This design comes from an exercise in tuning for small area and a short achievable clock period on the open sky130 flow, not from production work. RTL that was checked went through simulation tests only; none was proved equivalent to the original. Some runs may be left out. An edit can pass the tests and still lose a function that they never use. The RTL of runs 2 to 4, 8 and 9 was laid out without a check of its function.

==> design/flow/config.mk <==
export PLATFORM = sky130hd
export DESIGN_NAME = Kernel
export DESIGN_NICKNAME = Kernel
export VERILOG_FILES = /design/flow/design.v
export SDC_FILE = /design/flow/constraint.sdc
export NUM_CORES = 4
export LEC_CHECK = 0
export CAP_MARGIN = 20
export CORE_MARGIN = 2
export CORE_UTILIZATION = 40
export SLEW_MARGIN = 20
==> design/flow/constraint.sdc <==
create_clock -name core_clock -period 3.0 [get_ports {clk}]
set_input_delay 0.6000 -clock core_clock [delete_from_list [all_inputs] [get_ports {clk}]]
set_output_delay 0.6000 -clock core_clock [all_outputs]
set_load 0.01 [all_outputs]
==> design/flow/design.v <==
module pg_bit(x, y, p, g);
	input x, y;
	output p, g;
	xor pblock (p, x, y);
	and gblock (g, x, y);
endmodule
module black_cell(g_ik, p_ik, g_k1j, p_k1j, Gij, Pij);
	input g_ik, p_ik, g_k1j, p_k1j;
	output Gij, Pij;
	wire w1;
	and g1 (w1, p_ik, g_k1j);
	or g2 (Gij, g_ik, w1);
	and g3 (Pij, p_ik, p_k1j);
endmodule
module gray_cell(g_ik, p_ik, g_k1j, Gij);
	input g_ik, p_ik, g_k1j;
	output Gij;
	wire w1;
	or g1 (Gij, g_ik, w1);
	and g2 (w1, p_ik, g_k1j);
endmodule
module KS_ADDER(clk, rst_n, a, b, c_in, sum, cout);
input clk, rst_n, c_in;
input [31:0]a;
input [31:0]b;
output reg [31:0]sum;
output reg cout;
reg [31:0]a_reg;  
reg [31:0]b_reg;   
reg c_in_reg;     
wire [31:0]Yout;  
wire cout_p;  
wire [32:0]bitwise_p;
wire [32:0]bitwise_g;
assign bitwise_p[0] = 0;
assign bitwise_g[0] = c_in_reg;
genvar i;
generate for(i = 1; i <= 32; i = i+1) begin : pg_bit_wise
	pg_bit pg_generation (a_reg[i-1], b_reg[i-1], bitwise_p[i], bitwise_g[i]);
	end
endgenerate
wire [31:0]l1p;
wire [31:0]l1g;
genvar l1;
generate for(l1 = 2; l1 <= 31; l1 = l1 + 1) begin : l1b
		black_cell l1bcs (bitwise_g[l1], bitwise_p[l1], bitwise_g[l1-1], bitwise_p[l1-1], l1g[l1], l1p[l1]);
	end
endgenerate 
assign l1p[1] = 1'b0;
assign l1p[0] = 1'b0;
gray_cell l1gray1 (bitwise_g[1], bitwise_p[1], bitwise_g[0], l1g[1]);
buf l1buffer1 (l1g[0], bitwise_g[0]);
wire [31:0]l2p;
wire [31:0]l2g;
genvar l2;
generate for(l2 = 4; l2 <= 31; l2 = l2 + 1) begin : l2b
	black_cell l2bcs (l1g[l2], l1p[l2], l1g[l2-2], l1p[l2-2], l2g[l2], l2p[l2]);
	end
endgenerate
gray_cell l2gray1 (l1g[3], l1p[3], l1g[1], l2g[3]);
gray_cell l2gray2 (l1g[2], l1p[2], l1g[0], l2g[2]);
assign l2p[3] = 1'b0;
assign l2p[2] = 1'b0;
assign l2p[1] = 1'b0;
assign l2p[0] = 1'b0;
assign l2g[0] = l1g[0];
buf l2buffer (l2g[1], l1g[1]);
wire [31:0]l3g;
wire [31:0]l3p;
genvar l3;
generate for(l3 = 8; l3 <= 31; l3 = l3 + 1) begin : l3b
		black_cell l3bcs (l2g[l3], l2p[l3], l2g[l3-4], l2p[l3-4], l3g[l3], l3p[l3]);
	end
endgenerate 
gray_cell l3gray1 (l2g[7], l2p[7], l2g[3], l3g[7]);
gray_cell l3gray2 (l2g[6], l2p[6], l2g[2], l3g[6]);
gray_cell l3gray3 (l2g[5], l2p[5], l2g[1], l3g[5]);
gray_cell l3gray4 (l2g[4], l2p[4], l2g[0], l3g[4]);
assign l3p[7] = 1'b0;
assign l3p[6] = 1'b0;
assign l3p[5] = 1'b0;
assign l3p[4] = 1'b0;
buf l3buffer1 (l3g[3], l2g[3]);
buf l3buffer2 (l3g[2], l2g[2]);
assign l3p[3] = 1'b0;
assign l3p[2] = 1'b0;
assign l3g[1] = l2g[1];
assign l3p[1] = 1'b0;
assign l3g[0] = l2g[0];
assign l3p[0] = 1'b0;
wire [31:0]l4g;
wire [31:0]l4p;
genvar l4;
generate for(l4 = 16; l4 <= 31; l4 = l4 + 1) begin : l4b
		black_cell l4bcs (l3g[l4], l3p[l4], l3g[l4-8], l3p[l4-8], l4g[l4], l4p[l4]);
	end
endgenerate
genvar l4gc;
generate for(l4gc = 8; l4gc <= 15; l4gc = l4gc + 1) begin : l4gcell
		gray_cell l4gcs (l3g[l4gc], l3p[l4gc], l3g[l4gc - 8], l4g[l4gc]);
	end
endgenerate
genvar l4bf;
generate for(l4bf = 4; l4bf <= 7; l4bf = l4bf + 1) begin : buffersl4
		buf l4buffer (l4g[l4bf], l3g[l4bf]);
	end
endgenerate
assign l4g[3] = l3g[3];
assign l4g[2] = l3g[2];
assign l4g[1] = l3g[1];
assign l4g[0] = l3g[0];
assign l4p[15:0] = 16'b0;
wire [31:0]l5g;
genvar l5;
generate for(l5 = 16; l5 <= 31; l5 = l5 + 1) begin : gcs
		gray_cell l5gcs (l4g[l5], l4p[l5], l4g[l5-16], l5g[l5]);
	end
endgenerate
genvar l5bf;
generate for(l5bf = 8; l5bf <= 15; l5bf = l5bf + 1) begin : buffersl5
		buf l5buffer (l5g[l5bf], l4g[l5bf]);
	end
endgenerate
assign l5g[7] = l4g[7];
assign l5g[6] = l4g[6];
assign l5g[5] = l4g[5];
assign l5g[4] = l4g[4];
assign l5g[3] = l4g[3];
assign l5g[2] = l4g[2];
assign l5g[1] = l4g[1];
assign l5g[0] = l4g[0];
wire last1;
and coutG1 (last1, bitwise_p[32], l5g[31]);
or coutG2 (cout_p, bitwise_g[32], last1);
genvar s_out;
generate for(s_out = 0; s_out <=  31; s_out = s_out + 1) begin : summing 
	xor sumready (Yout[s_out], bitwise_p[s_out+1], l5g[s_out]);
	end
endgenerate
always @(posedge clk or negedge rst_n) begin
	if(!rst_n) begin
		a_reg <= 32'b0;
		b_reg <= 32'b0;
		c_in_reg <= 1'b0;
		sum <= 32'b0;
		cout <= 1'b0;
	end
	else begin
		a_reg <= a;
		b_reg <= b;
		c_in_reg <= c_in;
		sum <= Yout;
		cout <= cout_p;
	end
end
endmodule
module multipler(
input clk,
input rst,
input [7:0] A,
input [7:0] B,
output [15:0] Product
    );
wire [3:0]  A_low,A_high,B_low,B_high;
assign A_low = A[3:0];
assign A_high = A[7:4];
assign B_low = B[3:0];
assign B_high = B[7:4];
wire [7:0] Product1,Product2,Product3,Product4;
assign Product1 = A_low * B_low;
assign Product2 = A_high * B_low;
assign Product3 = A_low * B_high;
assign Product4 = A_high * B_high;
reg[7:0] reg_Product1,reg_Product2,reg_Product3,reg_Product4;
wire[8:0] Sum1 = reg_Product2 + reg_Product3;
wire[12:0] Sum1_shift = {Sum1,4'b0};
wire[15:0] Product1_shift,Product4_shift;
assign Product1_shift = {8'b0,reg_Product1};
assign Product4_shift = {reg_Product4,8'b0};
reg[12:0] reg_Sum1_shift;
reg[15:0] reg_Product1_shift,reg_Product4_shift;
wire[15:0] PP1,PP2,PP3;
assign PP1 =reg_Product1_shift;
assign PP2 ={3'b0,reg_Sum1_shift};
assign PP3 =reg_Product4_shift;
wire [15:0] result = PP1 + PP2 + PP3;
reg[15:0] reg_Product;
always @(posedge clk) begin
        if (rst) begin
            reg_Product1        <= 8'b0;
            reg_Product2        <= 8'b0;
            reg_Product3        <= 8'b0;
            reg_Product4        <= 8'b0;
            reg_Sum1_shift  <= 13'b0;
            reg_Product1_shift <= 16'b0;
            reg_Product4_shift    <= 16'b0;
            reg_Product    <= 16'b0;
        end else begin
            reg_Product1 <= Product1;
            reg_Product2 <= Product2;
            reg_Product3 <= Product3;
            reg_Product4 <= Product4;
            reg_Sum1_shift  <= Sum1_shift;
            reg_Product1_shift <= Product1_shift;
            reg_Product4_shift    <= Product4_shift;
            reg_Product <= result;
        end
    end
    assign Product =reg_Product;
endmodule
module MAC(
    input  [7:0]  in1,
    input  [7:0]  h,
    input  [31:0] in2,
    input         rst_n,
    input         clk,
    output [31:0] z_out
);
    wire [15:0] mul_out;
    multipler u_mul (
        .clk(clk),
        .rst(~rst_n),    
        .A(in1),
        .B(h),
        .Product(mul_out)
    );
    wire [31:0] mul_ext = {16'b0, mul_out};
    wire [31:0] sum_wire;
    wire        cout_wire;
    KS_ADDER u_adder (
        .clk(clk),
        .rst_n(rst_n),
        .a(mul_ext),
        .b(in2),
        .c_in(1'b0),
        .sum(sum_wire),
        .cout(cout_wire)
    );
    assign z_out = sum_wire;
endmodule
module dff_c #(
parameter integer N = 8
) (
input clk,
input en,     
input rst_n,  
input [N-1:0] d,
output reg [N-1:0] q
);
always @(posedge clk) begin
	if (!rst_n)	q <= {N{1'b0}};
	else if (en)	q <= d;
end
endmodule
module modified_MAC(
    input  [7:0]  in1,
    input  [7:0]  h,
    input  [31:0] in2,
    input         rst_n,
    input         clk,
    input         slow_en,
    output [31:0] z_out
);
	wire [7:0]in1_wire;
	wire [31:0]z_out_wire;
	dff_c #(.N(8)) d1 (
		.clk(clk),
		.en(slow_en),
		.rst_n(rst_n), 
		.d(in1),
		.q(in1_wire)
	);
	MAC original (
		.in1(in1_wire),
		.h(h),
		.in2(in2),
		.rst_n(rst_n),
		.clk(clk),
		.z_out(z_out_wire)
	);
	dff_c #(.N(32)) d2 (
		.clk(clk),
		.en(slow_en),
		.rst_n(rst_n), 
		.d(z_out_wire),
		.q(z_out)
	);
endmodule
module clk_div6(
    input  clk,
    input  rst_n,
    output reg slow_clk,
    output slow_en       
);
    reg [2:0] cnt;
    assign slow_en = (cnt == 3'd2) && !slow_clk;
    always @(posedge clk or negedge rst_n) begin
        if (!rst_n) begin
            cnt      <= 3'd0;
            slow_clk <= 1'b0;
        end
        else begin
            if (cnt == 3'd2) begin
                cnt      <= 3'd0;
                slow_clk <= ~slow_clk;    
            end
            else begin
                cnt <= cnt + 1'b1;
            end
        end
    end
endmodule
module Kernel(
    input  [7:0] pixel_in,
    input        clk,
    input        rst_n,
    input 	 rst_clk,
    output [31:0] z_out,
    output        slow_clk_out      
);
    wire slow_clk;
    wire slow_en;
    clk_div6 u_div6 (
        .clk(clk),
        .rst_n(rst_clk),
        .slow_clk(slow_clk),
        .slow_en(slow_en)
    );
    assign slow_clk_out = slow_clk;
wire [7:0]h_in[0:8];
	assign h_in[0] = 8'd2;
	assign h_in[1] = 8'd1;
	assign h_in[2] = 8'd2;
	assign h_in[3] = 8'd1;
	assign h_in[4] = 8'd2;
	assign h_in[5] = 8'd1;
	assign h_in[6] = 8'd2;
	assign h_in[7] = 8'd1;
	assign h_in[8] = 8'd2;
wire [31:0]mid_val[0:9];
modified_MAC M1 (
	.in1(pixel_in),
	.h(h_in[0]),
	.in2(32'b0),
	.rst_n(rst_n),
	.clk(clk),
	.slow_en(slow_en),
	.z_out(mid_val[0])
);
genvar m_gen;
generate for(m_gen = 1; m_gen <= 2; m_gen = m_gen + 1) begin : Munits
	 	modified_MAC Mxs (
			.in1(pixel_in),
			.h(h_in[m_gen]),
			.in2(mid_val[m_gen - 1]),
			.rst_n(rst_n),
			.clk(clk),
			.slow_en(slow_en),
			.z_out(mid_val[m_gen])
		);
	end
endgenerate
	wire [31:0]l1b[0:2]; 
	dff_c #(.N(32)) b1l1 (
		.clk(clk),
		.en(slow_en),
		.rst_n(rst_n), 
		.d(mid_val[2]),
		.q(l1b[0])
	);
	dff_c #(.N(32)) b2l1 (
		.clk(clk),
		.en(slow_en),
		.rst_n(rst_n), 
		.d(l1b[0]),
		.q(l1b[1])
	);
	dff_c #(.N(32)) b3l1 (
		.clk(clk),
		.en(slow_en),
		.rst_n(rst_n), 
		.d(l1b[1]),
		.q(l1b[2])
	);	
modified_MAC M4 (
	.in1(pixel_in),
	.h(h_in[3]),
	.in2(l1b[2]),
	.rst_n(rst_n),
	.clk(clk),
	.slow_en(slow_en),
	.z_out(mid_val[3])
);
modified_MAC M5 (
	.in1(pixel_in),
	.h(h_in[4]),
	.in2(mid_val[3]),
	.rst_n(rst_n),
	.clk(clk),
	.slow_en(slow_en),
	.z_out(mid_val[4])
);
modified_MAC M6 (
	.in1(pixel_in),
	.h(h_in[5]),
	.in2(mid_val[4]),
	.rst_n(rst_n),
	.clk(clk),
	.slow_en(slow_en),
	.z_out(mid_val[5])
);
	wire [31:0]l2b[0:2];
	dff_c #(.N(32)) b1l2 (
		.clk(clk),
		.en(slow_en),
		.rst_n(rst_n), 
		.d(mid_val[5]),
		.q(l2b[0])
	);
	dff_c #(.N(32)) b2l2 (
		.clk(clk),
		.en(slow_en),
		.rst_n(rst_n), 
		.d(l2b[0]),
		.q(l2b[1])
	);
	dff_c #(.N(32)) b3l2 (
		.clk(clk),
		.en(slow_en),
		.rst_n(rst_n), 
		.d(l2b[1]),
		.q(l2b[2])
	);
modified_MAC M7 (
	.in1(pixel_in),
	.h(h_in[6]),
	.in2(l2b[2]),
	.rst_n(rst_n),
	.clk(clk),
	.slow_en(slow_en),
	.z_out(mid_val[6])
);
modified_MAC M8 (
	.in1(pixel_in),
	.h(h_in[7]),
	.in2(mid_val[6]),
	.rst_n(rst_n),
	.clk(clk),
	.slow_en(slow_en),
	.z_out(mid_val[7])
);
modified_MAC M9 (
	.in1(pixel_in),
	.h(h_in[8]),
	.in2(mid_val[7]),
	.rst_n(rst_n),
	.clk(clk),
	.slow_en(slow_en),
	.z_out(mid_val[8])
);
assign z_out = mid_val[8];
endmodule
==> design/flow/run.sh <==
#!/bin/bash
# synth_recipe.tcl (not shown) runs the flow's synth.tcl, then flattens the netlist and writes it again
# the make line also repeats each setting of config.mk as NAME=value (left out here)
make -C /OpenROAD-flow-scripts/flow DESIGN_CONFIG=/design/flow/config.mk WORK_HOME=/design/flow/orfs CLKGATE_MAP_FILE= SYNTH_SCRIPT=/design/flow/synth_recipe.tcl finish
**Run 1: signal wires by layer**

(2 px per micron)
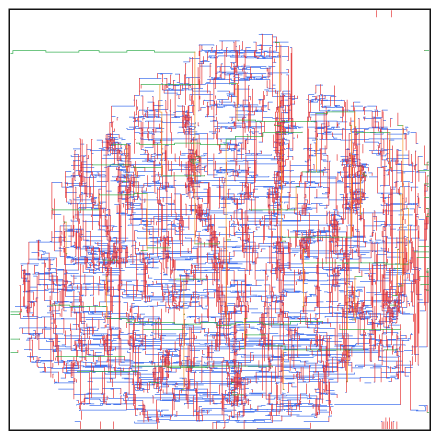
layer	colour	wire length
metal 4	orange	936 microns
metal 2	red	15,200 microns
metal 3	green	1,140 microns
metal 1	blue	14,500 microns
wire per inst: 14.5 microns
drt total wl: 31.7 mm

**Run 1: I/O nets highlighted**

(3 px per micron)
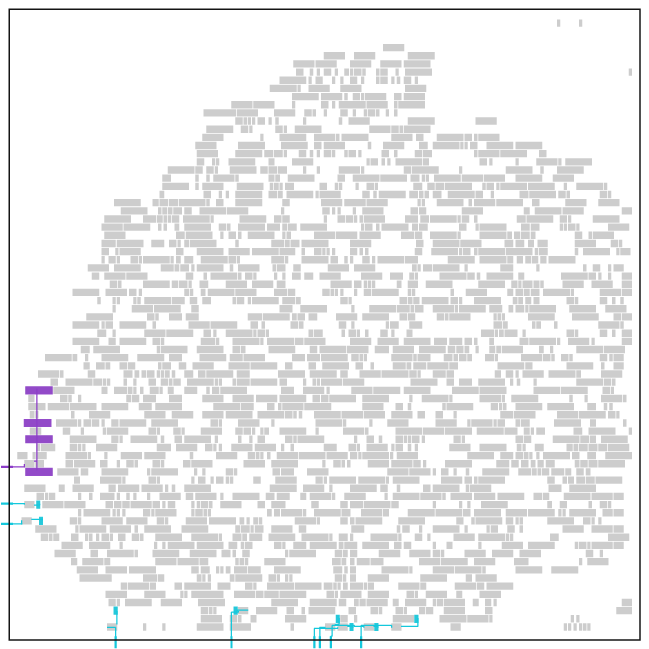
port	colour	direction	end cells	buffers	wire
pixel_in	cyan	input	8	8	105 microns
rst_clk	purple	input	4	1	33.3 microns
Port Buffers: 28
# IOs: 44

==> run notes, run 1 <==
* Outcome: timing/DRC/antenna clean
* Top-area cell type share of the netlist area at 0.333
* Crit path time final at 2.56 ns
* Crit path capture type: flop
* Most frequent cell after synthesis: nand2_1
* CORE AREA at 41,900 sq um
* DRC at 0
* Routed via count at 10,684
* Largest stage delay, worst path at 0.58 ns
* Crit Path Category: reg2reg
* Crit Path Max Fanout at 9
* Clk sink count at 447
* Reg-to-Reg Start: M8.original.u_adder.a_reg[1]
* Initial Utilization at 0.405
* Critical path depth at 6
* Worst endpoint required time at 3.43 ns
* Max Clock Freq at 0.391 GHz
* GR Util All Layers at 0.151
* Post-route setup slack at 0.439 ns
* Layout Nets at 1,690
* Initial antenna violation count at 0
* Worst clock skew at 0.00999 ns
* Max Cap Viol at 0
* Worst R2R Path Depth at 6
* Gr ovfl total at 0
* Final RePlAce weighted congestion at 0.811
* Ratio of cells with drive above 1 in the final layout at 0.0668
* CTS tree: built
* Critical Path Start Type: flop
* Crit-path cells: fa_1 -> a211oi_1 -> o21ai_0 -> a211oi_1 -> nor3_1 -> xor2_1
* DR iter-0 viols at 590
* WP buf/inv at 0
* First-pass GRT wire length at 53.5 mm
* Top flop regs: Munits.Mxs.d2.q x20, Munits.Mxs.original.u_adder.sum x20
* Top cells by count, synth: 420 x nand2_1, 225 x dfrtp_1, 222 x dfxtp_1
* DR pass1 iterations at 4
* Critical Path End: M7.original.u_adder.sum[13]
* #FFs+latches synth at 447
* Main synth FF type: dfrtp_1
* Max clock buf depth at 3
* Top delay family on crit path: compound AO/OA/AOI/OAI gates
* Pin count of the biggest net entering global routing at 104
* Inserted Diodes at 0
* Top cells by area, synth: dfrtp_1 33%, dfxtp_1 26%, nand2_1 9.3%, a21boi_1 5.3%, ha_1 4.7%
* Vias in the first global route at 10,827
* Total of warnings raised by yosys at 6
* EDFF count, synth at 0
* R2R Setup Slk at 0.44 ns
* Die Y at 210 microns
* Period utilization at 0.854
* Final Hold Vio Count at 0
* DP Area at 17,700 sq um
* Final TNS setup at 0 ns
* Synth area leader: dfrtp_1
* Syn Area/Cell at 10.7 sq um
* DR vias/cell at 4.89
* Setup violators final at 0
* Clock transition at the registers of the reported paths at 0.06 ns
* Cell area after layout at 19,400 sq um
* Cells after Synth at 1,580
* Clk latency of the worst-skew pair at 0.56 ns
* Post-synthesis sequential area ratio at 0.595
* Crit path from: M8.original.u_adder.a_reg[1]
* Measured slew at the worst slew-check pin at 0.828 ns
* CP most frequent cell: a211oi_1
* Horiz. Die Dim at 210 microns
* WP data arrival at 2.99 ns
* Clock buffer count from CTS at 46
* Ys async rst share at 0.503
* DP HPWL at 20.0 mm
* Row Count at 75
* Clock root cell: clkbuf_16
* Synth unique cells at 58
* Worst reg2reg endpoint: M7.original.u_adder.sum[13]
* CTS H-tree depth at 2
* Slew margin rel. at 0.446
* Final Max Tran Viols at 0
* ANT nets after route at 0
* Pre-CTS WS at 0.462 ns
* Slowest cell on the critical path: dfrtp_1
* RSZ-0062 raised after global routing: no
* Postcts setup bufs at 0
* HP Class: in2async
* Area delta synth->final at 14.4%
* DIE AREA at 44,000 sq um
* Synthesized area at 16,900 sq um
**Run 1: cell density map**

(2 px per micron) 21 x 21 tiles, from dark purple (low) to yellow (high), 0 to 100% covered.
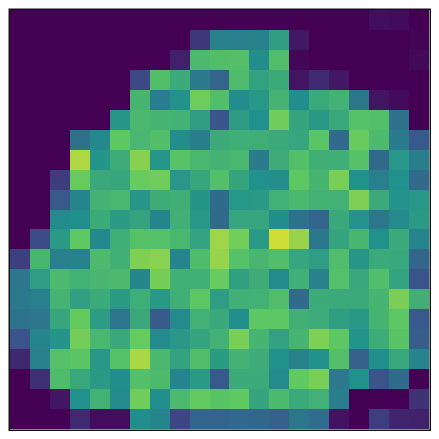
tiles over 75% full	7.3%
nearly empty tiles	22%
fullest tile	93%

run 1: area by class of cell:
type / count / area (sq um)
fill: 3888 / 22500
sequential: 447 / 10100
multi-input combinational: 1049 / 6370
clock buffer: 74 / 1480
tap: 539 / 674
timing repair buffer: 54 / 583
clock inverter: 12 / 141
inverter: 10 / 37.5
run 1: cells by family (layout without fill, tap and decap cells):
| logic type | Yosys count | after routing | synth area share |
|---|---|---|---|
| and+or+nand+nor | 546 | 546 | 0.133 |
| DFF | 447 | 447 | 0.595 |
| AOI/OAI and AO/OA | 351 | 351 | 0.149 |
| buffers and inverters | 98 | 150 | 0.0319 |
| adders and majority gates | 71 | 71 | 0.0560 |
| xor gates and xnor gates | 65 | 65 | 0.0336 |
| other | 1 | 15 | 0.000221 |
| muxes | 1 | 1 | 0.000591 |
run 1: placed cells by master (no fill, tap or decap), drive strengths merged, types with 5 or more instances in the layout:
master	netlist	final
a21o	21	21
ha	63	63
o21ai	27	27
a31oi	5	5
clkinv	0	6
nor3	8	8
and2	25	25
clkdlybuf4s50	0	27
nand2b	5	5
nor2	46	46
nand3	8	8
clkbuf	35	74
fa	8	8
inv	10	11
or2	5	5
buf	53	26
dfrtp	225	225
conb	1	15
xor2	25	25
nor2b	8	8
nand4	8	8
dfxtp	222	222
xnor2	40	40
a211oi	18	18
o2111ai	8	8
a21oi	30	30
and3	5	5
a21boi	203	203
o21a	7	7
o21bai	5	5
nand2	420	420
run 1: per-layer routing:
layer	vias to the layer above	GRT usage	routed length (microns)
met5	-	0	0
li1	5300	-	-
met2	139	0.257	15200
met3	66	0.0325	1140
met1	5179	0.189	14500
met4	0	0.0540	935
run 1: through the flow:
| step | hold slack [ns] | utilization | instances |
|---|---|---|---|
| 6_report | 0.249 | 0.463 | 2185 |
| 5_1_grt | 0.222 | 0.463 | 2185 |
| 4_1_cts | 0.217 | 0.463 | 2185 |
| 3_3_place_gp | 0.318 | 0.424 | 2098 |
| 2_1_floorplan | 0.304 | - | 1594 |
| 3_5_place_dp | 0.320 | 0.424 | 2098 |
run 1: what timing repair did:
item | 4_1_cts | 5_1_grt
gates resized for setup | 0 | 0
endpoints found under the hold margin | 28 | 0
endpoints found under the setup margin | 0 | 0
hold buffers | 1 | 0
**Run 1: cell sizes after repair**

(3 px per micron)
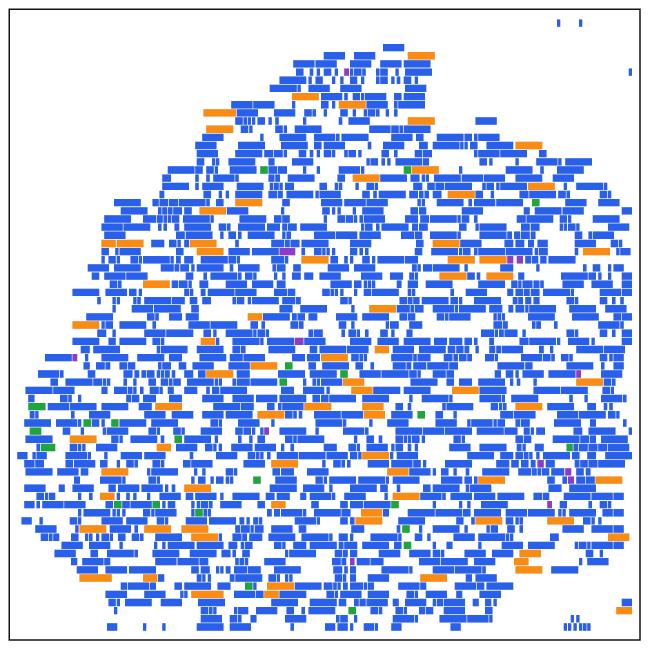

==> run 2, diff against run 1 <==
==> design/flow/design.v (replaced) <==
module fa(input a, input b, input c, output s, output co);
    assign s  = a ^ b ^ c;
    assign co = (a & b) | (c & (a ^ b));
endmodule
module Kernel(
    input  [7:0]  pixel_in,
    input         clk,
    input         rst_n,
    input         rst_clk,
    output [31:0] z_out,
    output        slow_clk_out
);
    reg [2:0] j;
    always @(posedge clk or negedge rst_clk) begin
        if (!rst_clk) j <= 3'b000;
        else          j <= {j[1], j[0], ~j[2]};
    end
    assign slow_clk_out = j[2];
    reg slot;                        
    always @(posedge clk) slot <= j[0] & ~j[1];
    reg rst_seen, rst_prev;
    wire seen_nx = ~rst_n | (rst_seen & ~slot);
    wire kill_nx = ~rst_n | rst_seen | (rst_prev & ~slot);    
    always @(posedge clk) begin
        rst_seen <= seen_nx;
        if (slot) rst_prev <= rst_seen | ~rst_n;
    end
    reg [7:0] px;
    reg       px_lo;   
    always @(posedge clk) begin
        px[7:2] <= slot ? pixel_in[7:2] : {2'b00, px[7:4]};
        px[1:0] <= (slot ? pixel_in[1:0] : px[3:2]) & {2{~seen_nx}};
        px_lo   <= px[1] & ~slot & ~seen_nx;
    end
    wire [1:0] x1 = {px[1], px[0]};    
    wire [1:0] x2 = {px[0], px_lo};    
    wire [1:0] out [1:15];
    assign out[15] = x2;
    genvar k;
    generate
        for (k = 14; k >= 1; k = k - 1) begin : tap
            reg  [11:0] dl;
            always @(posedge clk) begin
                dl[9:0]   <= {dl[7:0], out[k+1]};
                dl[11:10] <= dl[9:8] & {2{~kill_nx}};
            end
            wire [1:0] din = dl[11:10];
            wire co;
            if (k == 1 || k == 3 || k == 8 || k == 13) begin : w2
                reg cy;
                wire c0;
                fa f0 (.a(din[0]), .b(x2[0]), .c(cy), .s(out[k][0]), .co(c0));
                fa f1 (.a(din[1]), .b(x2[1]), .c(c0), .s(out[k][1]), .co(co));
                always @(posedge clk) cy <= co;
            end else if (k == 2 || k == 7 || k == 9 || k == 14) begin : w1
                reg cy;
                wire c0;
                fa f0 (.a(din[0]), .b(x1[0]), .c(cy), .s(out[k][0]), .co(c0));
                fa f1 (.a(din[1]), .b(x1[1]), .c(c0), .s(out[k][1]), .co(co));
                always @(posedge clk) cy <= co;
            end else begin : w0
                assign out[k] = din;
            end
        end
    endgenerate
    reg [9:0]  zs;      
    reg [11:0] zr;
    always @(posedge clk) begin
        zs <= {out[1], zs[9:2]};
        if (!rst_n)    zr <= 12'd0;
        else if (slot) zr <= rst_seen ? 12'd0 : {out[1], zs};
    end
    assign z_out = {20'd0, zr};
endmodule
**Run 2: cell sizes after repair**

(4 px per micron)
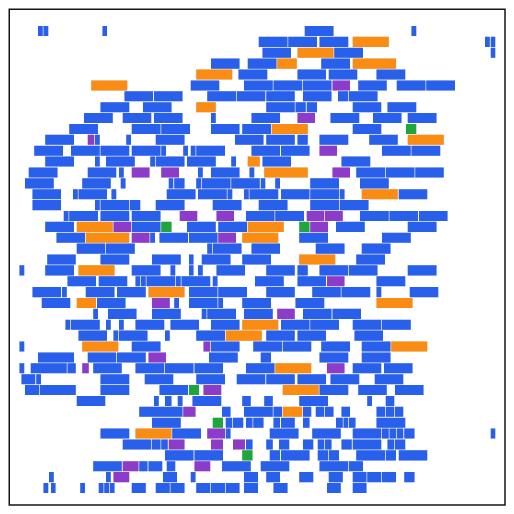
size	colour	cells	most used
_2 cells	purple	31	nor3b_2
_6 and larger	orange	29	clkbuf_16
_0 and _1 cells	blue	375	dfxtp_1
_3 and _4 cells	green	6	buf_4

**Run 2: sequential cells coloured by netlist name**

(6 px per micron) Other sequential cells in the stronger grey, the rest of the logic in the fainter grey.
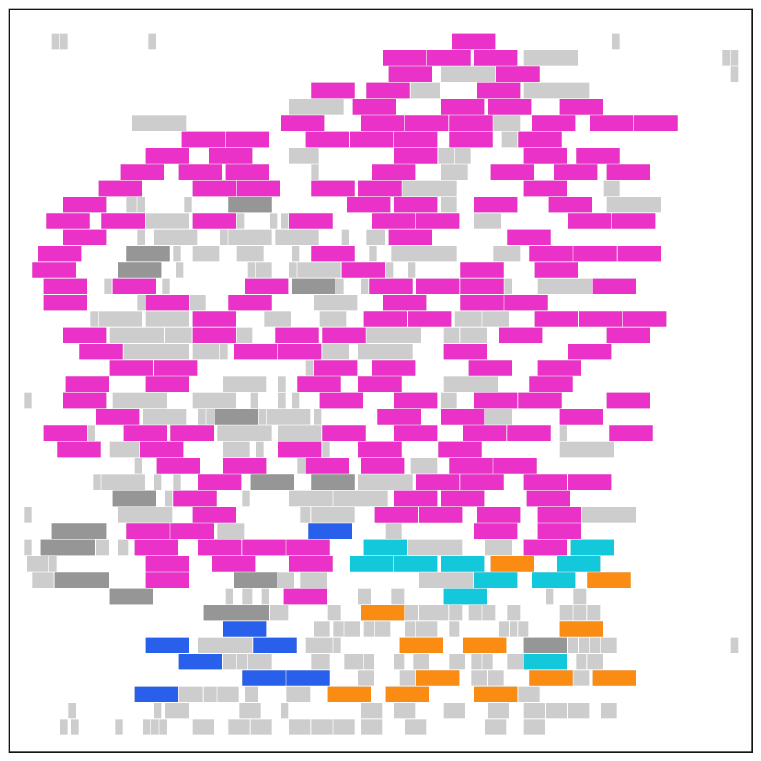
name in the netlist	colour	flops
tap.dl	magenta	168
px	blue	8
zs	cyan	10
zr	orange	12
Storage cell area: 4290 sq um
sequential share of cell area: 0.637

==> run 2 against run 1 <==
Still clean. Clock skew is 0.0023 ns higher. Sequential cell count is 234 lower. Global-route usage is 4.8 points lower. Utilization is 2.1 points higher.
==> run notes, run 2 <==
* Outcome: timing/DRC/antenna clean
* Largest stage delay, worst path at 0.56 ns
* Period utilization at 0.659
* Met3 Use GR at 0.0279
* Row Count at 43
* Final Max Tran Viols at 0
* Top-area cell type share of the netlist area at 0.732
* Wire per inst at 11.6 microns
* DIE AREA at 15,300 sq um
* Area delta synth->final at 17.8%
* Final RePlAce weighted congestion at 0.712
* RSZ-0062 raised after global routing: no
* Initial antenna violation count at 0
* Max clock buf depth at 3
* Hold Buf Count CTS at 0
* Synthesized area at 5720 sq um
* Met1 GRT Util at 0.136
* CTS tree: built
* Number of flip-flops in the largest register at 168
* DR vias/cell at 4.03
* Cells after Synth at 391
* Horiz. Die Dim at 124 microns
* # IOs at 44
* Final Hold Vio Count at 0
* Drt total wl at 7.20 mm
* Synth area leader: dfxtp_1
* Clock transition at the registers of the reported paths at 0.06 ns
* Most frequent cells in the layout: 209 x dfxtp_1, 47 x inv_1, 23 x clkdlybuf4s50_1, 21 x clkbuf_16
* WP buf/inv at 1
* Slowest cell on the critical path: clkdlybuf4s50_1
* Fin Hold WS at 0.304 ns
* Crit-path cells: clkdlybuf4s50_1
* Max Cap Viol at 0
* Main synth FF type: dfxtp_1
* Postcts setup bufs at 0
* Top reg by flops: tap.dl
* Top delay family on crit path: buffers and inverters
* Routed via count at 2,502
* EDFF count, synth at 1
* First-pass GRT wire length at 12.4 mm
* Crit path time final at 1.98 ns
* Post-synthesis sequential area ratio at 0.750
* HP Class: in2async
* R2R Setup Slk at 1.22 ns
* Commonest non-fill, non-tap cell in the layout: dfxtp_1
* GR Util All Layers at 0.103
* Most frequent cell after synthesis: dfxtp_1
* Worst endpoint required time at 2.40 ns
* Setup violators final at 0
* Initial Utilization at 0.410
* Synth unique cells at 27
* Crit Path Max Fanout at 2
* DR pass1 iterations at 4
* Cts repair resizes at 0
* Gr ovfl total at 0
* Clk sink count at 213
* Final TNS setup at 0 ns
* Top flop regs: tap.dl x168, zr x12, zs x10
* Layout Nets at 455
* DRC at 0
* CORE AREA at 13,900 sq um
* #FFs+latches synth at 213
* Top cells by area, synth: dfxtp_1 73%, fa_1 5.6%, nor3b_2 4.4%, inv_1 3.1%, buf_4 3.0%
* Top cells by count, synth: 209 x dfxtp_1, 47 x inv_1, 23 x buf_4
* Vias in the first global route at 2,646
* CTS H-tree depth at 1
* WP data arrival at 1.38 ns
* Syn Area/Cell at 14.6 sq um
* Max Clock Freq at 0.506 GHz
* Pin count of the biggest net entering global routing at 29
* Port Buffers at 23
* Worst clock skew at 0.0123 ns
* Crit Path Category: reg2out
* Critical Path Start Type: flop
* DR iter-0 viols at 119
* Total of warnings raised by yosys at 1
* Clock buffer count from CTS at 21
* Clock root cell: clkbuf_16
* Inserted Diodes at 0
* Busiest layer in global routing: met2
* Ys async rst share at 0.0141
* Ratio of cells with drive above 1 in the final layout at 0.150
* Clk latency of the worst-skew pair at 0.48 ns
* Met2 Usage GRT at 0.161
* Crit path capture type: primary output
* ANT nets after route at 0
* Fillers at 1,185
* Die Y at 124 microns
* DP HPWL at 4.37 mm
**Run 2: signal wires by layer**

(4 px per micron)
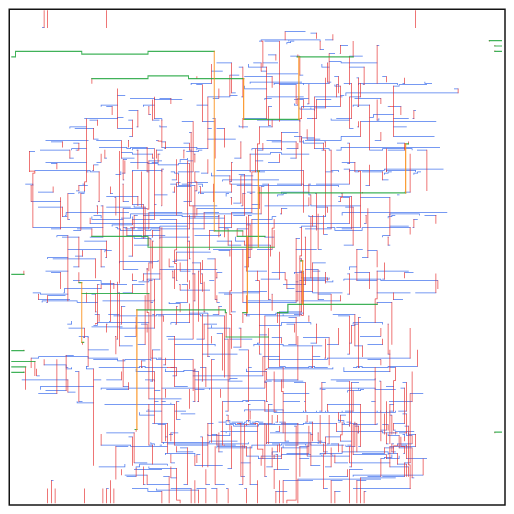
layer	colour	wire length
metal 2	red	3,240 microns
metal 4	orange	177 microns
metal 1	blue	3,460 microns
metal 3	green	326 microns

==> run 2: routing by layer <==
metal	vias up	share of wire	wire length, microns
met5	-	0	0
met1	1218	0.48	3460
met2	34	0.45	3240
met3	20	0.045	326
li1	1230	-	-
met4	0	0.024	176
==> run 2: layout make-up <==
cell class / count / area [sq um] / area share
multi-input cells: 117 / 1060 / 0.158
repair buffers: 28 / 268 / 0.0398
flip-flops and latches: 213 / 4290 / 0.637
inverters: 47 / 176 / 0.0262
clock buffers: 28 / 592 / 0.0879
clock inverters: 8 / 121 / 0.0180
well taps: 180 / 225 / 0.0334
==> run 2: kinds of logic after synthesis <==
kind of cell	synth area share
DFF	0.750
buffers and inverters	0.0770
and+or+nand+nor	0.0947
adders and majority gates	0.0560
AOI/OAI and AO/OA	0.0138
muxes	0.00788
other	0.000656
==> run 2: final timing paths <==
check,startpoint,cells past startpoint,to
max in group asynchronous,rst_clk,1,j[1]
worst max register to register,px[0],4,tap[1].dl[1]
worst min-delay path,rst_clk,1,j[2]
worst min register to register,tap[10].dl[7],0,tap[10].dl[9]
worst max-delay path,zr[2],1,z_out[2]
min in group core_clock,tap[10].dl[7],0,tap[10].dl[9]
==> run 2: stage by stage <==
| step | setup WS [ns] | utilization | instance area (sq um) | instances |
|---|---|---|---|---|
| finish | 1.02 | 0.483 | 6740 | 621 |
| global route | 0.992 | 0.483 | 6740 | 621 |
| global placement | 1.10 | 0.432 | 6020 | 585 |
| CTS | 1.00 | 0.483 | 6740 | 621 |
| floorplan | 1.35 | - | 5790 | 410 |
| detailed placement | 1.05 | 0.432 | 6020 | 585 |
**Run 2: cell density map**

(3 px per micron) 12 x 12 tiles, from dark purple (low) to yellow (high), 0 to 100% covered.
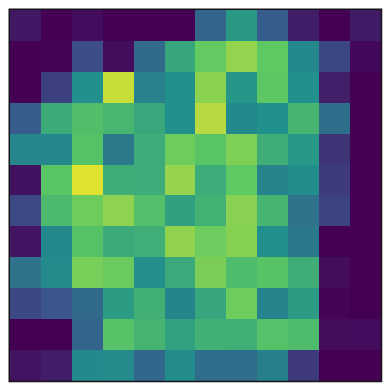

==> run 3, diff against run 2 <==
==> design/flow/flow/run.sh (new file) <==
#!/bin/bash
set -euo pipefail
bash standard.sh \
  "CTS_ARGS=-sink_clustering_enable -repair_clock_nets -dont_use_dummy_load -buf_list sky130_fd_sc_hd__clkbuf_8" \
  "BUFFER_PORTS_ARGS=-buffer_cell sky130_fd_sc_hd__buf_2" \
  SKIP_REPAIR_TIE_FANOUT=1 \
  finish > flow.log 2>&1
==> design/flow/standard.sh (new file) <==
#!/bin/bash
# synth_recipe.tcl (not shown) runs the flow's synth.tcl, then flattens the netlist and writes it again
# the make line also repeats each setting of config.mk as NAME=value (left out here)
make -C /OpenROAD-flow-scripts/flow DESIGN_CONFIG=/design/flow/config.mk WORK_HOME=/design/flow/orfs CLKGATE_MAP_FILE= SYNTH_SCRIPT=/design/flow/synth_recipe.tcl "${@:-finish}"
--- a/design/flow/config.mk
+++ b/design/flow/config.mk
@@ -8,4 +8,5 @@
 export CAP_MARGIN = 20
 export CORE_MARGIN = 2
 export CORE_UTILIZATION = 40
+export SETUP_SLACK_MARGIN = 1.5
 export SLEW_MARGIN = 20
removed: design/flow/run.sh
**Run 3: cell density map**

(3 px per micron) 12 x 12 tiles, from dark purple (low) to yellow (high), 0 to 100% covered.
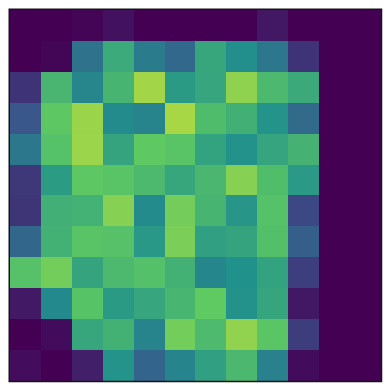
nearly empty tiles	25%
fullest tile	87%
tiles over 75% full	9.0%
CORE AREA: 13,900 sq um
Core Util, Final: 0.459

**Run 3: sequential cells coloured by netlist name**

(6 px per micron) Other sequential cells in the stronger grey, the rest of the logic in the fainter grey.
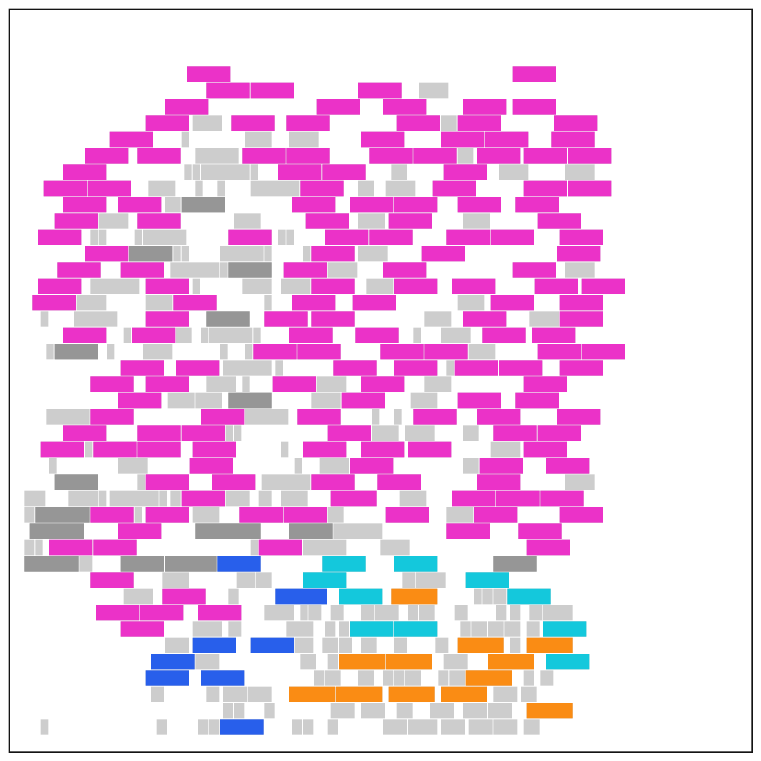
name in the netlist	colour	flops
zr	orange	12
px	blue	8
zs	cyan	10
tap.dl	magenta	168

==> run 3 against run 2 <==
Synthesized cell count stayed put. Still clean on timing, DRC and antenna. Wire length down 4.5%. Clock-buffer cell count increased by 3. Utilization decreased by 2.4 points. Sequential cell count is the same. Final cell count fell by 3.9%. First-iteration DRC count decreased by 46%. Maximum frequency is 23% higher. Cell area fell by 5.0%.
==> run notes, run 3 <==
* Syn Area/Cell at 14.6 sq um
* Max Clock Freq at 0.621 GHz
* Period utilization at 0.537
* Crit Path Max Fanout at 2
* EDFF count, synth at 1
* WP data arrival at 1.01 ns
* # IOs at 44
* Clock transition at the registers of the reported paths at 0.05 ns
* Vias in the first global route at 2,604
* DR pass1 iterations at 4
* Crit path capture type: primary output
* Top cells by area, synth: dfxtp_1 73%, fa_1 5.6%, nor3b_2 4.4%, inv_1 3.1%, buf_4 3.0%
* Ys async rst share at 0.0141
* Most frequent cells in the layout: 194 x dfxtp_1, 45 x inv_1, 31 x clkbuf_8, 20 x nor3b_2
* Total of warnings raised by yosys at 1
* Worst clock skew at 0.0183 ns
* Post-synthesis sequential area ratio at 0.750
* Number of flip-flops in the largest register at 168
* DP HPWL at 4.01 mm
* Horiz. Die Dim at 124 microns
* Ratio of cells with drive above 1 in the final layout at 0.266
* First-pass GRT wire length at 12.0 mm
* Layout Nets at 446
* WP buf/inv at 1
* Fin Hold WS at 0.305 ns
* ANT nets after route at 0
* Worst endpoint required time at 2.40 ns
* DRC at 0
* Crit Path Category: reg2out
* Die Y at 124 microns
* Final TNS setup at 0 ns
* Inserted Diodes at 0
* Clk sink count at 213
* DIE AREA at 15,300 sq um
* Max Cap Viol at 0
* Cells after Synth at 391
* Setup violators final at 0
* Drt total wl at 6.88 mm
* DR vias/cell at 4.12
* Synthesized area at 5720 sq um
* Final RePlAce weighted congestion at 0.716
* Top flop regs: tap.dl x168, zr x12, zs x10
* GR Util All Layers at 0.0991
* Pin count of the biggest net entering global routing at 32
* Routed via count at 2,461
* Row Count at 43
* Synth unique cells at 27
* Slew margin rel. at 0.665
* Outcome: timing/DRC/antenna clean
* Crit path time final at 1.61 ns
* Max clock buf depth at 3
* HP Class: in2reg
* #FFs+latches synth at 213
* Top-area cell type share of the netlist area at 0.732
* Measured slew at the worst slew-check pin at 0.503 ns
* Synth area leader: dfxtp_1
* Area delta synth->final at 11.9%
* Clock root cell: clkbuf_8
* Critical Path Start Type: flop
* RSZ-0062 raised after global routing: yes
* Main synth FF type: dfxtp_1
* Slowest cell on the critical path: dfrtp_1
* DR iter-0 viols at 64
* Most frequent cell after synthesis: dfxtp_1
* Wire per inst at 11.5 microns
* Clk latency of the worst-skew pair at 0.51 ns
* Initial Utilization at 0.410
* Commonest non-fill, non-tap cell in the layout: dfxtp_1
* Crit-path cells: buf_2
* Final Hold Vio Count at 0
* Gr ovfl total at 0
* Top cells by count, synth: 209 x dfxtp_1, 47 x inv_1, 23 x buf_4
* Initial antenna violation count at 0
* CTS H-tree depth at 1
* Port Buffers at 23
* Top delay family on crit path: flip-flops
* Largest stage delay, worst path at 0.38 ns
* CTS tree: built
* Clock buffer count from CTS at 31
* Top reg by flops: tap.dl
* Final Max Tran Viols at 0
**Run 3: cell sizes after repair**

(4 px per micron)
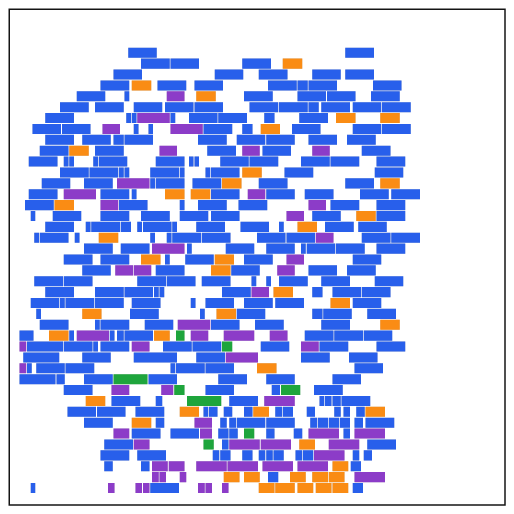
size	colour	cells	most used
_2 cells	purple	59	nor3b_2
_3 and _4 cells	green	8	buf_4
_6 and larger	orange	44	clkbuf_8
_0 and _1 cells	blue	306	dfxtp_1

==> run 3: final timing paths <==
kind                               from      endpoint  slack [ns]  depth (start not counted)
min in group asynchronous       rst_clk          j[1]        0.43                          2
max reg2reg                       px_lo  tap[7].dl[1]        1.53                          4
max                                j[2]  slow_clk_out        1.39                          1
max in group asynchronous       rst_clk          j[0]        2.47                          2
min reg2reg                tap[1].dl[4]  tap[1].dl[6]        0.32                          0
min                         pixel_in[6]         px[6]        0.30                          2
==> run 3: routing by layer <==
layer  up-vias  part of all wire  wire, microns  global-route usage
met1      1194              0.46           3150               0.123
met5         -                 0              0                   0
met4         0             0.027            186              0.0469
li1       1214                 -              -                   -
met3        18             0.040            276              0.0266
met2        35              0.47           3260               0.161
==> run 3: cell type report <==
type	count	area (sq um)
Clock buffer	31	427
Fill cell	1201	7540
Inverter	47	186
Multi-Input combinational cell	98	1020
Sequential cell	213	4310
Tap cell	180	225
Timing Repair Buffer	28	230
==> run 3: cell families (layout without fill, tap and decap cells) <==
logic type	after synthesis	in the layout	share of synthesized area
buf+inv	80	106	0.0770
compound gates	15	15	0.0138
fa+ha+maj	16	16	0.0560
mux	4	4	0.00788
simple gates	62	62	0.0947
other cells	1	1	0.000656
flops	213	213	0.750
==> run 3: per-stage QoR <==
stage                     std cells  setup slack (ns)  area, sq um
after floorplan                 391              1.48         5730
after global placement          563              1.10         5830
final                           597              1.39         6400
after CTS                       597              1.35         6390
after detailed placement        563              1.04         5830
after global routing            597              1.33         6400
==> run 3: timing repair <==
action                                  in CTS  in global routing
buffers inserted                             2                  0
endpoints found under the setup margin      52                 18
pin swaps                                    8                  8
gates resized for setup                     35                  2
endpoints found under the hold margin        3                  0
hold buffers                                 1                  0
**Run 3: signal wires by layer**

(4 px per micron)
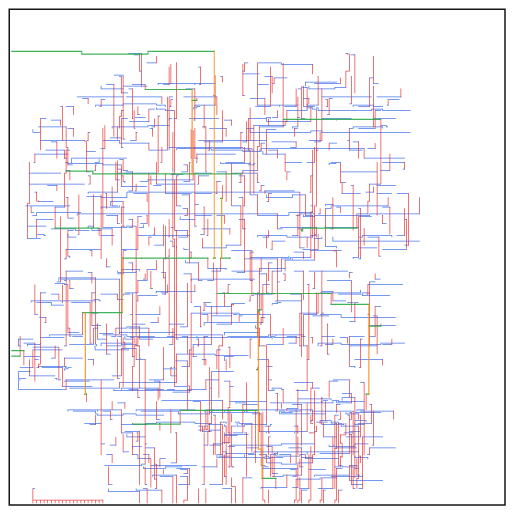

==> run 4, diff against run 3 <==
==> design/flow/flow/run.sh (replaced) <==
#!/bin/bash
set -euo pipefail
bash standard.sh \
  "CTS_ARGS=-sink_clustering_enable -repair_clock_nets -dont_use_dummy_load -buf_list sky130_fd_sc_hd__clkbuf_8" \
  "BUFFER_PORTS_ARGS=-buffer_cell sky130_fd_sc_hd__buf_2" \
  finish > flow.log 2>&1
**Run 4: signal wires by layer**

(4 px per micron)
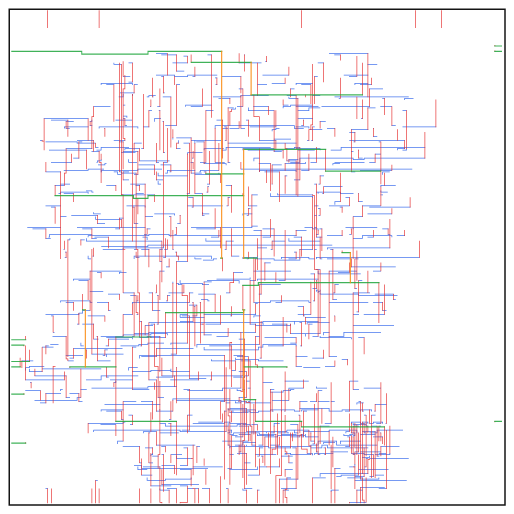
layer	colour	wire length
metal 1	blue	3,120 microns
metal 4	orange	131 microns
metal 2	red	3,170 microns
metal 3	green	356 microns
wire per inst: 10.9 microns
GR Util All Layers: 0.0964
routed via count: 2,495
drt total wl: 6.78 mm

**Run 4: sequential cells coloured by netlist name**

(6 px per micron) Other sequential cells in the stronger grey, the rest of the logic in the fainter grey.
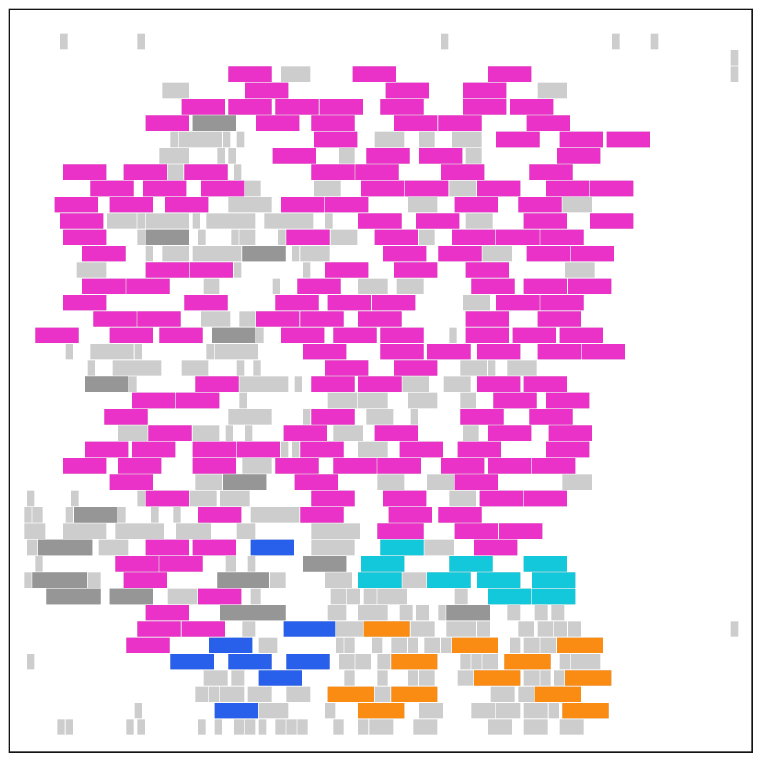
name in the netlist	colour	flops
zr	orange	12
px	blue	8
zs	cyan	10
tap.dl	magenta	168
not coloured	15
Storage cell area: 4310 sq um
sequential share of cell area: 0.664
Core Util, Final: 0.466

==> run 4 against run 3 <==
Largest cell class unchanged. Synthesized cell count unchanged. Critical path type unchanged. Clock skew is 0.0044 ns lower. Area after synthesis did not move. Critical path depth stayed put. Global-route usage shrank 0.27 points. Wire length down 1.5%.
==> run notes, run 4 <==
* Outcome: timing/DRC/antenna clean
* DR vias/cell at 4.03
* Commonest non-fill, non-tap cell in the layout: dfxtp_1
* CTS tree: built
* Initial antenna violation count at 0
* Setup violators final at 0
* Initial Utilization at 0.410
* Final TNS setup at 0 ns
* Cell area after layout at 6500 sq um
* Port Buffers at 23
* Inserted Diodes at 0
* Total of warnings raised by yosys at 1
* Hold Crit Depth at 2
* Final Max Tran Viols at 0
* Max Clock Freq at 0.618 GHz
* Measured slew at the worst slew-check pin at 0.505 ns
* ANT nets after route at 0
* Horiz. Die Dim at 124 microns
* Fin Hold WS at 0.306 ns
* Most frequent cell after synthesis: dfxtp_1
* Cells after Synth at 391
* # IOs at 44
* Pin count of the biggest net entering global routing at 32
* First-pass GRT wire length at 11.7 mm
* DP HPWL at 3.99 mm
* Worst endpoint required time at 2.40 ns
* Synth area leader: dfxtp_1
* Worst reg2reg endpoint: tap[8].dl[1]
* EDFF count, synth at 1
* Reg-to-Reg Start: px[0]
* Synthesized area at 5720 sq um
* #FFs+latches synth at 213
* Critical Path Start Type: flop
* Slew margin rel. at 0.664
* Max Cap Viol at 0
* Period utilization at 0.539
* Largest stage delay, worst path at 0.38 ns
* Most frequent cells in the layout: 194 x dfxtp_1, 45 x inv_1, 31 x clkbuf_8, 20 x nor3b_2, 20 x conb_1
* WP buf/inv at 1
* Top reg by flops: tap.dl
* Top cells by count, synth: 209 x dfxtp_1, 47 x inv_1, 23 x buf_4
* Placed insts at 582
* Hold_sp: pixel_in[6]
* Hold endpoint: px[6]
* Final Hold Vio Count at 0
* Clock transition at the registers of the reported paths at 0.05 ns
* Area delta synth->final at 13.7%
* Ratio of cells with drive above 1 in the final layout at 0.260
* Worst R2R Path Depth at 4
* CORE AREA at 13,900 sq um
* Top cells by area, synth: dfxtp_1 73%, fa_1 5.6%, nor3b_2 4.4%, inv_1 3.1%, buf_4 3.0%
* Top flop regs: tap.dl x168, zr x12, zs x10
* Slowest cell on the critical path: dfrtp_1
* WP data arrival at 1.02 ns
* Ys async rst share at 0.0141
* DR pass1 iterations at 3
* HP Class: in2reg
* Syn Area/Cell at 14.6 sq um
* Crit path from: j[2]
* Max clock buf depth at 3
* Top-area cell type share of the netlist area at 0.732
* Clock buffer count from CTS at 31
* Crit Path Max Fanout at 2
* Main synth FF type: dfxtp_1
* Top delay family on crit path: flip-flops
* Post-synthesis sequential area ratio at 0.750
* Crit Path Category: reg2out
* Layout Nets at 468
* Crit path capture type: primary output
* DRC at 0
* Number of flip-flops in the largest register at 168
* Final RePlAce weighted congestion at 0.719
* DP Area at 5900 sq um
* DIE AREA at 15,300 sq um
* Clk sink count at 213
* Synth unique cells at 27
* Clock root cell: clkbuf_8
* Worst clock skew at 0.0139 ns
* Crit-path cells: buf_2
**Run 4: placement view**

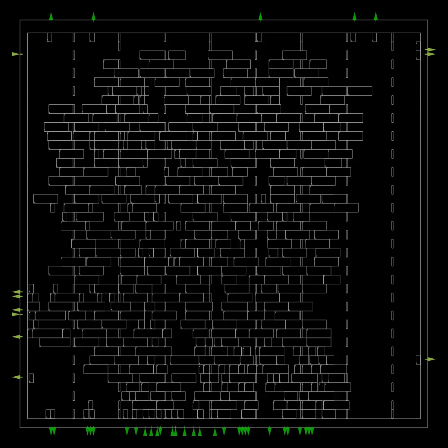
Final Non-Filler Cells: 619
Row Count: 43
flip-flop and latch count: 213
# Taps: 180
fillers: 1,232

run 4: worst max path at each step:
stage,to,slack (ns),cells past startpoint
4_1_cts,slow_clk_out,1.34,1
3_3_place_gp,rst_prev,1.11,2
3_5_place_dp,px[1],1.07,3
5_1_grt,slow_clk_out,1.33,1
6_report,slow_clk_out,1.38,1
2_1_floorplan,tap[12].dl[1],1.48,4
run 4: per-stage QoR:
stage               utilization  worst slack, ns
CTS                       0.464             1.34
finish                    0.466             1.38
floorplan                     -             1.48
global placement          0.423             1.11
global route              0.466             1.33
detailed placement        0.423             1.07
run 4: timing repair:
action	in CTS	in global routing
setup buffers	2	3
endpoints found under the hold margin	3	0
gates cloned	0	0
setup endpoints to repair	53	20
hold buffers	1	0
gates resized for setup	36	3
pin swaps	8	10
run 4: routing by layer:
| metal | up-vias | track usage | share of wire |
|---|---|---|---|
| li1 | 1243 | - | - |
| met1 | 1195 | 0.121 | 0.46 |
| met2 | 42 | 0.154 | 0.47 |
| met3 | 15 | 0.0284 | 0.052 |
| met4 | 0 | 0.0433 | 0.019 |
| met5 | - | 0 | 0 |
run 4: cell type report:
type | instances | area share
sequential | 213 | 0.664
multi-input combinational | 117 | 0.167
clock buffer | 31 | 0.0656
timing repair buffer | 31 | 0.0389
tap | 180 | 0.0346
inverter | 47 | 0.0298
run 4: kinds of logic (layout without fill, tap and decap cells):
family,count (synthesis),in the layout,synth area share
fa+ha+maj,16,16,0.0560
simple gates,62,62,0.0947
buf+inv,80,109,0.0770
mux,4,4,0.00788
flops,213,213,0.750
compound gates,15,15,0.0138
other cells,1,20,0.000656
**Run 4: cell sizes after repair**

(4 px per micron)
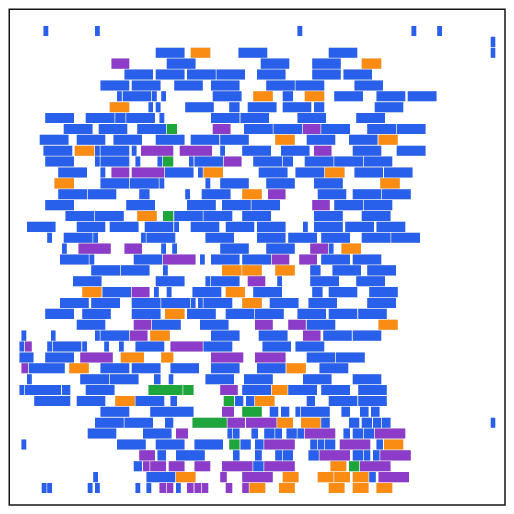

==> run 5, diff against run 4 <==
--- a/design/flow/design.v
+++ b/design/flow/design.v
@@ -10,41 +10,44 @@
     output [31:0] z_out,
     output        slow_clk_out
 );
-    reg [2:0] j;
+    reg [1:0] cnt;
+    reg       s;
     always @(posedge clk or negedge rst_clk) begin
-        if (!rst_clk) j <= 3'b000;
-        else          j <= {j[1], j[0], ~j[2]};
+        if (!rst_clk) begin
+            cnt <= 2'd0;
+            s   <= 1'b0;
+        end else if (cnt == 2'd2) begin
+            cnt <= 2'd0;
+            s   <= ~s;
+        end else begin
+            cnt <= cnt + 2'd1;
+        end
     end
-    assign slow_clk_out = j[2];
-    reg slot;                        
-    always @(posedge clk) slot <= j[0] & ~j[1];
+    assign slow_clk_out = s;
+    wire slot = (cnt == 2'd2) & ~s;    
     reg rst_seen, rst_prev;
-    wire seen_nx = ~rst_n | (rst_seen & ~slot);
-    wire kill_nx = ~rst_n | rst_seen | (rst_prev & ~slot);    
     always @(posedge clk) begin
-        rst_seen <= seen_nx;
+        rst_seen <= ~rst_n | (rst_seen & ~slot);
         if (slot) rst_prev <= rst_seen | ~rst_n;
     end
+    wire kill = rst_seen | rst_prev;
     reg [7:0] px;
     reg       px_lo;   
     always @(posedge clk) begin
-        px[7:2] <= slot ? pixel_in[7:2] : {2'b00, px[7:4]};
-        px[1:0] <= (slot ? pixel_in[1:0] : px[3:2]) & {2{~seen_nx}};
-        px_lo   <= px[1] & ~slot & ~seen_nx;
+        if (slot) px <= pixel_in;
+        else      px <= {2'b00, px[7:2]};
+        px_lo <= px[1] & ~slot;
     end
-    wire [1:0] x1 = {px[1], px[0]};    
-    wire [1:0] x2 = {px[0], px_lo};    
+    wire [1:0] x1 = {px[1], px[0]} & {2{~rst_seen}};    
+    wire [1:0] x2 = {px[0], px_lo} & {2{~rst_seen}};    
     wire [1:0] out [1:15];
     assign out[15] = x2;
     genvar k;
     generate
         for (k = 14; k >= 1; k = k - 1) begin : tap
             reg  [11:0] dl;
-            always @(posedge clk) begin
-                dl[9:0]   <= {dl[7:0], out[k+1]};
-                dl[11:10] <= dl[9:8] & {2{~kill_nx}};
-            end
-            wire [1:0] din = dl[11:10];
+            always @(posedge clk) dl <= {dl[9:0], out[k+1]};
+            wire [1:0] din = dl[11:10] & {2{~kill}};
             wire co;
             if (k == 1 || k == 3 || k == 8 || k == 13) begin : w2
                 reg cy;
==> design/flow/run.sh (new file) <==
#!/bin/bash
# synth_recipe.tcl (not shown) runs the flow's synth.tcl, then flattens the netlist and writes it again
# the make line also repeats each setting of config.mk as NAME=value (left out here)
make -C /OpenROAD-flow-scripts/flow DESIGN_CONFIG=/design/flow/config.mk WORK_HOME=/design/flow/orfs CLKGATE_MAP_FILE= SYNTH_SCRIPT=/design/flow/synth_recipe.tcl finish
--- a/design/flow/config.mk
+++ b/design/flow/config.mk
@@ -8,5 +8,4 @@
 export CAP_MARGIN = 20
 export CORE_MARGIN = 2
 export CORE_UTILIZATION = 40
-export SETUP_SLACK_MARGIN = 1.5
 export SLEW_MARGIN = 20
removed: design/flow/flow/run.sh
removed: design/flow/standard.sh
**Run 5: cell sizes after repair**

(4 px per micron)
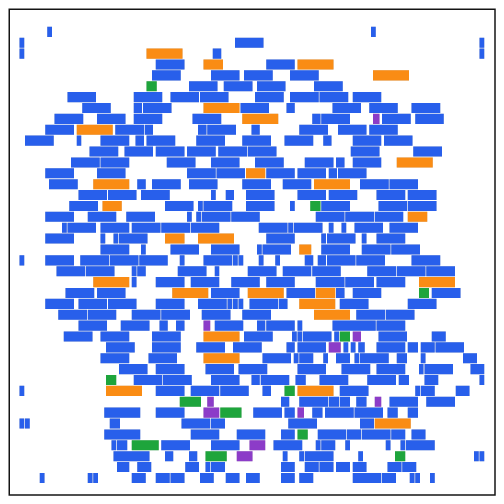
size	colour	cells
_6 and larger	orange	28
_3 and _4 cells	green	12
_2 cells	purple	10
_0 and _1 cells	blue	372

**Run 5: cell density map**

(3 px per micron) 12 x 12 tiles, from dark purple (low) to yellow (high), 0 to 100% covered.
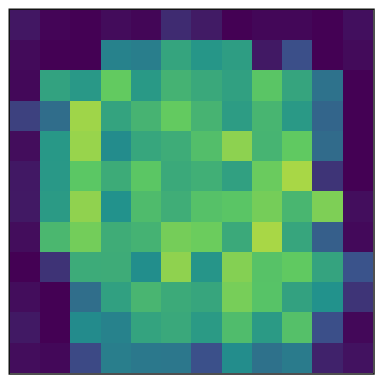
mean over tiles	43%
densest ninth of the die	middle
fullest tile	87%
nearly empty tiles	12%

**Run 5: placement view**

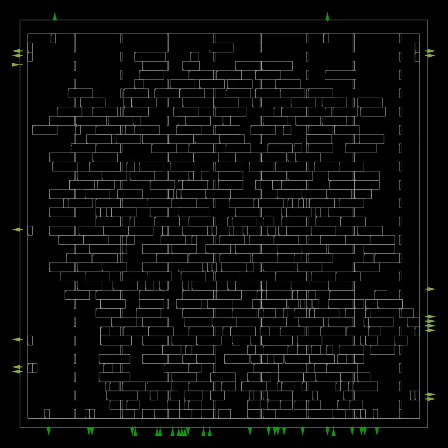
fillers: 1,123
sequential share of cell area: 0.656

==> run 5 against run 4 <==
Still clean on timing, DRC and antenna. First-iteration DRC count up 69%. Final cell count fell by 3.4%. Global-route usage about the same. Utilization rose by 2.3 points. Maximum frequency decreased by 27%. Wire length fell by 5.3%. Register-to-register slack got worse by 0.72 ns. Non-clock buffer count decreased by 4. Cell area is essentially flat.
==> run notes, run 5 <==
* Fin Hold WS at 0.304 ns
* Storage cell area at 4270 sq um
* R2R Setup Slk at 0.79 ns
* Cts repair resizes at 0
* Max Clock Freq at 0.453 GHz
* Total of warnings raised by yosys at 1
* WP data arrival at 2.57 ns
* Worst reg2reg endpoint: zr[11]
* Commonest non-fill, non-tap cell in the layout: dfxtp_1
* Final TNS setup at 0 ns
* Top reg by flops: tap.dl
* Largest stage delay, worst path at 0.47 ns
* Horiz. Die Dim at 121 microns
* DR pass1 iterations at 2
* Outcome: timing/DRC/antenna clean
* Placed insts at 560
* Clk latency of the worst-skew pair at 0.48 ns
* Top-area cell type share of the netlist area at 0.760
* Most frequent cells in the layout: 208 x dfxtp_1, 25 x inv_1, 23 x and2_1, 23 x clkdlybuf4s50_1, 21 x clkbuf_16
* Routed via count at 2,311
* Number of flip-flops in the largest register at 168
* Wire per inst at 10.7 microns
* Clock buffer count from CTS at 21
* Inserted Diodes at 0
* Slew margin rel. at 0.635
* HP Class: in2async
* Slowest cell on the critical path: dfxtp_1
* Worst clock skew at 0.00810 ns
* Postcts setup bufs at 0
* Layout Nets at 434
* Main synth FF type: dfxtp_1
* Syn Area/Cell at 15.0 sq um
* Die Y at 121 microns
* Cells after Synth at 366
* Ratio of cells with drive above 1 in the final layout at 0.118
* Worst endpoint required time at 3.36 ns
* Drt total wl at 6.42 mm
* Area of the multi-input gates at 987 sq um
* Vias in the first global route at 2,317
* Crit path time final at 2.21 ns
* Clock root cell: clkbuf_16
* Crit path capture type: flop
* Final Non-Filler Cells at 598
* Gr ovfl total at 0
* Pin count of the biggest net entering global routing at 29
* ANT nets after route at 0
* DIE AREA at 14,700 sq um
* Clk sink count at 212
* Row Count at 42
* DR vias/cell at 3.86
* Max Cap Viol at 0
* Synthesized area at 5480 sq um
* DRC at 0
* GR Util All Layers at 0.0963
* Measured slew at the worst slew-check pin at 0.548 ns
* Clock transition at the registers of the reported paths at 0.06 ns
* CTS H-tree depth at 1
* Reg-to-Reg Start: rst_seen
* Period utilization at 0.735
* Crit Path Category: reg2reg
* Initial Utilization at 0.412
* Crit Path Max Fanout at 28
* Final Max Tran Viols at 0
* Post-route setup slack at 0.794 ns
* RSZ-0062 raised after global routing: no
* Worst R2R Path Depth at 8
* DR iter-0 viols at 93
* Top cells by area, synth: dfxtp_1 76%, fa_1 5.8%, buf_4 2.7%, and2_1 2.6%, mux2i_1 2.2%
* Synth area leader: dfxtp_1
* Final RePlAce weighted congestion at 0.679
* Top cells by count, synth: 208 x dfxtp_1, 25 x inv_1, 23 x and2_1
* Max clock buf depth at 3
* Most frequent cell after synthesis: dfxtp_1
* CORE AREA at 13,300 sq um
* Pre-CTS WS at 0.780 ns
* Area delta synth->final at 18.7%
* # IOs at 44
* DP HPWL at 3.74 mm
* #FFs+latches synth at 212
* Initial antenna violation count at 0
* EDFF count, synth at 1
* Synth unique cells at 26
* Final Hold Vio Count at 0
* Crit-path cells: nor2_2 -> buf_4 -> nand2_1 -> fa_1 -> inv_1 -> fa_1 -> nand3b_1 -> mux2i_1
* Hold Buf Count CTS at 0
* Ys async rst share at 0.0142
run 5: cell types whose count changed in the layout (fill, tap and decap cells not counted), moves of 13 or more:
| cell | delta |
|---|---|
| dfxtp_2 | -13 |
| clkdlybuf4s50_1 | +23 |
| and2_1 | +21 |
| nand2b_1 | -13 |
| nand2_1 | +19 |
| clkbuf_16 | +21 |
| clkbuf_8 | -25 |
| dfxtp_1 | +14 |
| inv_1 | -20 |
| nor3b_2 | -20 |
run 5: cells by family after synthesis:
group / count (synthesis) / share of synthesized area
AOI/OAI and AO/OA: 1 / 0.000912
and+or+nand+nor: 64 / 0.0692
muxes: 18 / 0.0363
adders and majority gates: 16 / 0.0584
xor gates and xnor gates: 1 / 0.00160
other: 1 / 0.000684
buffers and inverters: 53 / 0.0541
DFF: 212 / 0.779
run 5: area by class of cell:
class	count	share of cell area
Multi-Input combinational cell	120	0.152
Inverter	25	0.0144
Tap cell	176	0.0338
Clock buffer	28	0.0940
Clock inverter	10	0.00981
Timing Repair Buffer	27	0.0400
Sequential cell	212	0.656
run 5: worst max-delay path by stage:
stage / from / end / slack (ns) / depth (start not counted)
after floorplan: rst_seen / zr[11] / 1.03 / 8
after global placement: rst_seen / zr[11] / 0.84 / 8
after detailed placement: rst_seen / zr[11] / 0.78 / 8
after CTS: rst_seen / zr[11] / 0.77 / 8
after global routing: rst_seen / zr[11] / 0.59 / 8
final: rst_seen / zr[11] / 0.79 / 8
run 5: per-stage QoR:
step                cell area (sq um)  utilization
finish                           6510        0.489
global route                     6510        0.489
CTS                              6510        0.489
detailed placement               5830        0.439
global placement                 5830        0.439
floorplan                        5550            -
run 5: routing by layer:
metal  vias up  GRT usage  routed length (microns)
li1       1157          -                        -
met1      1099      0.139                     3300
met2        36      0.131                     2580
met3        19     0.0277                      276
met4         0     0.0487                      261
met5         -          0                        0
run 5: critical path: cells and delay by family (launching register included):
kind,cells,cell delay (ns)
adders and majority gates,2,0.83
buffers and inverters,2,0.35
DFF,1,0.47
muxes,1,0.07
and+or+nand+nor,3,0.38
**Run 5: sequential cells coloured by netlist name**

(6 px per micron) Other sequential cells in the stronger grey, the rest of the logic in the fainter grey.
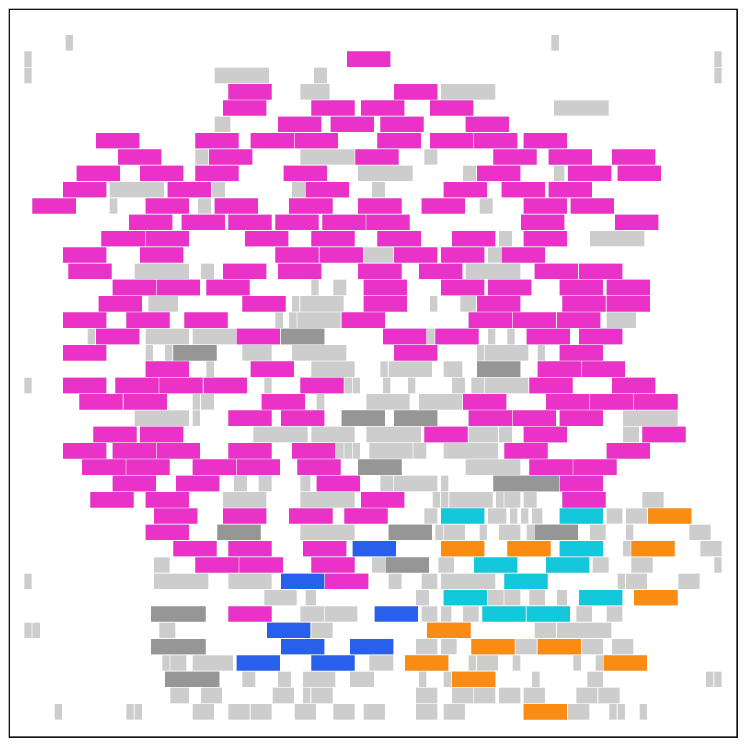

--- run 6 (changed files replaced; the others as in run 5) ---
removed: design/flow/run.sh
==> design/flow/design.v <==
module fa(input a, input b, input c, output s, output co);
    assign s  = a ^ b ^ c;
    assign co = (a & b) | (c & (a ^ b));
endmodule
module add2(input [1:0] a, input [1:0] b, input ci, output [1:0] s, output co);
    wire c0;
    fa f0 (.a(a[0]), .b(b[0]), .c(ci), .s(s[0]), .co(c0));
    fa f1 (.a(a[1]), .b(b[1]), .c(c0), .s(s[1]), .co(co));
endmodule
module Kernel(
    input  [7:0]  pixel_in,
    input         clk,
    input         rst_n,
    input         rst_clk,
    output [31:0] z_out,
    output        slow_clk_out
);
    reg [2:0] j;
    always @(posedge clk or negedge rst_clk) begin
        if (!rst_clk) j <= 3'b000;
        else          j <= {j[1], j[0], ~j[2]};
    end
    assign slow_clk_out = j[2];
    wire c5_nx = j[0] & ~j[1];       
    reg  slot;                       
    always @(posedge clk) slot <= c5_nx;
    wire c3 = ~j[2] & ~j[0];         
    reg rst_seen, rst_prev;
    wire seen_nx = ~rst_n | (rst_seen & ~slot);
    wire prev_nx = slot ? (rst_seen | ~rst_n) : rst_prev;
    wire kill_nx = seen_nx | (prev_nx & ~c5_nx);
    always @(posedge clk) begin
        rst_seen <= seen_nx;
        rst_prev <= prev_nx;
    end
    reg [3:0] n;                     
    always @(posedge clk) begin
        if (!rst_n)                  n <= 4'd0;
        else if (slot && n != 4'd13) n <= n + 4'd1;
    end
    reg v_lane, v_reg, w_lane, w_reg;
    always @(posedge clk) begin
        v_lane <= rst_n & ~j[2] & (n >= 4'd6);
        v_reg  <= rst_n & j[2] & j[0] & (n >= 4'd7);
        w_lane <= rst_n & ~j[2] & (n >= 4'd12);
        w_reg  <= rst_n & j[2] & j[0] & (n >= 4'd13);
    end
    reg [3:0] ev;
    reg [6:0] od;
    reg       x_lo;                  
    always @(posedge clk) begin
        if (slot) begin
            ev[3:1] <= {pixel_in[6], pixel_in[4], pixel_in[2]};
            od[6:4] <= {pixel_in[7], pixel_in[5], pixel_in[3]};
            od[2:0] <= 3'b000;
        end else begin
            ev[3:1] <= {1'b0, ev[3:2]};
            od[6:4] <= {1'b0, od[6:5]};
            od[2:0] <= od[3:1];
        end
        ev[0] <= (slot ? pixel_in[0] : ev[1]) & ~seen_nx;
        od[3] <= (slot ? pixel_in[1] : od[4]) & ~seen_nx;
        x_lo  <= od[3] & ~slot & ~seen_nx;
    end
    wire [1:0] x1 = {od[3], ev[0]};      
    wire [1:0] x2 = {ev[0], x_lo};       
    reg [70:1] lane;
    always @(posedge clk) lane <= {lane[69:1], j[2] ? ev[0] : od[0]};
    reg [1:0] hb [1:12];                 
    integer k;
    always @(posedge clk) begin
        if (c3) begin
            hb[1] <= x1;
            for (k = 2; k <= 12; k = k + 1) hb[k] <= hb[k-1];
        end
    end
    wire [1:0] v = ({2{v_lane}} & {lane[31], lane[34]}) | ({2{v_reg}} & hb[6]);    
    wire [1:0] w = ({2{w_lane}} & {lane[67], lane[70]}) | ({2{w_reg}} & hb[12]);   
    reg v_lo, w_lo;
    wire [1:0] v2 = {v[0], v_lo};
    wire [1:0] w2 = {w[0], w_lo};
    wire [1:0] r, s, q, s1, c1, t2in, z;
    wire       r_co, s_co, q_co, s1_co, c1_co, t2_co, z_co;
    reg        r_cy, s_cy, q_cy, s1_cy, c1_cy, t2_cy, z_cy;
    reg  [1:0] r_q, r_qq, s_q, q_q, s1_q;
    reg  [9:0] t3, t2;               
    add2 a_r  (.a(v),    .b(w2),   .ci(r_cy),  .s(r),    .co(r_co));
    add2 a_s  (.a(v2),   .b(w),    .ci(s_cy),  .s(s),    .co(s_co));
    add2 a_q  (.a(r_q),  .b(t2[9:8]), .ci(q_cy),  .s(q),    .co(q_co));
    add2 a_s1 (.a(s_q),  .b(t3[9:8]), .ci(s1_cy), .s(s1),   .co(s1_co));
    add2 a_c1 (.a(x2),   .b(r_qq), .ci(c1_cy), .s(c1),   .co(c1_co));
    add2 a_t2 (.a(x1),   .b(s1_q), .ci(t2_cy), .s(t2in), .co(t2_co));
    add2 a_z  (.a(x2),   .b(q_q),  .ci(z_cy),  .s(z),    .co(z_co));
    always @(posedge clk) begin
        if (!rst_n) begin
            v_lo <= 1'b0;  w_lo <= 1'b0;
            r_cy <= 1'b0;  s_cy <= 1'b0;  q_cy <= 1'b0;  s1_cy <= 1'b0;
            r_q  <= 2'b00; r_qq <= 2'b00; s_q <= 2'b00; q_q <= 2'b00; s1_q <= 2'b00;
        end else begin
            v_lo <= v[1];  w_lo <= w[1];
            r_cy <= r_co;  s_cy <= s_co;  q_cy <= q_co;  s1_cy <= s1_co;
            r_q  <= r;     r_qq <= r_q;   s_q <= s;      q_q <= q;      s1_q <= s1;
        end
        c1_cy <= c1_co;  t2_cy <= t2_co;  z_cy <= z_co;
        t3[7:0] <= {t3[5:0], c1};
        t3[9:8] <= t3[7:6] & {2{~kill_nx}};
        t2[7:0] <= {t2[5:0], t2in};
        t2[9:8] <= t2[7:6] & {2{~kill_nx}};
    end
    reg [9:0]  zs;      
    reg [11:0] zr;
    always @(posedge clk) begin
        zs <= {z, zs[9:2]};
        if (!rst_n)    zr <= 12'd0;
        else if (slot) zr <= rst_seen ? 12'd0 : {z, zs};
    end
    assign z_out = {20'd0, zr};
endmodule
==> design/flow/flow/run.sh <==
#!/bin/bash
set -euo pipefail
bash standard.sh \
  "CTS_ARGS=-sink_clustering_enable -repair_clock_nets -dont_use_dummy_load -buf_list sky130_fd_sc_hd__clkbuf_8" \
  "BUFFER_PORTS_ARGS=-buffer_cell sky130_fd_sc_hd__buf_2" \
  SKIP_REPAIR_TIE_FANOUT=1 \
  finish > flow.log 2>&1
==> design/flow/standard.sh <==
#!/bin/bash
# synth_recipe.tcl (not shown) runs the flow's synth.tcl, then flattens the netlist and writes it again
# the make line also repeats each setting of config.mk as NAME=value (left out here)
make -C /OpenROAD-flow-scripts/flow DESIGN_CONFIG=/design/flow/config.mk WORK_HOME=/design/flow/orfs CLKGATE_MAP_FILE= SYNTH_SCRIPT=/design/flow/synth_recipe.tcl "${@:-finish}"
==> design/flow/config.mk <==
export PLATFORM = sky130hd
export DESIGN_NAME = Kernel
export DESIGN_NICKNAME = Kernel
export VERILOG_FILES = /design/flow/design.v
export SDC_FILE = /design/flow/constraint.sdc
export NUM_CORES = 4
export LEC_CHECK = 0
export CAP_MARGIN = 20
export CORE_MARGIN = 2
export CORE_UTILIZATION = 40
export SETUP_SLACK_MARGIN = 1.6
export SLEW_MARGIN = 20
**Run 6: sequential cells coloured by netlist name**

(6 px per micron) Other sequential cells in the stronger grey, the rest of the logic in the fainter grey.
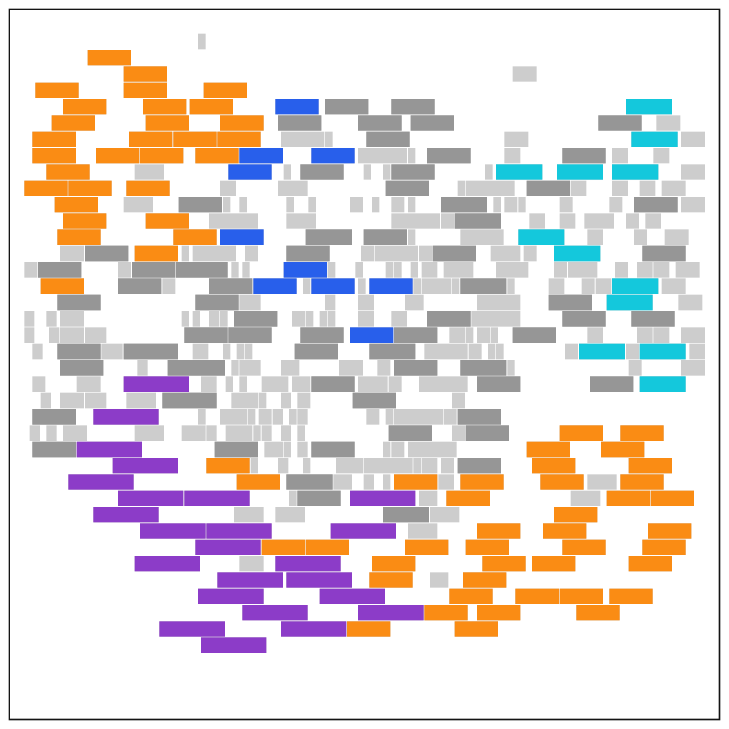
name in the netlist	colour	flops
t2	blue	10
lane	orange	70
zr	cyan	12
hb	purple	24
Storage cell area: 3910 sq um
sequential share of cell area: 0.664
Core Util, Final: 0.465

**Run 6: signal wires by layer**

(4 px per micron)
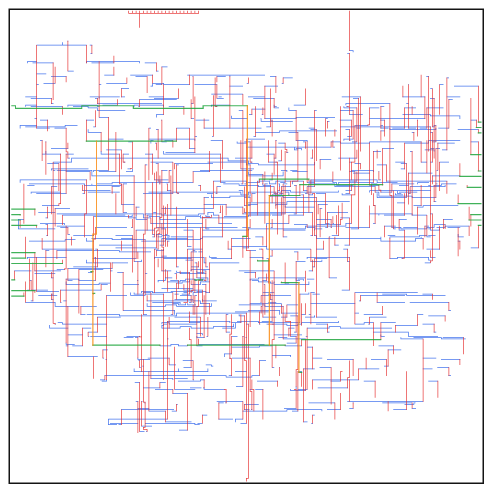
layer	colour	wire length
metal 2	red	3,140 microns
metal 3	green	271 microns
metal 1	blue	3,490 microns
metal 4	orange	144 microns

==> run 6 against run 5 <==
Still clean on timing, DRC and antenna. Clock skew is 0.031 ns higher. Register-to-register slack better by 0.61 ns. Critical path type unchanged.
==> run notes, run 6 <==
* CORE AREA at 12,700 sq um
* Ratio of cells with drive above 1 in the final layout at 0.261
* Total of warnings raised by yosys at 2
* Clock root cell: clkbuf_8
* Area delta synth->final at 13.1%
* Clk sink count at 181
* Period utilization at 0.532
* Slew margin rel. at 0.576
* CTS H-tree depth at 4
* Top-area cell type share of the netlist area at 0.592
* Routed via count at 2,432
* Commonest non-fill, non-tap cell in the layout: dfxtp_1
* Crit Path Category: reg2reg
* Post-synthesis sequential area ratio at 0.745
* Gr ovfl total at 0
* Layout Nets at 429
* Clock buffer count from CTS at 17
* ANT nets after route at 0
* Main synth FF type: dfxtp_1
* Vias in the first global route at 2,401
* Synth unique cells at 32
* DR vias/cell at 4.27
* Initial Utilization at 0.411
* HP Class: reg2reg
* Ys async rst share at 0.0166
* Max clock buf depth at 2
* DR iter-0 viols at 153
* GR Util All Layers at 0.109
* Met3 WL post-DR at 270 microns
* Worst clock skew at 0.0391 ns
* # IOs at 44
* DP HPWL at 4.21 mm
* CTS tree: built
* Horiz. Die Dim at 118 microns
* Met1 GRT Util at 0.145
* Inserted Diodes at 0
* First-pass GRT wire length at 11.6 mm
* Synthesized area at 5210 sq um
* Pin count of the biggest net entering global routing at 45
* EDFF count, synth at 24
* Die Y at 118 microns
* Setup violators final at 0
* Crit path time final at 1.60 ns
* Top cells by area, synth: dfxtp_1 59%, edfxtp_1 14%, fa_1 5.4%, buf_4 3.2%, inv_1 2.9%
* Final RePlAce weighted congestion at 0.800
* Most frequent cells in the layout: 133 x dfxtp_1, 32 x inv_1, 24 x edfxtp_1, 20 x nor2b_1, 20 x dfxtp_2
* Final Max Tran Viols at 0
* Crit path capture type: flop
* Measured slew at the worst slew-check pin at 0.635 ns
* Initial antenna violation count at 0
* Crit Path Max Fanout at 2
* Worst endpoint required time at 3.35 ns
* Row Count at 41
* Max Clock Freq at 0.627 GHz
* Met2 Usage GRT at 0.155
* Most frequent cell after synthesis: dfxtp_1
* DR pass1 iterations at 4
* Drt total wl at 7.04 mm
* Max Cap Viol at 0
* Number of flip-flops in the largest register at 70
* Busiest layer in global routing: met2
* Fin Hold WS at 0.304 ns
* Critical Path Start Type: flop
* Final TNS setup at 0 ns
* Met3 Use GR at 0.0431
* Port Buffers at 23
* Synth area leader: dfxtp_1
* DRC at 0
* Final Hold Vio Count at 0
* Cells after Synth at 371
* Wire per inst at 12.3 microns
* Clock transition at the registers of the reported paths at 0.08 ns
* Met2 wire length at 3.14 mm
* RSZ-0062 raised after global routing: yes
* Syn Area/Cell at 14.0 sq um
* Clk latency of the worst-skew pair at 0.44 ns
* Met1 Wirelength at 3.49 mm
* Top reg by flops: lane
* Highest routed layer: met4
* Top cells by count, synth: 154 x dfxtp_1, 40 x inv_1, 24 x edfxtp_1
* #FFs+latches synth at 181
* Top flop regs: lane x70, hb x24, zr x12
* WP data arrival at 1.95 ns
* DIE AREA at 14,000 sq um
* Outcome: timing/DRC/antenna clean
**Run 6: cell sizes after repair**

(4 px per micron)
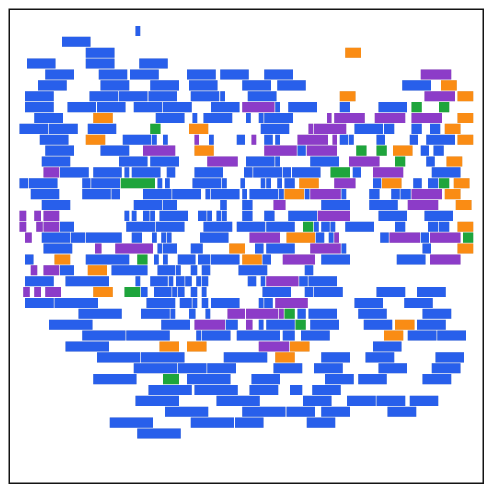
size	colour	cells	most used
_0 and _1 cells	blue	294	dfxtp_1
_2 cells	purple	55	dfxtp_2
_6 and larger	orange	33	clkbuf_8
_3 and _4 cells	green	16	buf_4

run 6: cell count changes in the layout (fill, tap and decap cells not counted), moves of 15 or more:
cell,previous run,this run
dfxtp_1,208,133
clkdlybuf4s50_1,23,0
edfxtp_1,1,24
clkbuf_16,21,0
dfxtp_2,0,20
conb_1,20,1
nor2b_1,4,20
buf_6,0,15
run 6: kinds of logic (layout without fill, tap and decap cells):
family	Yosys count	after routing	share of synthesized area
AND/OR/NAND/NOR	64	65	0.0668
other	1	1	0.000720
buffers and inverters	69	95	0.0665
AO/OA/AOI/OAI	29	29	0.0394
multiplexers	9	9	0.0185
flip-flops	181	181	0.745
adder cells (fa/ha/maj)	18	18	0.0634
run 6: path summary, 6_finish.rpt:
kind                         start      to  slack (ns)  cells after the start
setup / recovery             w_reg  s_q[1]        1.40                      4
hold reg to reg              t3[0]   t3[2]        0.30                      0
hold / removal               t3[0]   t3[2]        0.30                      0
setup reg to reg             w_reg  s_q[1]        1.40                      4
min in group asynchronous  rst_clk    j[2]        0.52                      2
max in group asynchronous  rst_clk    j[0]        2.36                      2
run 6: timing repair:
action                                 in CTS  in global routing
gates resized for setup                    38                 10
gates cloned                                1                  0
pin swaps                                   4                  4
setup endpoints to repair                  57                 29
hold buffers                                1                  0
buffers inserted                            8                  5
endpoints found under the hold margin       3                  0
run 6: stage by stage:
| stage | setup WS, ns | std cells | instance area, sq um |
|---|---|---|---|
| floorplan | 1.41 | 371 | 5240 |
| global placement | 1.38 | 538 | 5380 |
| detailed placement | 1.37 | 538 | 5380 |
| CTS | 1.40 | 565 | 5810 |
| global route | 1.33 | 570 | 5890 |
| finish | 1.40 | 570 | 5890 |
run 6: final cells by class:
| class | instances | area, sq um |
|---|---|---|
| flip-flops and latches | 181 | 3910 |
| well taps | 172 | 215 |
| repair buffers | 38 | 332 |
| multi-input cells | 122 | 1050 |
| inverters | 40 | 154 |
| clock buffers | 17 | 234 |
| fillers | 1164 | 6780 |
run 6: critical path: stages (launching register included):
cell,delay [ns]
dfxtp_1,0.33
a22o_1,0.24
fa_2,0.34
fa_2,0.51
and2_1,0.11
**Run 6: placement view**

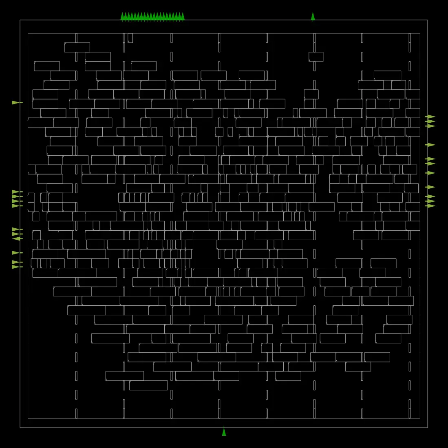

==> run 7, diff against run 6 <==
--- a/design/flow/config.mk
+++ b/design/flow/config.mk
@@ -8,5 +8,5 @@
 export CAP_MARGIN = 20
 export CORE_MARGIN = 2
 export CORE_UTILIZATION = 40
-export SETUP_SLACK_MARGIN = 1.6
+export SETUP_SLACK_MARGIN = 1.4
 export SLEW_MARGIN = 20
**Run 7: placement view**

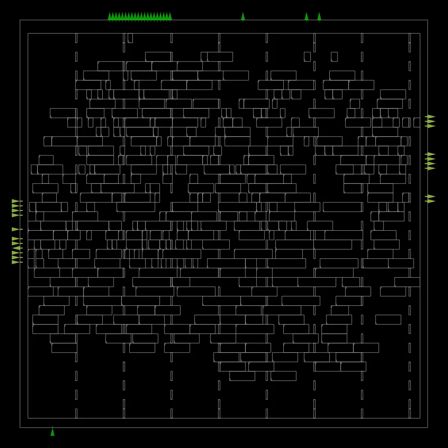
sequential share of cell area: 0.687
flip-flop and latch count: 181

**Run 7: sequential cells coloured by netlist name**

(6 px per micron) Other sequential cells in the stronger grey, the rest of the logic in the fainter grey.
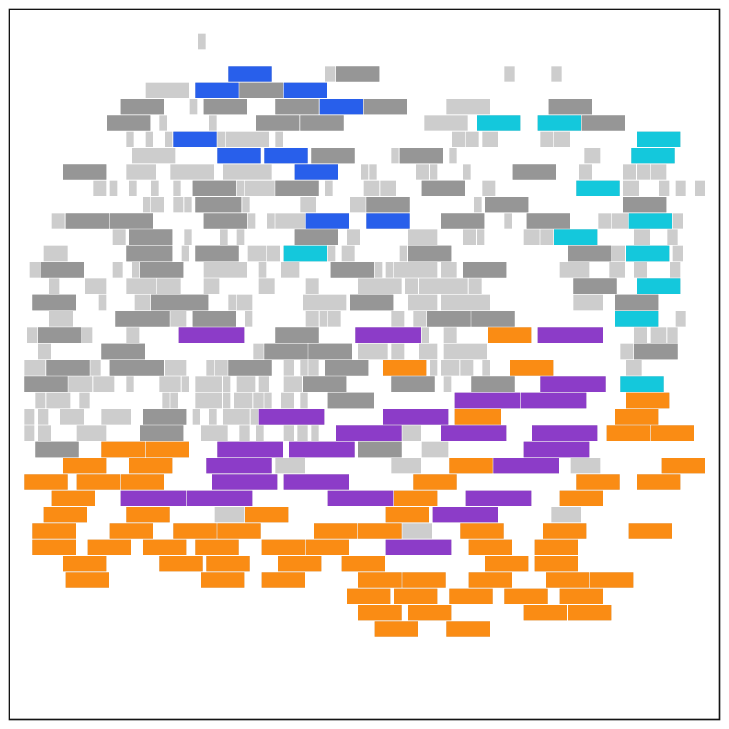
name in the netlist	colour	flops
hb	purple	24
t2	blue	10
lane	orange	70
zr	cyan	12
not coloured	65
Core Util, Final: 0.446
Storage cell area: 3880 sq um

==> run 7 against run 6 <==
Still clean. Register-to-register slack about the same. Cell area decreased by 4.0%. Sequential share of layout area is 2.3 points higher. Utilization decreased by 1.9 points. Critical endpoint unchanged.
==> run notes, run 7 <==
* Gr ovfl total at 0
* ANT nets after route at 0
* Die Y at 118 microns
* Worst clock skew at 0.0246 ns
* Synth unique cells at 32
* Clock root cell: clkbuf_8
* Initial antenna violation count at 0
* Total of warnings raised by yosys at 2
* Synthesized area at 5210 sq um
* Xor/xnor cell area share of the yosys netlist at 0
* Area of the multi-input gates at 1000 sq um
* CTS H-tree depth at 4
* Inserted Diodes at 0
* Hold endpoint: t2[3]
* Post-synthesis sequential area ratio at 0.745
* Top reg by flops: lane
* EDFF count, synth at 24
* Post-synthesis compound-gate area fraction at 0.0394
* Simple-Gate Fraction of Synth Area at 0.0668
* Hold Crit Depth at 0
* Reg-to-Reg Start: w_lane
* Max Cap Viol at 0
* Final RePlAce weighted congestion at 0.749
* Ys async rst share at 0.0166
* WP data arrival at 1.96 ns
* Clock buffer count from CTS at 17
* Combinational family with the most area after synthesis: simple AND/OR/NAND/NOR gates
* Crit path time final at 1.60 ns
* Final Hold Vio Count at 0
* Area delta synth->final at 8.55%
* Horiz. Die Dim at 118 microns
* Crit path capture type: flop
* Multiplexer share of the synthesized area at 0.0185
* Port Buffers at 23
* HP Class: reg2reg
* Worst endpoint required time at 3.36 ns
* CTS tree: built
* Worst R2R Path Depth at 4
* Max clock buf depth at 2
* Ratio of cells with drive above 1 in the final layout at 0.165
* Layout Nets at 419
* Outcome: timing/DRC/antenna clean
* Clk latency of the worst-skew pair at 0.43 ns
* Commonest non-fill, non-tap cell in the layout: dfxtp_1
* DR pass1 iterations at 4
* CORE AREA at 12,700 sq um
* Final Max Tran Viols at 0
* DRC at 0
* Max Clock Freq at 0.624 GHz
* DP Area at 5360 sq um
* Measured slew at the worst slew-check pin at 0.655 ns
* Critical Path Start Type: flop
* # IOs at 44
* Clk sink count at 181
* Synth area leader: dfxtp_1
* Row Count at 41
* Cell area after layout at 5650 sq um
* Most frequent cell after synthesis: dfxtp_1
* Top flop regs: lane x70, hb x24, zr x12
* Period utilization at 0.534
* R2R Setup Slk at 1.40 ns
* RSZ-0062 raised after global routing: yes
* Fillers at 1,193
* Crit Path Max Fanout at 2
* Worst reg2reg endpoint: s_q[1]
* Setup violators final at 0
* Hold_sp: t2[1]
* DR iter-0 viols at 118
* DR vias/cell at 4.21
* Top cells by area, synth: dfxtp_1 59%, edfxtp_1 14%, fa_1 5.4%, buf_4 3.2%, inv_1 2.9%
* Cells after Synth at 371
* Number of flip-flops in the largest register at 70
* Most frequent cells in the layout: 150 x dfxtp_1, 37 x inv_1, 24 x edfxtp_1, 22 x buf_2, 21 x nor2b_1
* Adder-Cell Fraction of Synth Area at 0.0634
* Final TNS setup at 0 ns
* Slew margin rel. at 0.563
* DP HPWL at 4.38 mm
* Clock transition at the registers of the reported paths at 0.08 ns
* Initial Utilization at 0.411
* Syn Area/Cell at 14.0 sq um
* DIE AREA at 14,000 sq um
* #FFs+latches synth at 181
* First-pass GRT wire length at 11.8 mm
* Crit Path Category: reg2reg
* Pin count of the biggest net entering global routing at 45
* Main synth FF type: dfxtp_1
* Top-area cell type share of the netlist area at 0.592
* Vias in the first global route at 2,517
* Top cells by count, synth: 154 x dfxtp_1, 40 x inv_1, 24 x edfxtp_1
**Run 7: signal wires by layer**

(4 px per micron)
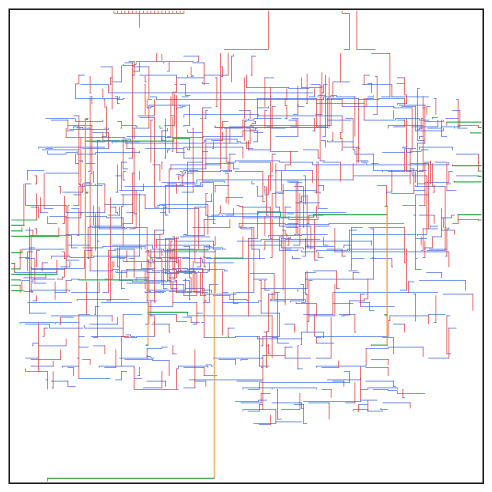
layer	colour	wire length
metal 3	green	263 microns
metal 4	orange	146 microns
metal 2	red	2,860 microns
metal 1	blue	3,510 microns
routed via count: 2,359
GR Util All Layers: 0.111
wire per inst: 12.1 microns
drt total wl: 6.78 mm

## run 7: cell counts after synthesis
Identical to the previous run, type by type.
## run 7: worst max-delay path by stage
| stage | startpoint | to | slack (ns) | cells past startpoint |
|---|---|---|---|---|
| 2_1_floorplan | x_lo | zr[11] | 1.40 | 7 |
| 3_3_place_gp | x_lo | zr[11] | 1.37 | 7 |
| 3_5_place_dp | x_lo | zr[11] | 1.33 | 7 |
| 4_1_cts | z_cy | zr[11] | 1.39 | 7 |
| 5_1_grt | hb[12][0] | s_q[1] | 1.32 | 4 |
| 6_report | w_lane | s_q[1] | 1.40 | 4 |
## run 7: area by class of cell
cell class | instances | area share
clock buffer | 17 | 0.0414
sequential | 181 | 0.687
inverter | 40 | 0.0266
tap | 172 | 0.0381
multi-input combinational | 121 | 0.177
timing repair buffer | 29 | 0.0299
## run 7: cells by family after synthesis
family / after synthesis
muxes: 9
AOI/OAI and AO/OA: 29
and+or+nand+nor: 64
other: 1
DFF: 181
adders and majority gates: 18
buffers and inverters: 69
## run 7: metrics by stage
| step | setup WS [ns] | instances | hold WS (ns) |
|---|---|---|---|
| finish | 1.40 | 560 | 0.316 |
| global route | 1.32 | 560 | 0.325 |
| CTS | 1.39 | 560 | 0.316 |
| detailed placement | 1.33 | 539 | 0.312 |
| global placement | 1.37 | 539 | 0.312 |
| floorplan | 1.40 | 371 | 0.304 |
## run 7: repair_timing
item,in CTS,in global routing
pin swaps,3,1
hold endpoints to repair,3,0
setup buffers,3,0
gates resized for setup,7,5
hold buffers,1,0
endpoints found under the setup margin,5,14
## run 7: per-layer routing
layer	wire, microns	vias to the layer above	global-route usage
li1	-	1174	-
met1	3510	1132	0.146
met2	2860	40	0.156
met3	263	13	0.0368
met4	146	0	0.0685
met5	0	-	0
## run 7: worst max-delay path: stages (launching register included)
cell     delay [ns]
dfxtp_1        0.32
a22o_1         0.26
fa_2           0.34
fa_2           0.51
and2_1         0.11
**Run 7: cell density map**

(3 px per micron) 12 x 12 tiles, from dark purple (low) to yellow (high), 0 to 100% covered.
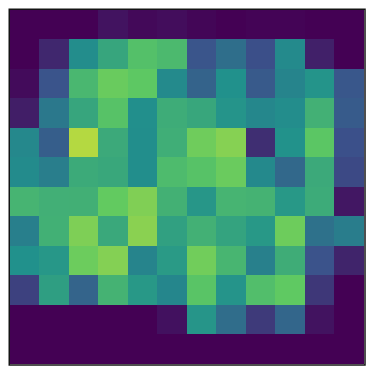

==> run 8, diff against run 7 <==
--- a/design/flow/design.v
+++ b/design/flow/design.v
@@ -16,15 +16,17 @@
     output        slow_clk_out
 );
     reg [2:0] j;
+    reg       j2;
     always @(posedge clk or negedge rst_clk) begin
         if (!rst_clk) j <= 3'b000;
-        else          j <= {j[1], j[0], ~j[2]};
+        else          j <= {j[1], j[0], ~j2};
     end
+    always @(posedge clk) j2 <= j[1] & rst_clk;
     assign slow_clk_out = j[2];
     wire c5_nx = j[0] & ~j[1];       
     reg  slot;                       
     always @(posedge clk) slot <= c5_nx;
-    wire c3 = ~j[2] & ~j[0];         
+    wire at_c1 = j[1] & ~j[0];       
     reg rst_seen, rst_prev;
     wire seen_nx = ~rst_n | (rst_seen & ~slot);
     wire prev_nx = slot ? (rst_seen | ~rst_n) : rst_prev;
@@ -38,13 +40,10 @@
         if (!rst_n)                  n <= 4'd0;
         else if (slot && n != 4'd13) n <= n + 4'd1;
     end
-    reg v_lane, v_reg, w_lane, w_reg;
-    always @(posedge clk) begin
-        v_lane <= rst_n & ~j[2] & (n >= 4'd6);
-        v_reg  <= rst_n & j[2] & j[0] & (n >= 4'd7);
-        w_lane <= rst_n & ~j[2] & (n >= 4'd12);
-        w_reg  <= rst_n & j[2] & j[0] & (n >= 4'd13);
-    end
+    wire v_lane = rst_n & ~j2 & (n >= 4'd6);
+    wire v_reg  = rst_n & j2 & j[0] & (n >= 4'd7);
+    wire w_lane = rst_n & ~j2 & (n >= 4'd12);
+    wire w_reg  = rst_n & j2 & j[0] & (n >= 4'd13);
     reg [3:0] ev;
     reg [6:0] od;
     reg       x_lo;                  
@@ -65,17 +64,20 @@
     wire [1:0] x1 = {od[3], ev[0]};      
     wire [1:0] x2 = {ev[0], x_lo};       
     reg [70:1] lane;
-    always @(posedge clk) lane <= {lane[69:1], j[2] ? ev[0] : od[0]};
+    always @(posedge clk) lane <= {lane[69:1], j2 ? ev[0] : od[0]};
     reg [1:0] hb [1:12];                 
     integer k;
     always @(posedge clk) begin
-        if (c3) begin
-            hb[1] <= x1;
+        if (at_c1) begin
+            hb[1] <= {od[5], ev[2]};
             for (k = 2; k <= 12; k = k + 1) hb[k] <= hb[k-1];
         end
     end
-    wire [1:0] v = ({2{v_lane}} & {lane[31], lane[34]}) | ({2{v_reg}} & hb[6]);    
-    wire [1:0] w = ({2{w_lane}} & {lane[67], lane[70]}) | ({2{w_reg}} & hb[12]);   
+    reg [1:0] v, w;
+    always @(posedge clk) begin
+        v <= ({2{v_lane}} & {lane[30], lane[33]}) | ({2{v_reg}} & hb[6]);
+        w <= ({2{w_lane}} & {lane[66], lane[69]}) | ({2{w_reg}} & hb[12]);
+    end
     reg v_lo, w_lo;
     wire [1:0] v2 = {v[0], v_lo};
     wire [1:0] w2 = {w[0], w_lo};
@@ -91,7 +93,7 @@
     add2 a_c1 (.a(x2),   .b(r_qq), .ci(c1_cy), .s(c1),   .co(c1_co));
     add2 a_t2 (.a(x1),   .b(s1_q), .ci(t2_cy), .s(t2in), .co(t2_co));
     add2 a_z  (.a(x2),   .b(q_q),  .ci(z_cy),  .s(z),    .co(z_co));
-    always @(posedge clk) begin
+    always @(posedge clk or negedge rst_n) begin
         if (!rst_n) begin
             v_lo <= 1'b0;  w_lo <= 1'b0;
             r_cy <= 1'b0;  s_cy <= 1'b0;  q_cy <= 1'b0;  s1_cy <= 1'b0;
@@ -101,6 +103,8 @@
             r_cy <= r_co;  s_cy <= s_co;  q_cy <= q_co;  s1_cy <= s1_co;
             r_q  <= r;     r_qq <= r_q;   s_q <= s;      q_q <= q;      s1_q <= s1;
         end
+    end
+    always @(posedge clk) begin
         c1_cy <= c1_co;  t2_cy <= t2_co;  z_cy <= z_co;
         t3[7:0] <= {t3[5:0], c1};
         t3[9:8] <= t3[7:6] & {2{~kill_nx}};
==> design/flow/flow/run.sh (replaced) <==
#!/bin/bash
set -euo pipefail
bash standard.sh \
  "CTS_ARGS=-sink_clustering_enable -repair_clock_nets -dont_use_dummy_load -buf_list sky130_fd_sc_hd__clkbuf_8 -root_buf sky130_fd_sc_hd__clkbuf_16" \
  "BUFFER_PORTS_ARGS=-buffer_cell sky130_fd_sc_hd__buf_2" \
  SKIP_REPAIR_TIE_FANOUT=1 \
  finish > flow.log 2>&1
**Run 8: cell density map**

(3 px per micron) 12 x 12 tiles, from dark purple (low) to yellow (high), 0 to 100% covered.
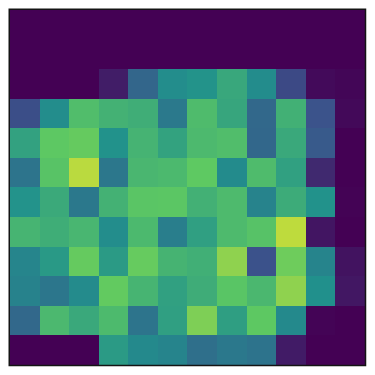
fullest tile	90%
tiles over 75% full	6.9%
mean over tiles	39%
Initial Utilization: 0.412
CORE AREA: 12,700 sq um
Core Util, Final: 0.447

**Run 8: sequential cells coloured by netlist name**

(6 px per micron) Other sequential cells in the stronger grey, the rest of the logic in the fainter grey.
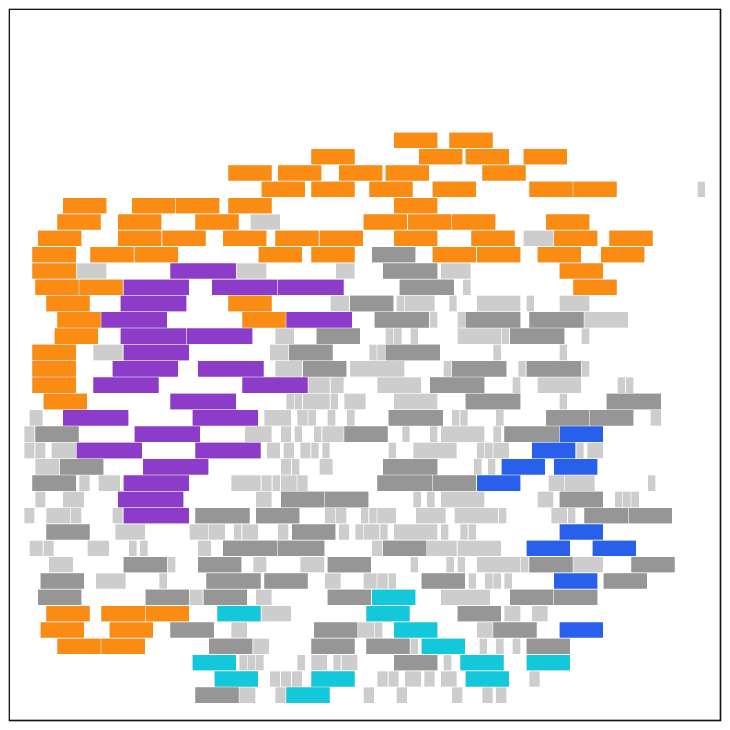
name in the netlist	colour	flops
zr	cyan	12
hb	purple	24
lane	orange	69
t2	blue	10
Storage cell area: 3960 sq um
sequential share of cell area: 0.700

**Run 8: signal wires by layer**

(4 px per micron)
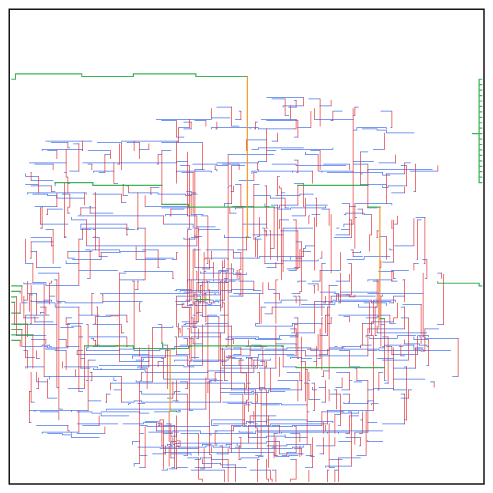
layer	colour	wire length
metal 3	green	293 microns
metal 4	orange	83.6 microns
metal 2	red	2,870 microns
metal 1	blue	3,410 microns
wire per inst: 11.9 microns
drt total wl: 6.65 mm
routed via count: 2,320
GR Util All Layers: 0.107

==> run 8 against run 7 <==
Utilization about the same. Maximum frequency increased by 5.2%. Sequential share of layout area increased by 1.3 points. Critical path type unchanged.
==> run notes, run 8 <==
* Max clock buf depth at 2
* Top cells by area, synth: dfxtp_1 53%, edfxtp_1 14%, dfrtp_1 9.1%, fa_1 5.4%, inv_1 4.0%
* Outcome: timing/DRC/antenna clean
* HP Class: in2async
* # IOs at 44
* Max Clock Freq at 0.656 GHz
* #FFs+latches synth at 181
* Setup violators final at 0
* Slowest cell on the critical path: fa_1
* Crit path time final at 1.52 ns
* Measured slew at the worst slew-check pin at 0.499 ns
* CTS H-tree depth at 4
* Final RePlAce weighted congestion at 0.713
* Synth unique cells at 31
* Final TNS setup at 0 ns
* Top-area cell type share of the netlist area at 0.529
* DP HPWL at 4.32 mm
* Vias in the first global route at 2,414
* Top reg by flops: lane
* Slew margin rel. at 0.667
* First-pass GRT wire length at 11.4 mm
* RSZ-0062 raised after global routing: yes
* Crit path capture type: flop
* Syn Area/Cell at 14.2 sq um
* Max Cap Viol at 0
* Largest stage delay, worst path at 0.43 ns
* DR iter-0 viols at 81
* DP Area at 5390 sq um
* Main synth FF type: dfxtp_1
* Ratio of cells with drive above 1 in the final layout at 0.144
* Post-route setup slack at 1.48 ns
* Synthesized area at 5230 sq um
* Fillers at 1,171
* Port Buffers at 23
* Crit-path cells: inv_1 -> fa_2 -> inv_2 -> fa_1 -> nand3_1 -> a21oi_1
* Post-synthesis sequential area ratio at 0.758
* Total of warnings raised by yosys at 2
* Top delay family on crit path: adder cells
* Top cells by count, synth: 138 x dfxtp_1, 56 x inv_1, 24 x edfxtp_1
* Most frequent cells in the layout: 137 x dfxtp_1, 55 x inv_1, 24 x edfxtp_1, 23 x buf_2, 19 x dfrtp_1
* Crit Path Category: reg2reg
* Crit Path Max Fanout at 2
* Inserted Diodes at 0
* Row Count at 41
* Worst endpoint required time at 3.25 ns
* Final Hold Vio Count at 0
* Critical Path Start Type: flop
* Commonest non-fill, non-tap cell in the layout: dfxtp_1
* Ys async rst share at 0.105
* WP data arrival at 1.78 ns
* Pin count of the biggest net entering global routing at 25
* Area delta synth->final at 8.29%
* Clk latency of the worst-skew pair at 0.38 ns
* Layout Nets at 419
* Fin Hold WS at 0.124 ns
* DR vias/cell at 4.14
* Period utilization at 0.508
* Synth area leader: dfxtp_1
* Most frequent cell after synthesis: dfxtp_1
* Clk sink count at 181
* Gr ovfl total at 0
* CTS tree: built
* Cells after Synth at 369
* Final Max Tran Viols at 0
* Initial antenna violation count at 0
* DIE AREA at 14,000 sq um
* Die Y at 118 microns
* Area of the multi-input gates at 868 sq um
* Number of flip-flops in the largest register at 69
* Cell area after layout at 5660 sq um
* Clock transition at the registers of the reported paths at 0.08 ns
* Horiz. Die Dim at 118 microns
* Worst clock skew at 0.0282 ns
* Clock root cell: clkbuf_16
* DR pass1 iterations at 4
* ANT nets after route at 0
* Top flop regs: lane x69, hb x24, zr x12
* Clock buffer count from CTS at 17
* Pre-CTS WS at 1.40 ns
* EDFF count, synth at 24
* DRC at 0
* WP buf/inv at 2
==> run 8: cell types whose count changed in the layout (fill, tap and decap cells not counted), moves of 3 or more <==
cell	delta
inv_1	+18
and2_1	-9
nor2b_1	-18
dfxtp_1	-13
dfrtp_1	+17
nor2_1	+10
dfxtp_2	-3
==> run 8: logic make-up (layout without fill, tap and decap cells) <==
group / Yosys count / count (layout) / synth area share
flops: 181 / 181 / 0.758
buf+inv: 83 / 102 / 0.0771
simple gates: 46 / 46 / 0.0414
compound gates: 31 / 31 / 0.0414
fa+ha+maj: 18 / 18 / 0.0632
mux: 9 / 9 / 0.0184
other cells: 1 / 1 / 0.000718
==> run 8: path summary, 6_finish.rpt <==
| kind | end | cells past startpoint | slack [ns] | startpoint |
|---|---|---|---|---|
| worst min-delay path | s1_q[0] | 1 | 0.12 | rst_n |
| worst min register to register | lane[11] | 0 | 0.32 | lane[10] |
| min in group core_clock | lane[11] | 0 | 0.32 | lane[10] |
| worst max register to register | zr[11] | 6 | 1.48 | x_lo |
| max in group asynchronous | j[1] | 2 | 2.31 | rst_clk |
| worst max-delay path | zr[11] | 6 | 1.48 | x_lo |
==> run 8: metrics by stage <==
stage | utilization | std cells
2_1_floorplan | - | 369
3_5_place_dp | 0.425 | 541
6_report | 0.447 | 560
4_1_cts | 0.446 | 559
3_3_place_gp | 0.425 | 541
5_1_grt | 0.447 | 560
==> run 8: area by class of cell <==
type,instances,share of cell area
Clock buffer,17,0.0433
Sequential cell,181,0.700
Timing Repair Buffer,28,0.0274
Tap cell,172,0.0380
Inverter,57,0.0378
Multi-Input combinational cell,105,0.153
==> run 8: per-layer routing <==
metal	global-route usage	part of all wire	vias to the layer above
li1	-	-	1159
met5	0	0	-
met1	0.143	0.51	1126
met2	0.147	0.43	29
met4	0.0542	0.012	0
met3	0.0483	0.044	6
==> run 8: timing repair <==
action / 4_1_cts / 5_1_grt
setup buffers: 0 / 1
endpoints found under the hold margin: 2 / 0
gates resized for setup: 0 / 3
endpoints found under the setup margin: 0 / 2
hold buffers: 1 / 0
**Run 8: cell sizes after repair**

(4 px per micron)
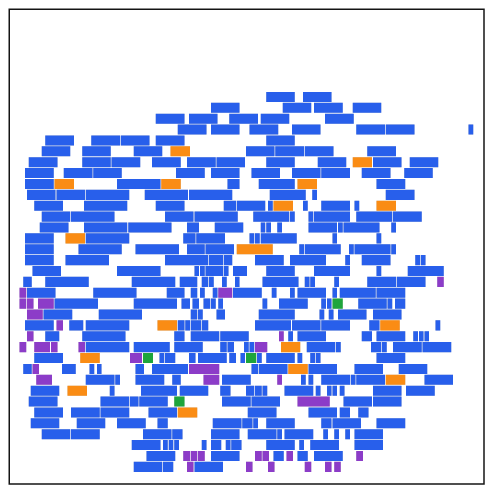

==> run 9, diff against run 8 <==
==> design/flow/flow/run.sh (replaced) <==
#!/bin/bash
set -euo pipefail
bash standard.sh \
  "CTS_ARGS=-sink_clustering_enable -repair_clock_nets -dont_use_dummy_load -buf_list sky130_fd_sc_hd__clkbuf_16 -root_buf sky130_fd_sc_hd__clkbuf_16" \
  "BUFFER_PORTS_ARGS=-buffer_cell sky130_fd_sc_hd__buf_2" \
  SKIP_REPAIR_TIE_FANOUT=1 \
  finish > flow.log 2>&1
**Run 9: cell sizes after repair**

(4 px per micron)
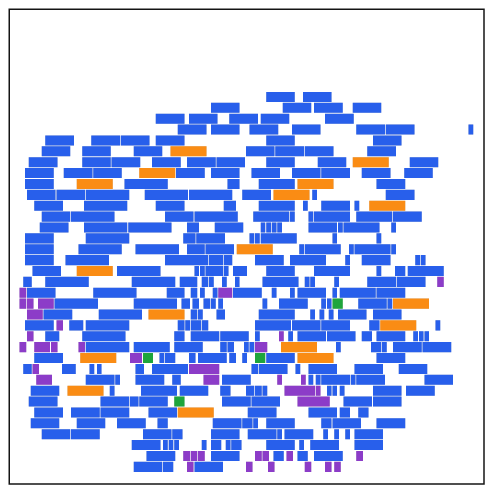
size	colour	cells	most used
_0 and _1 cells	blue	329	dfxtp_1
_3 and _4 cells	green	4	buf_4
_2 cells	purple	38	buf_2
_6 and larger	orange	17	clkbuf_16

**Run 9: cell density map**

(3 px per micron) 12 x 12 tiles, from dark purple (low) to yellow (high), 0 to 100% covered.
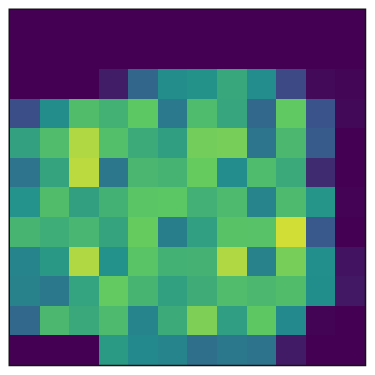
nearly empty tiles	27%
fullest tile	93%
tiles over 75% full	9.0%
Core Util, Final: 0.461

**Run 9: placement view**

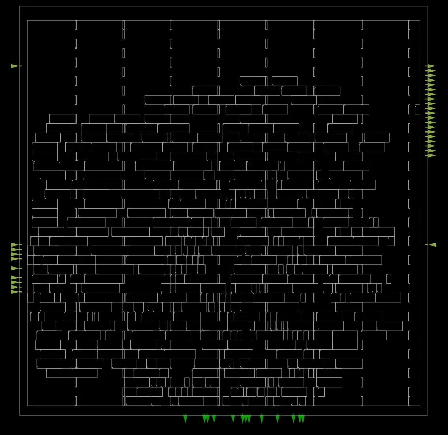
# Taps: 172
fillers: 1,157
Row Count: 41

==> run 9 against run 8 <==
Largest cell class unchanged. Critical endpoint is now t2[1]. Register-to-register slack about the same. Highest routed layer unchanged. Utilization up 1.4 points. Synthesized cell count unchanged. Hold slack worse by 0.050 ns. Die area unchanged. Still clean. Clock skew down 0.011 ns. Sequential cell count unchanged.
==> run notes, run 9 <==
* Outcome: timing/DRC/antenna clean
* Crit path time final at 1.53 ns
* Die Y at 118 microns
* Syn Area/Cell at 14.2 sq um
* Initial Utilization at 0.412
* Crit Path Category: reg2reg
* Vias in the first global route at 2,441
* Met3 WL post-DR at 284 microns
* Measured slew at the worst slew-check pin at 0.526 ns
* Clk sink count at 181
* DP Area at 5390 sq um
* Max Cap Viol at 0
* #FFs+latches synth at 181
* Met2 wire length at 2.96 mm
* Final Hold Vio Count at 0
* Fin Hold WS at 0.0740 ns
* Max clock buf depth at 2
* Total of warnings raised by yosys at 2
* RSZ-0062 raised after global routing: no
* Post-synthesis sequential area ratio at 0.758
* DP HPWL at 4.32 mm
* CTS H-tree depth at 4
* Port Buffers at 23
* Main synth FF type: dfxtp_1
* Clk latency of the worst-skew pair at 0.42 ns
* Commonest non-fill, non-tap cell in the layout: dfxtp_1
* Cells after Synth at 369
* Post-route setup slack at 1.47 ns
* Worst endpoint required time at 3.30 ns
* Final TNS setup at 0 ns
* Layout Nets at 419
* # IOs at 44
* Synth area leader: dfxtp_1
* Clock transition at the registers of the reported paths at 0.05 ns
* Wire per inst at 12.2 microns
* Ys async rst share at 0.105
* Crit path capture type: flop
* Top flop regs: lane x69, hb x24, zr x12
* Drt total wl at 6.81 mm
* Period utilization at 0.509
* Inserted Diodes at 0
* DIE AREA at 14,000 sq um
* Clock root cell: clkbuf_16
* First-pass GRT wire length at 11.7 mm
* Pin count of the biggest net entering global routing at 25
* Pre-CTS WS at 1.40 ns
* Slew margin rel. at 0.649
* Highest routed layer: met4
* CTS tree: built
* DR pass1 iterations at 4
* Top cells by area, synth: dfxtp_1 53%, edfxtp_1 14%, dfrtp_1 9.1%, fa_1 5.4%, inv_1 4.0%
* Most frequent cells in the layout: 136 x dfxtp_1, 53 x inv_1, 24 x edfxtp_1, 23 x buf_2, 19 x dfrtp_1
* Initial antenna violation count at 0
* DR iter-0 viols at 77
* Top reg by flops: lane
* Synth unique cells at 31
* Synthesized area at 5230 sq um
* Top-area cell type share of the netlist area at 0.529
* Critical Path Start Type: flop
* ANT nets after route at 0
* Gr ovfl total at 0
* Worst clock skew at 0.0172 ns
* Crit Path Max Fanout at 3
* Horiz. Die Dim at 118 microns
* Met1 Wirelength at 3.44 mm
* DR vias/cell at 4.17
* DRC at 0
-- run 9: repair_timing --
item,4_1_cts,5_1_grt
resized for setup,2,4
buffers inserted,1,0
endpoints found under the setup margin,2,2
endpoints found under the hold margin,3,0
hold buffers,1,0
pin swaps,2,4
-- run 9: critical path, stage by stage, from the launching register on --
cell and delay, ns:
dfxtp_2 0.36, inv_1 0.10, fa_1 0.44, fa_1 0.49, inv_1 0.04
-- run 9: layout make-up --
class | count | area (sq um) | area share
flip-flops and latches | 181 | 3960 | 0.678
multi-input cells | 105 | 868 | 0.149
clock buffers | 17 | 425 | 0.0729
well taps | 172 | 215 | 0.0369
inverters | 57 | 214 | 0.0366
repair buffers | 28 | 155 | 0.0266
-- run 9: per-layer routing --
layer  vias to the layer above  track usage
met4                         0       0.0655
met2                        30        0.153
met3                        13       0.0425
li1                       1160            -
met1                      1131        0.145
met5                         -            0
-- run 9: path summary, 6_finish.rpt --
path                       cells after the start       end  slack (ns)  startpoint
setup / recovery                               4     t2[1]        1.47       ev[0]
hold / removal                                 1   s1_q[0]        0.07       rst_n
setup reg to reg                               4     t2[1]        1.47       ev[0]
hold reg to reg                                0  lane[53]        0.32    lane[52]
max in group asynchronous                      2      j[1]        2.35     rst_clk
min in group core_clock                        0  lane[53]        0.32    lane[52]
-- run 9: per-stage QoR --
| stage | std cells | util |
|---|---|---|
| CTS | 560 | 0.461 |
| global route | 560 | 0.461 |
| detailed placement | 541 | 0.425 |
| global placement | 541 | 0.425 |
| floorplan | 369 | - |
| finish | 560 | 0.461 |
-- run 9: kinds of logic after synthesis --
family / Yosys count / share of synthesized area
AOI/OAI and AO/OA: 31 / 0.0414
adders and majority gates: 18 / 0.0632
buffers and inverters: 83 / 0.0771
DFF: 181 / 0.758
muxes: 9 / 0.0184
other: 1 / 0.000718
and+or+nand+nor: 46 / 0.0414

==> layout pictures side by side <==
Placement view.
Plate I
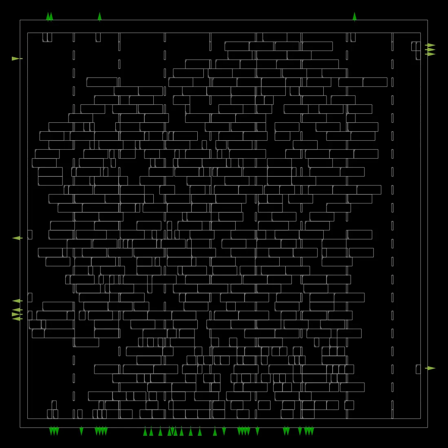
Plate II
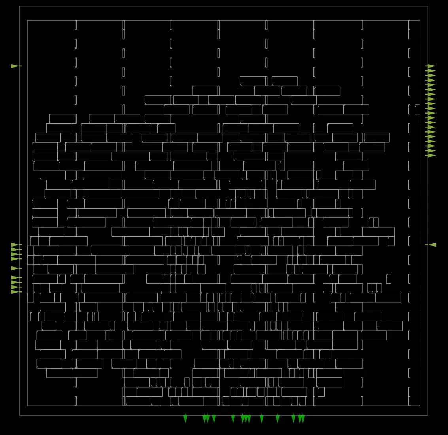
Plate III
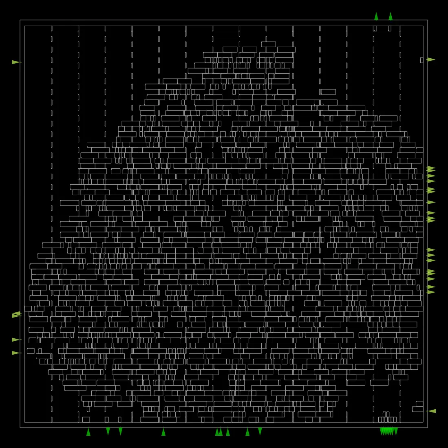
- run 2 = Plate I
- run 8 = Plate II
- run 1 = Plate III

==> separate check: timing with driven ports <==
In the flow no input, the clock included, has a driving cell. The finished layouts below were timed again as built, in two steps. Step 1 (the two cells are an assumption about what drives the block):
set clk [get_ports {clk}]
set_driving_cell -lib_cell sky130_fd_sc_hd__clkbuf_16 $clk
set_driving_cell -lib_cell sky130_fd_sc_hd__buf_2 [delete_from_list [all_inputs] $clk]
Step 2 also shifts input and output timing later by t, the mid clock arrival at the registers, as if the neighbouring blocks saw the same clock. Slacks: ideal / step 1 / step 2; pairs: ideal / step 1.
run	t, ns	setup slack, ns	worst setup path after step 2	worst register clock-pin slew, ns	worst data-port slew with drivers (ns)
run 1	0.604	0.439 / 0.439 / 0.439	register to register	0.06 / 0.06	0.03
run 2	0.512	1.023 / 0.985 / 1.067	input to register	0.06 / 0.06	0.03
run 3	0.535	1.390 / 1.357 / 1.335	input to register	0.06 / 0.06	0.03
run 4	0.530	1.382 / 1.349 / 1.358	input to register	0.06 / 0.06	0.03
run 5	0.512	0.794 / 0.794 / 0.794	register to register	0.06 / 0.06	0.03
run 6	0.454	1.404 / 1.404 / 1.347	input to register	0.11 / 0.11	0.05
run 7	0.453	1.397 / 1.397 / 1.348	input to register	0.09 / 0.09	0.03
run 8	0.396	1.476 / 1.472 / 1.445	input to register	0.09 / 0.09	0.03
run 9	0.444	1.474 / 1.441 / 1.439	input to register	0.06 / 0.06	0.03
After both steps setup and hold are still met in every run listed. For run 6, which loses most, drivers alone change the setup slack by 0.000 ns; drivers and shift together by -0.057 ns.
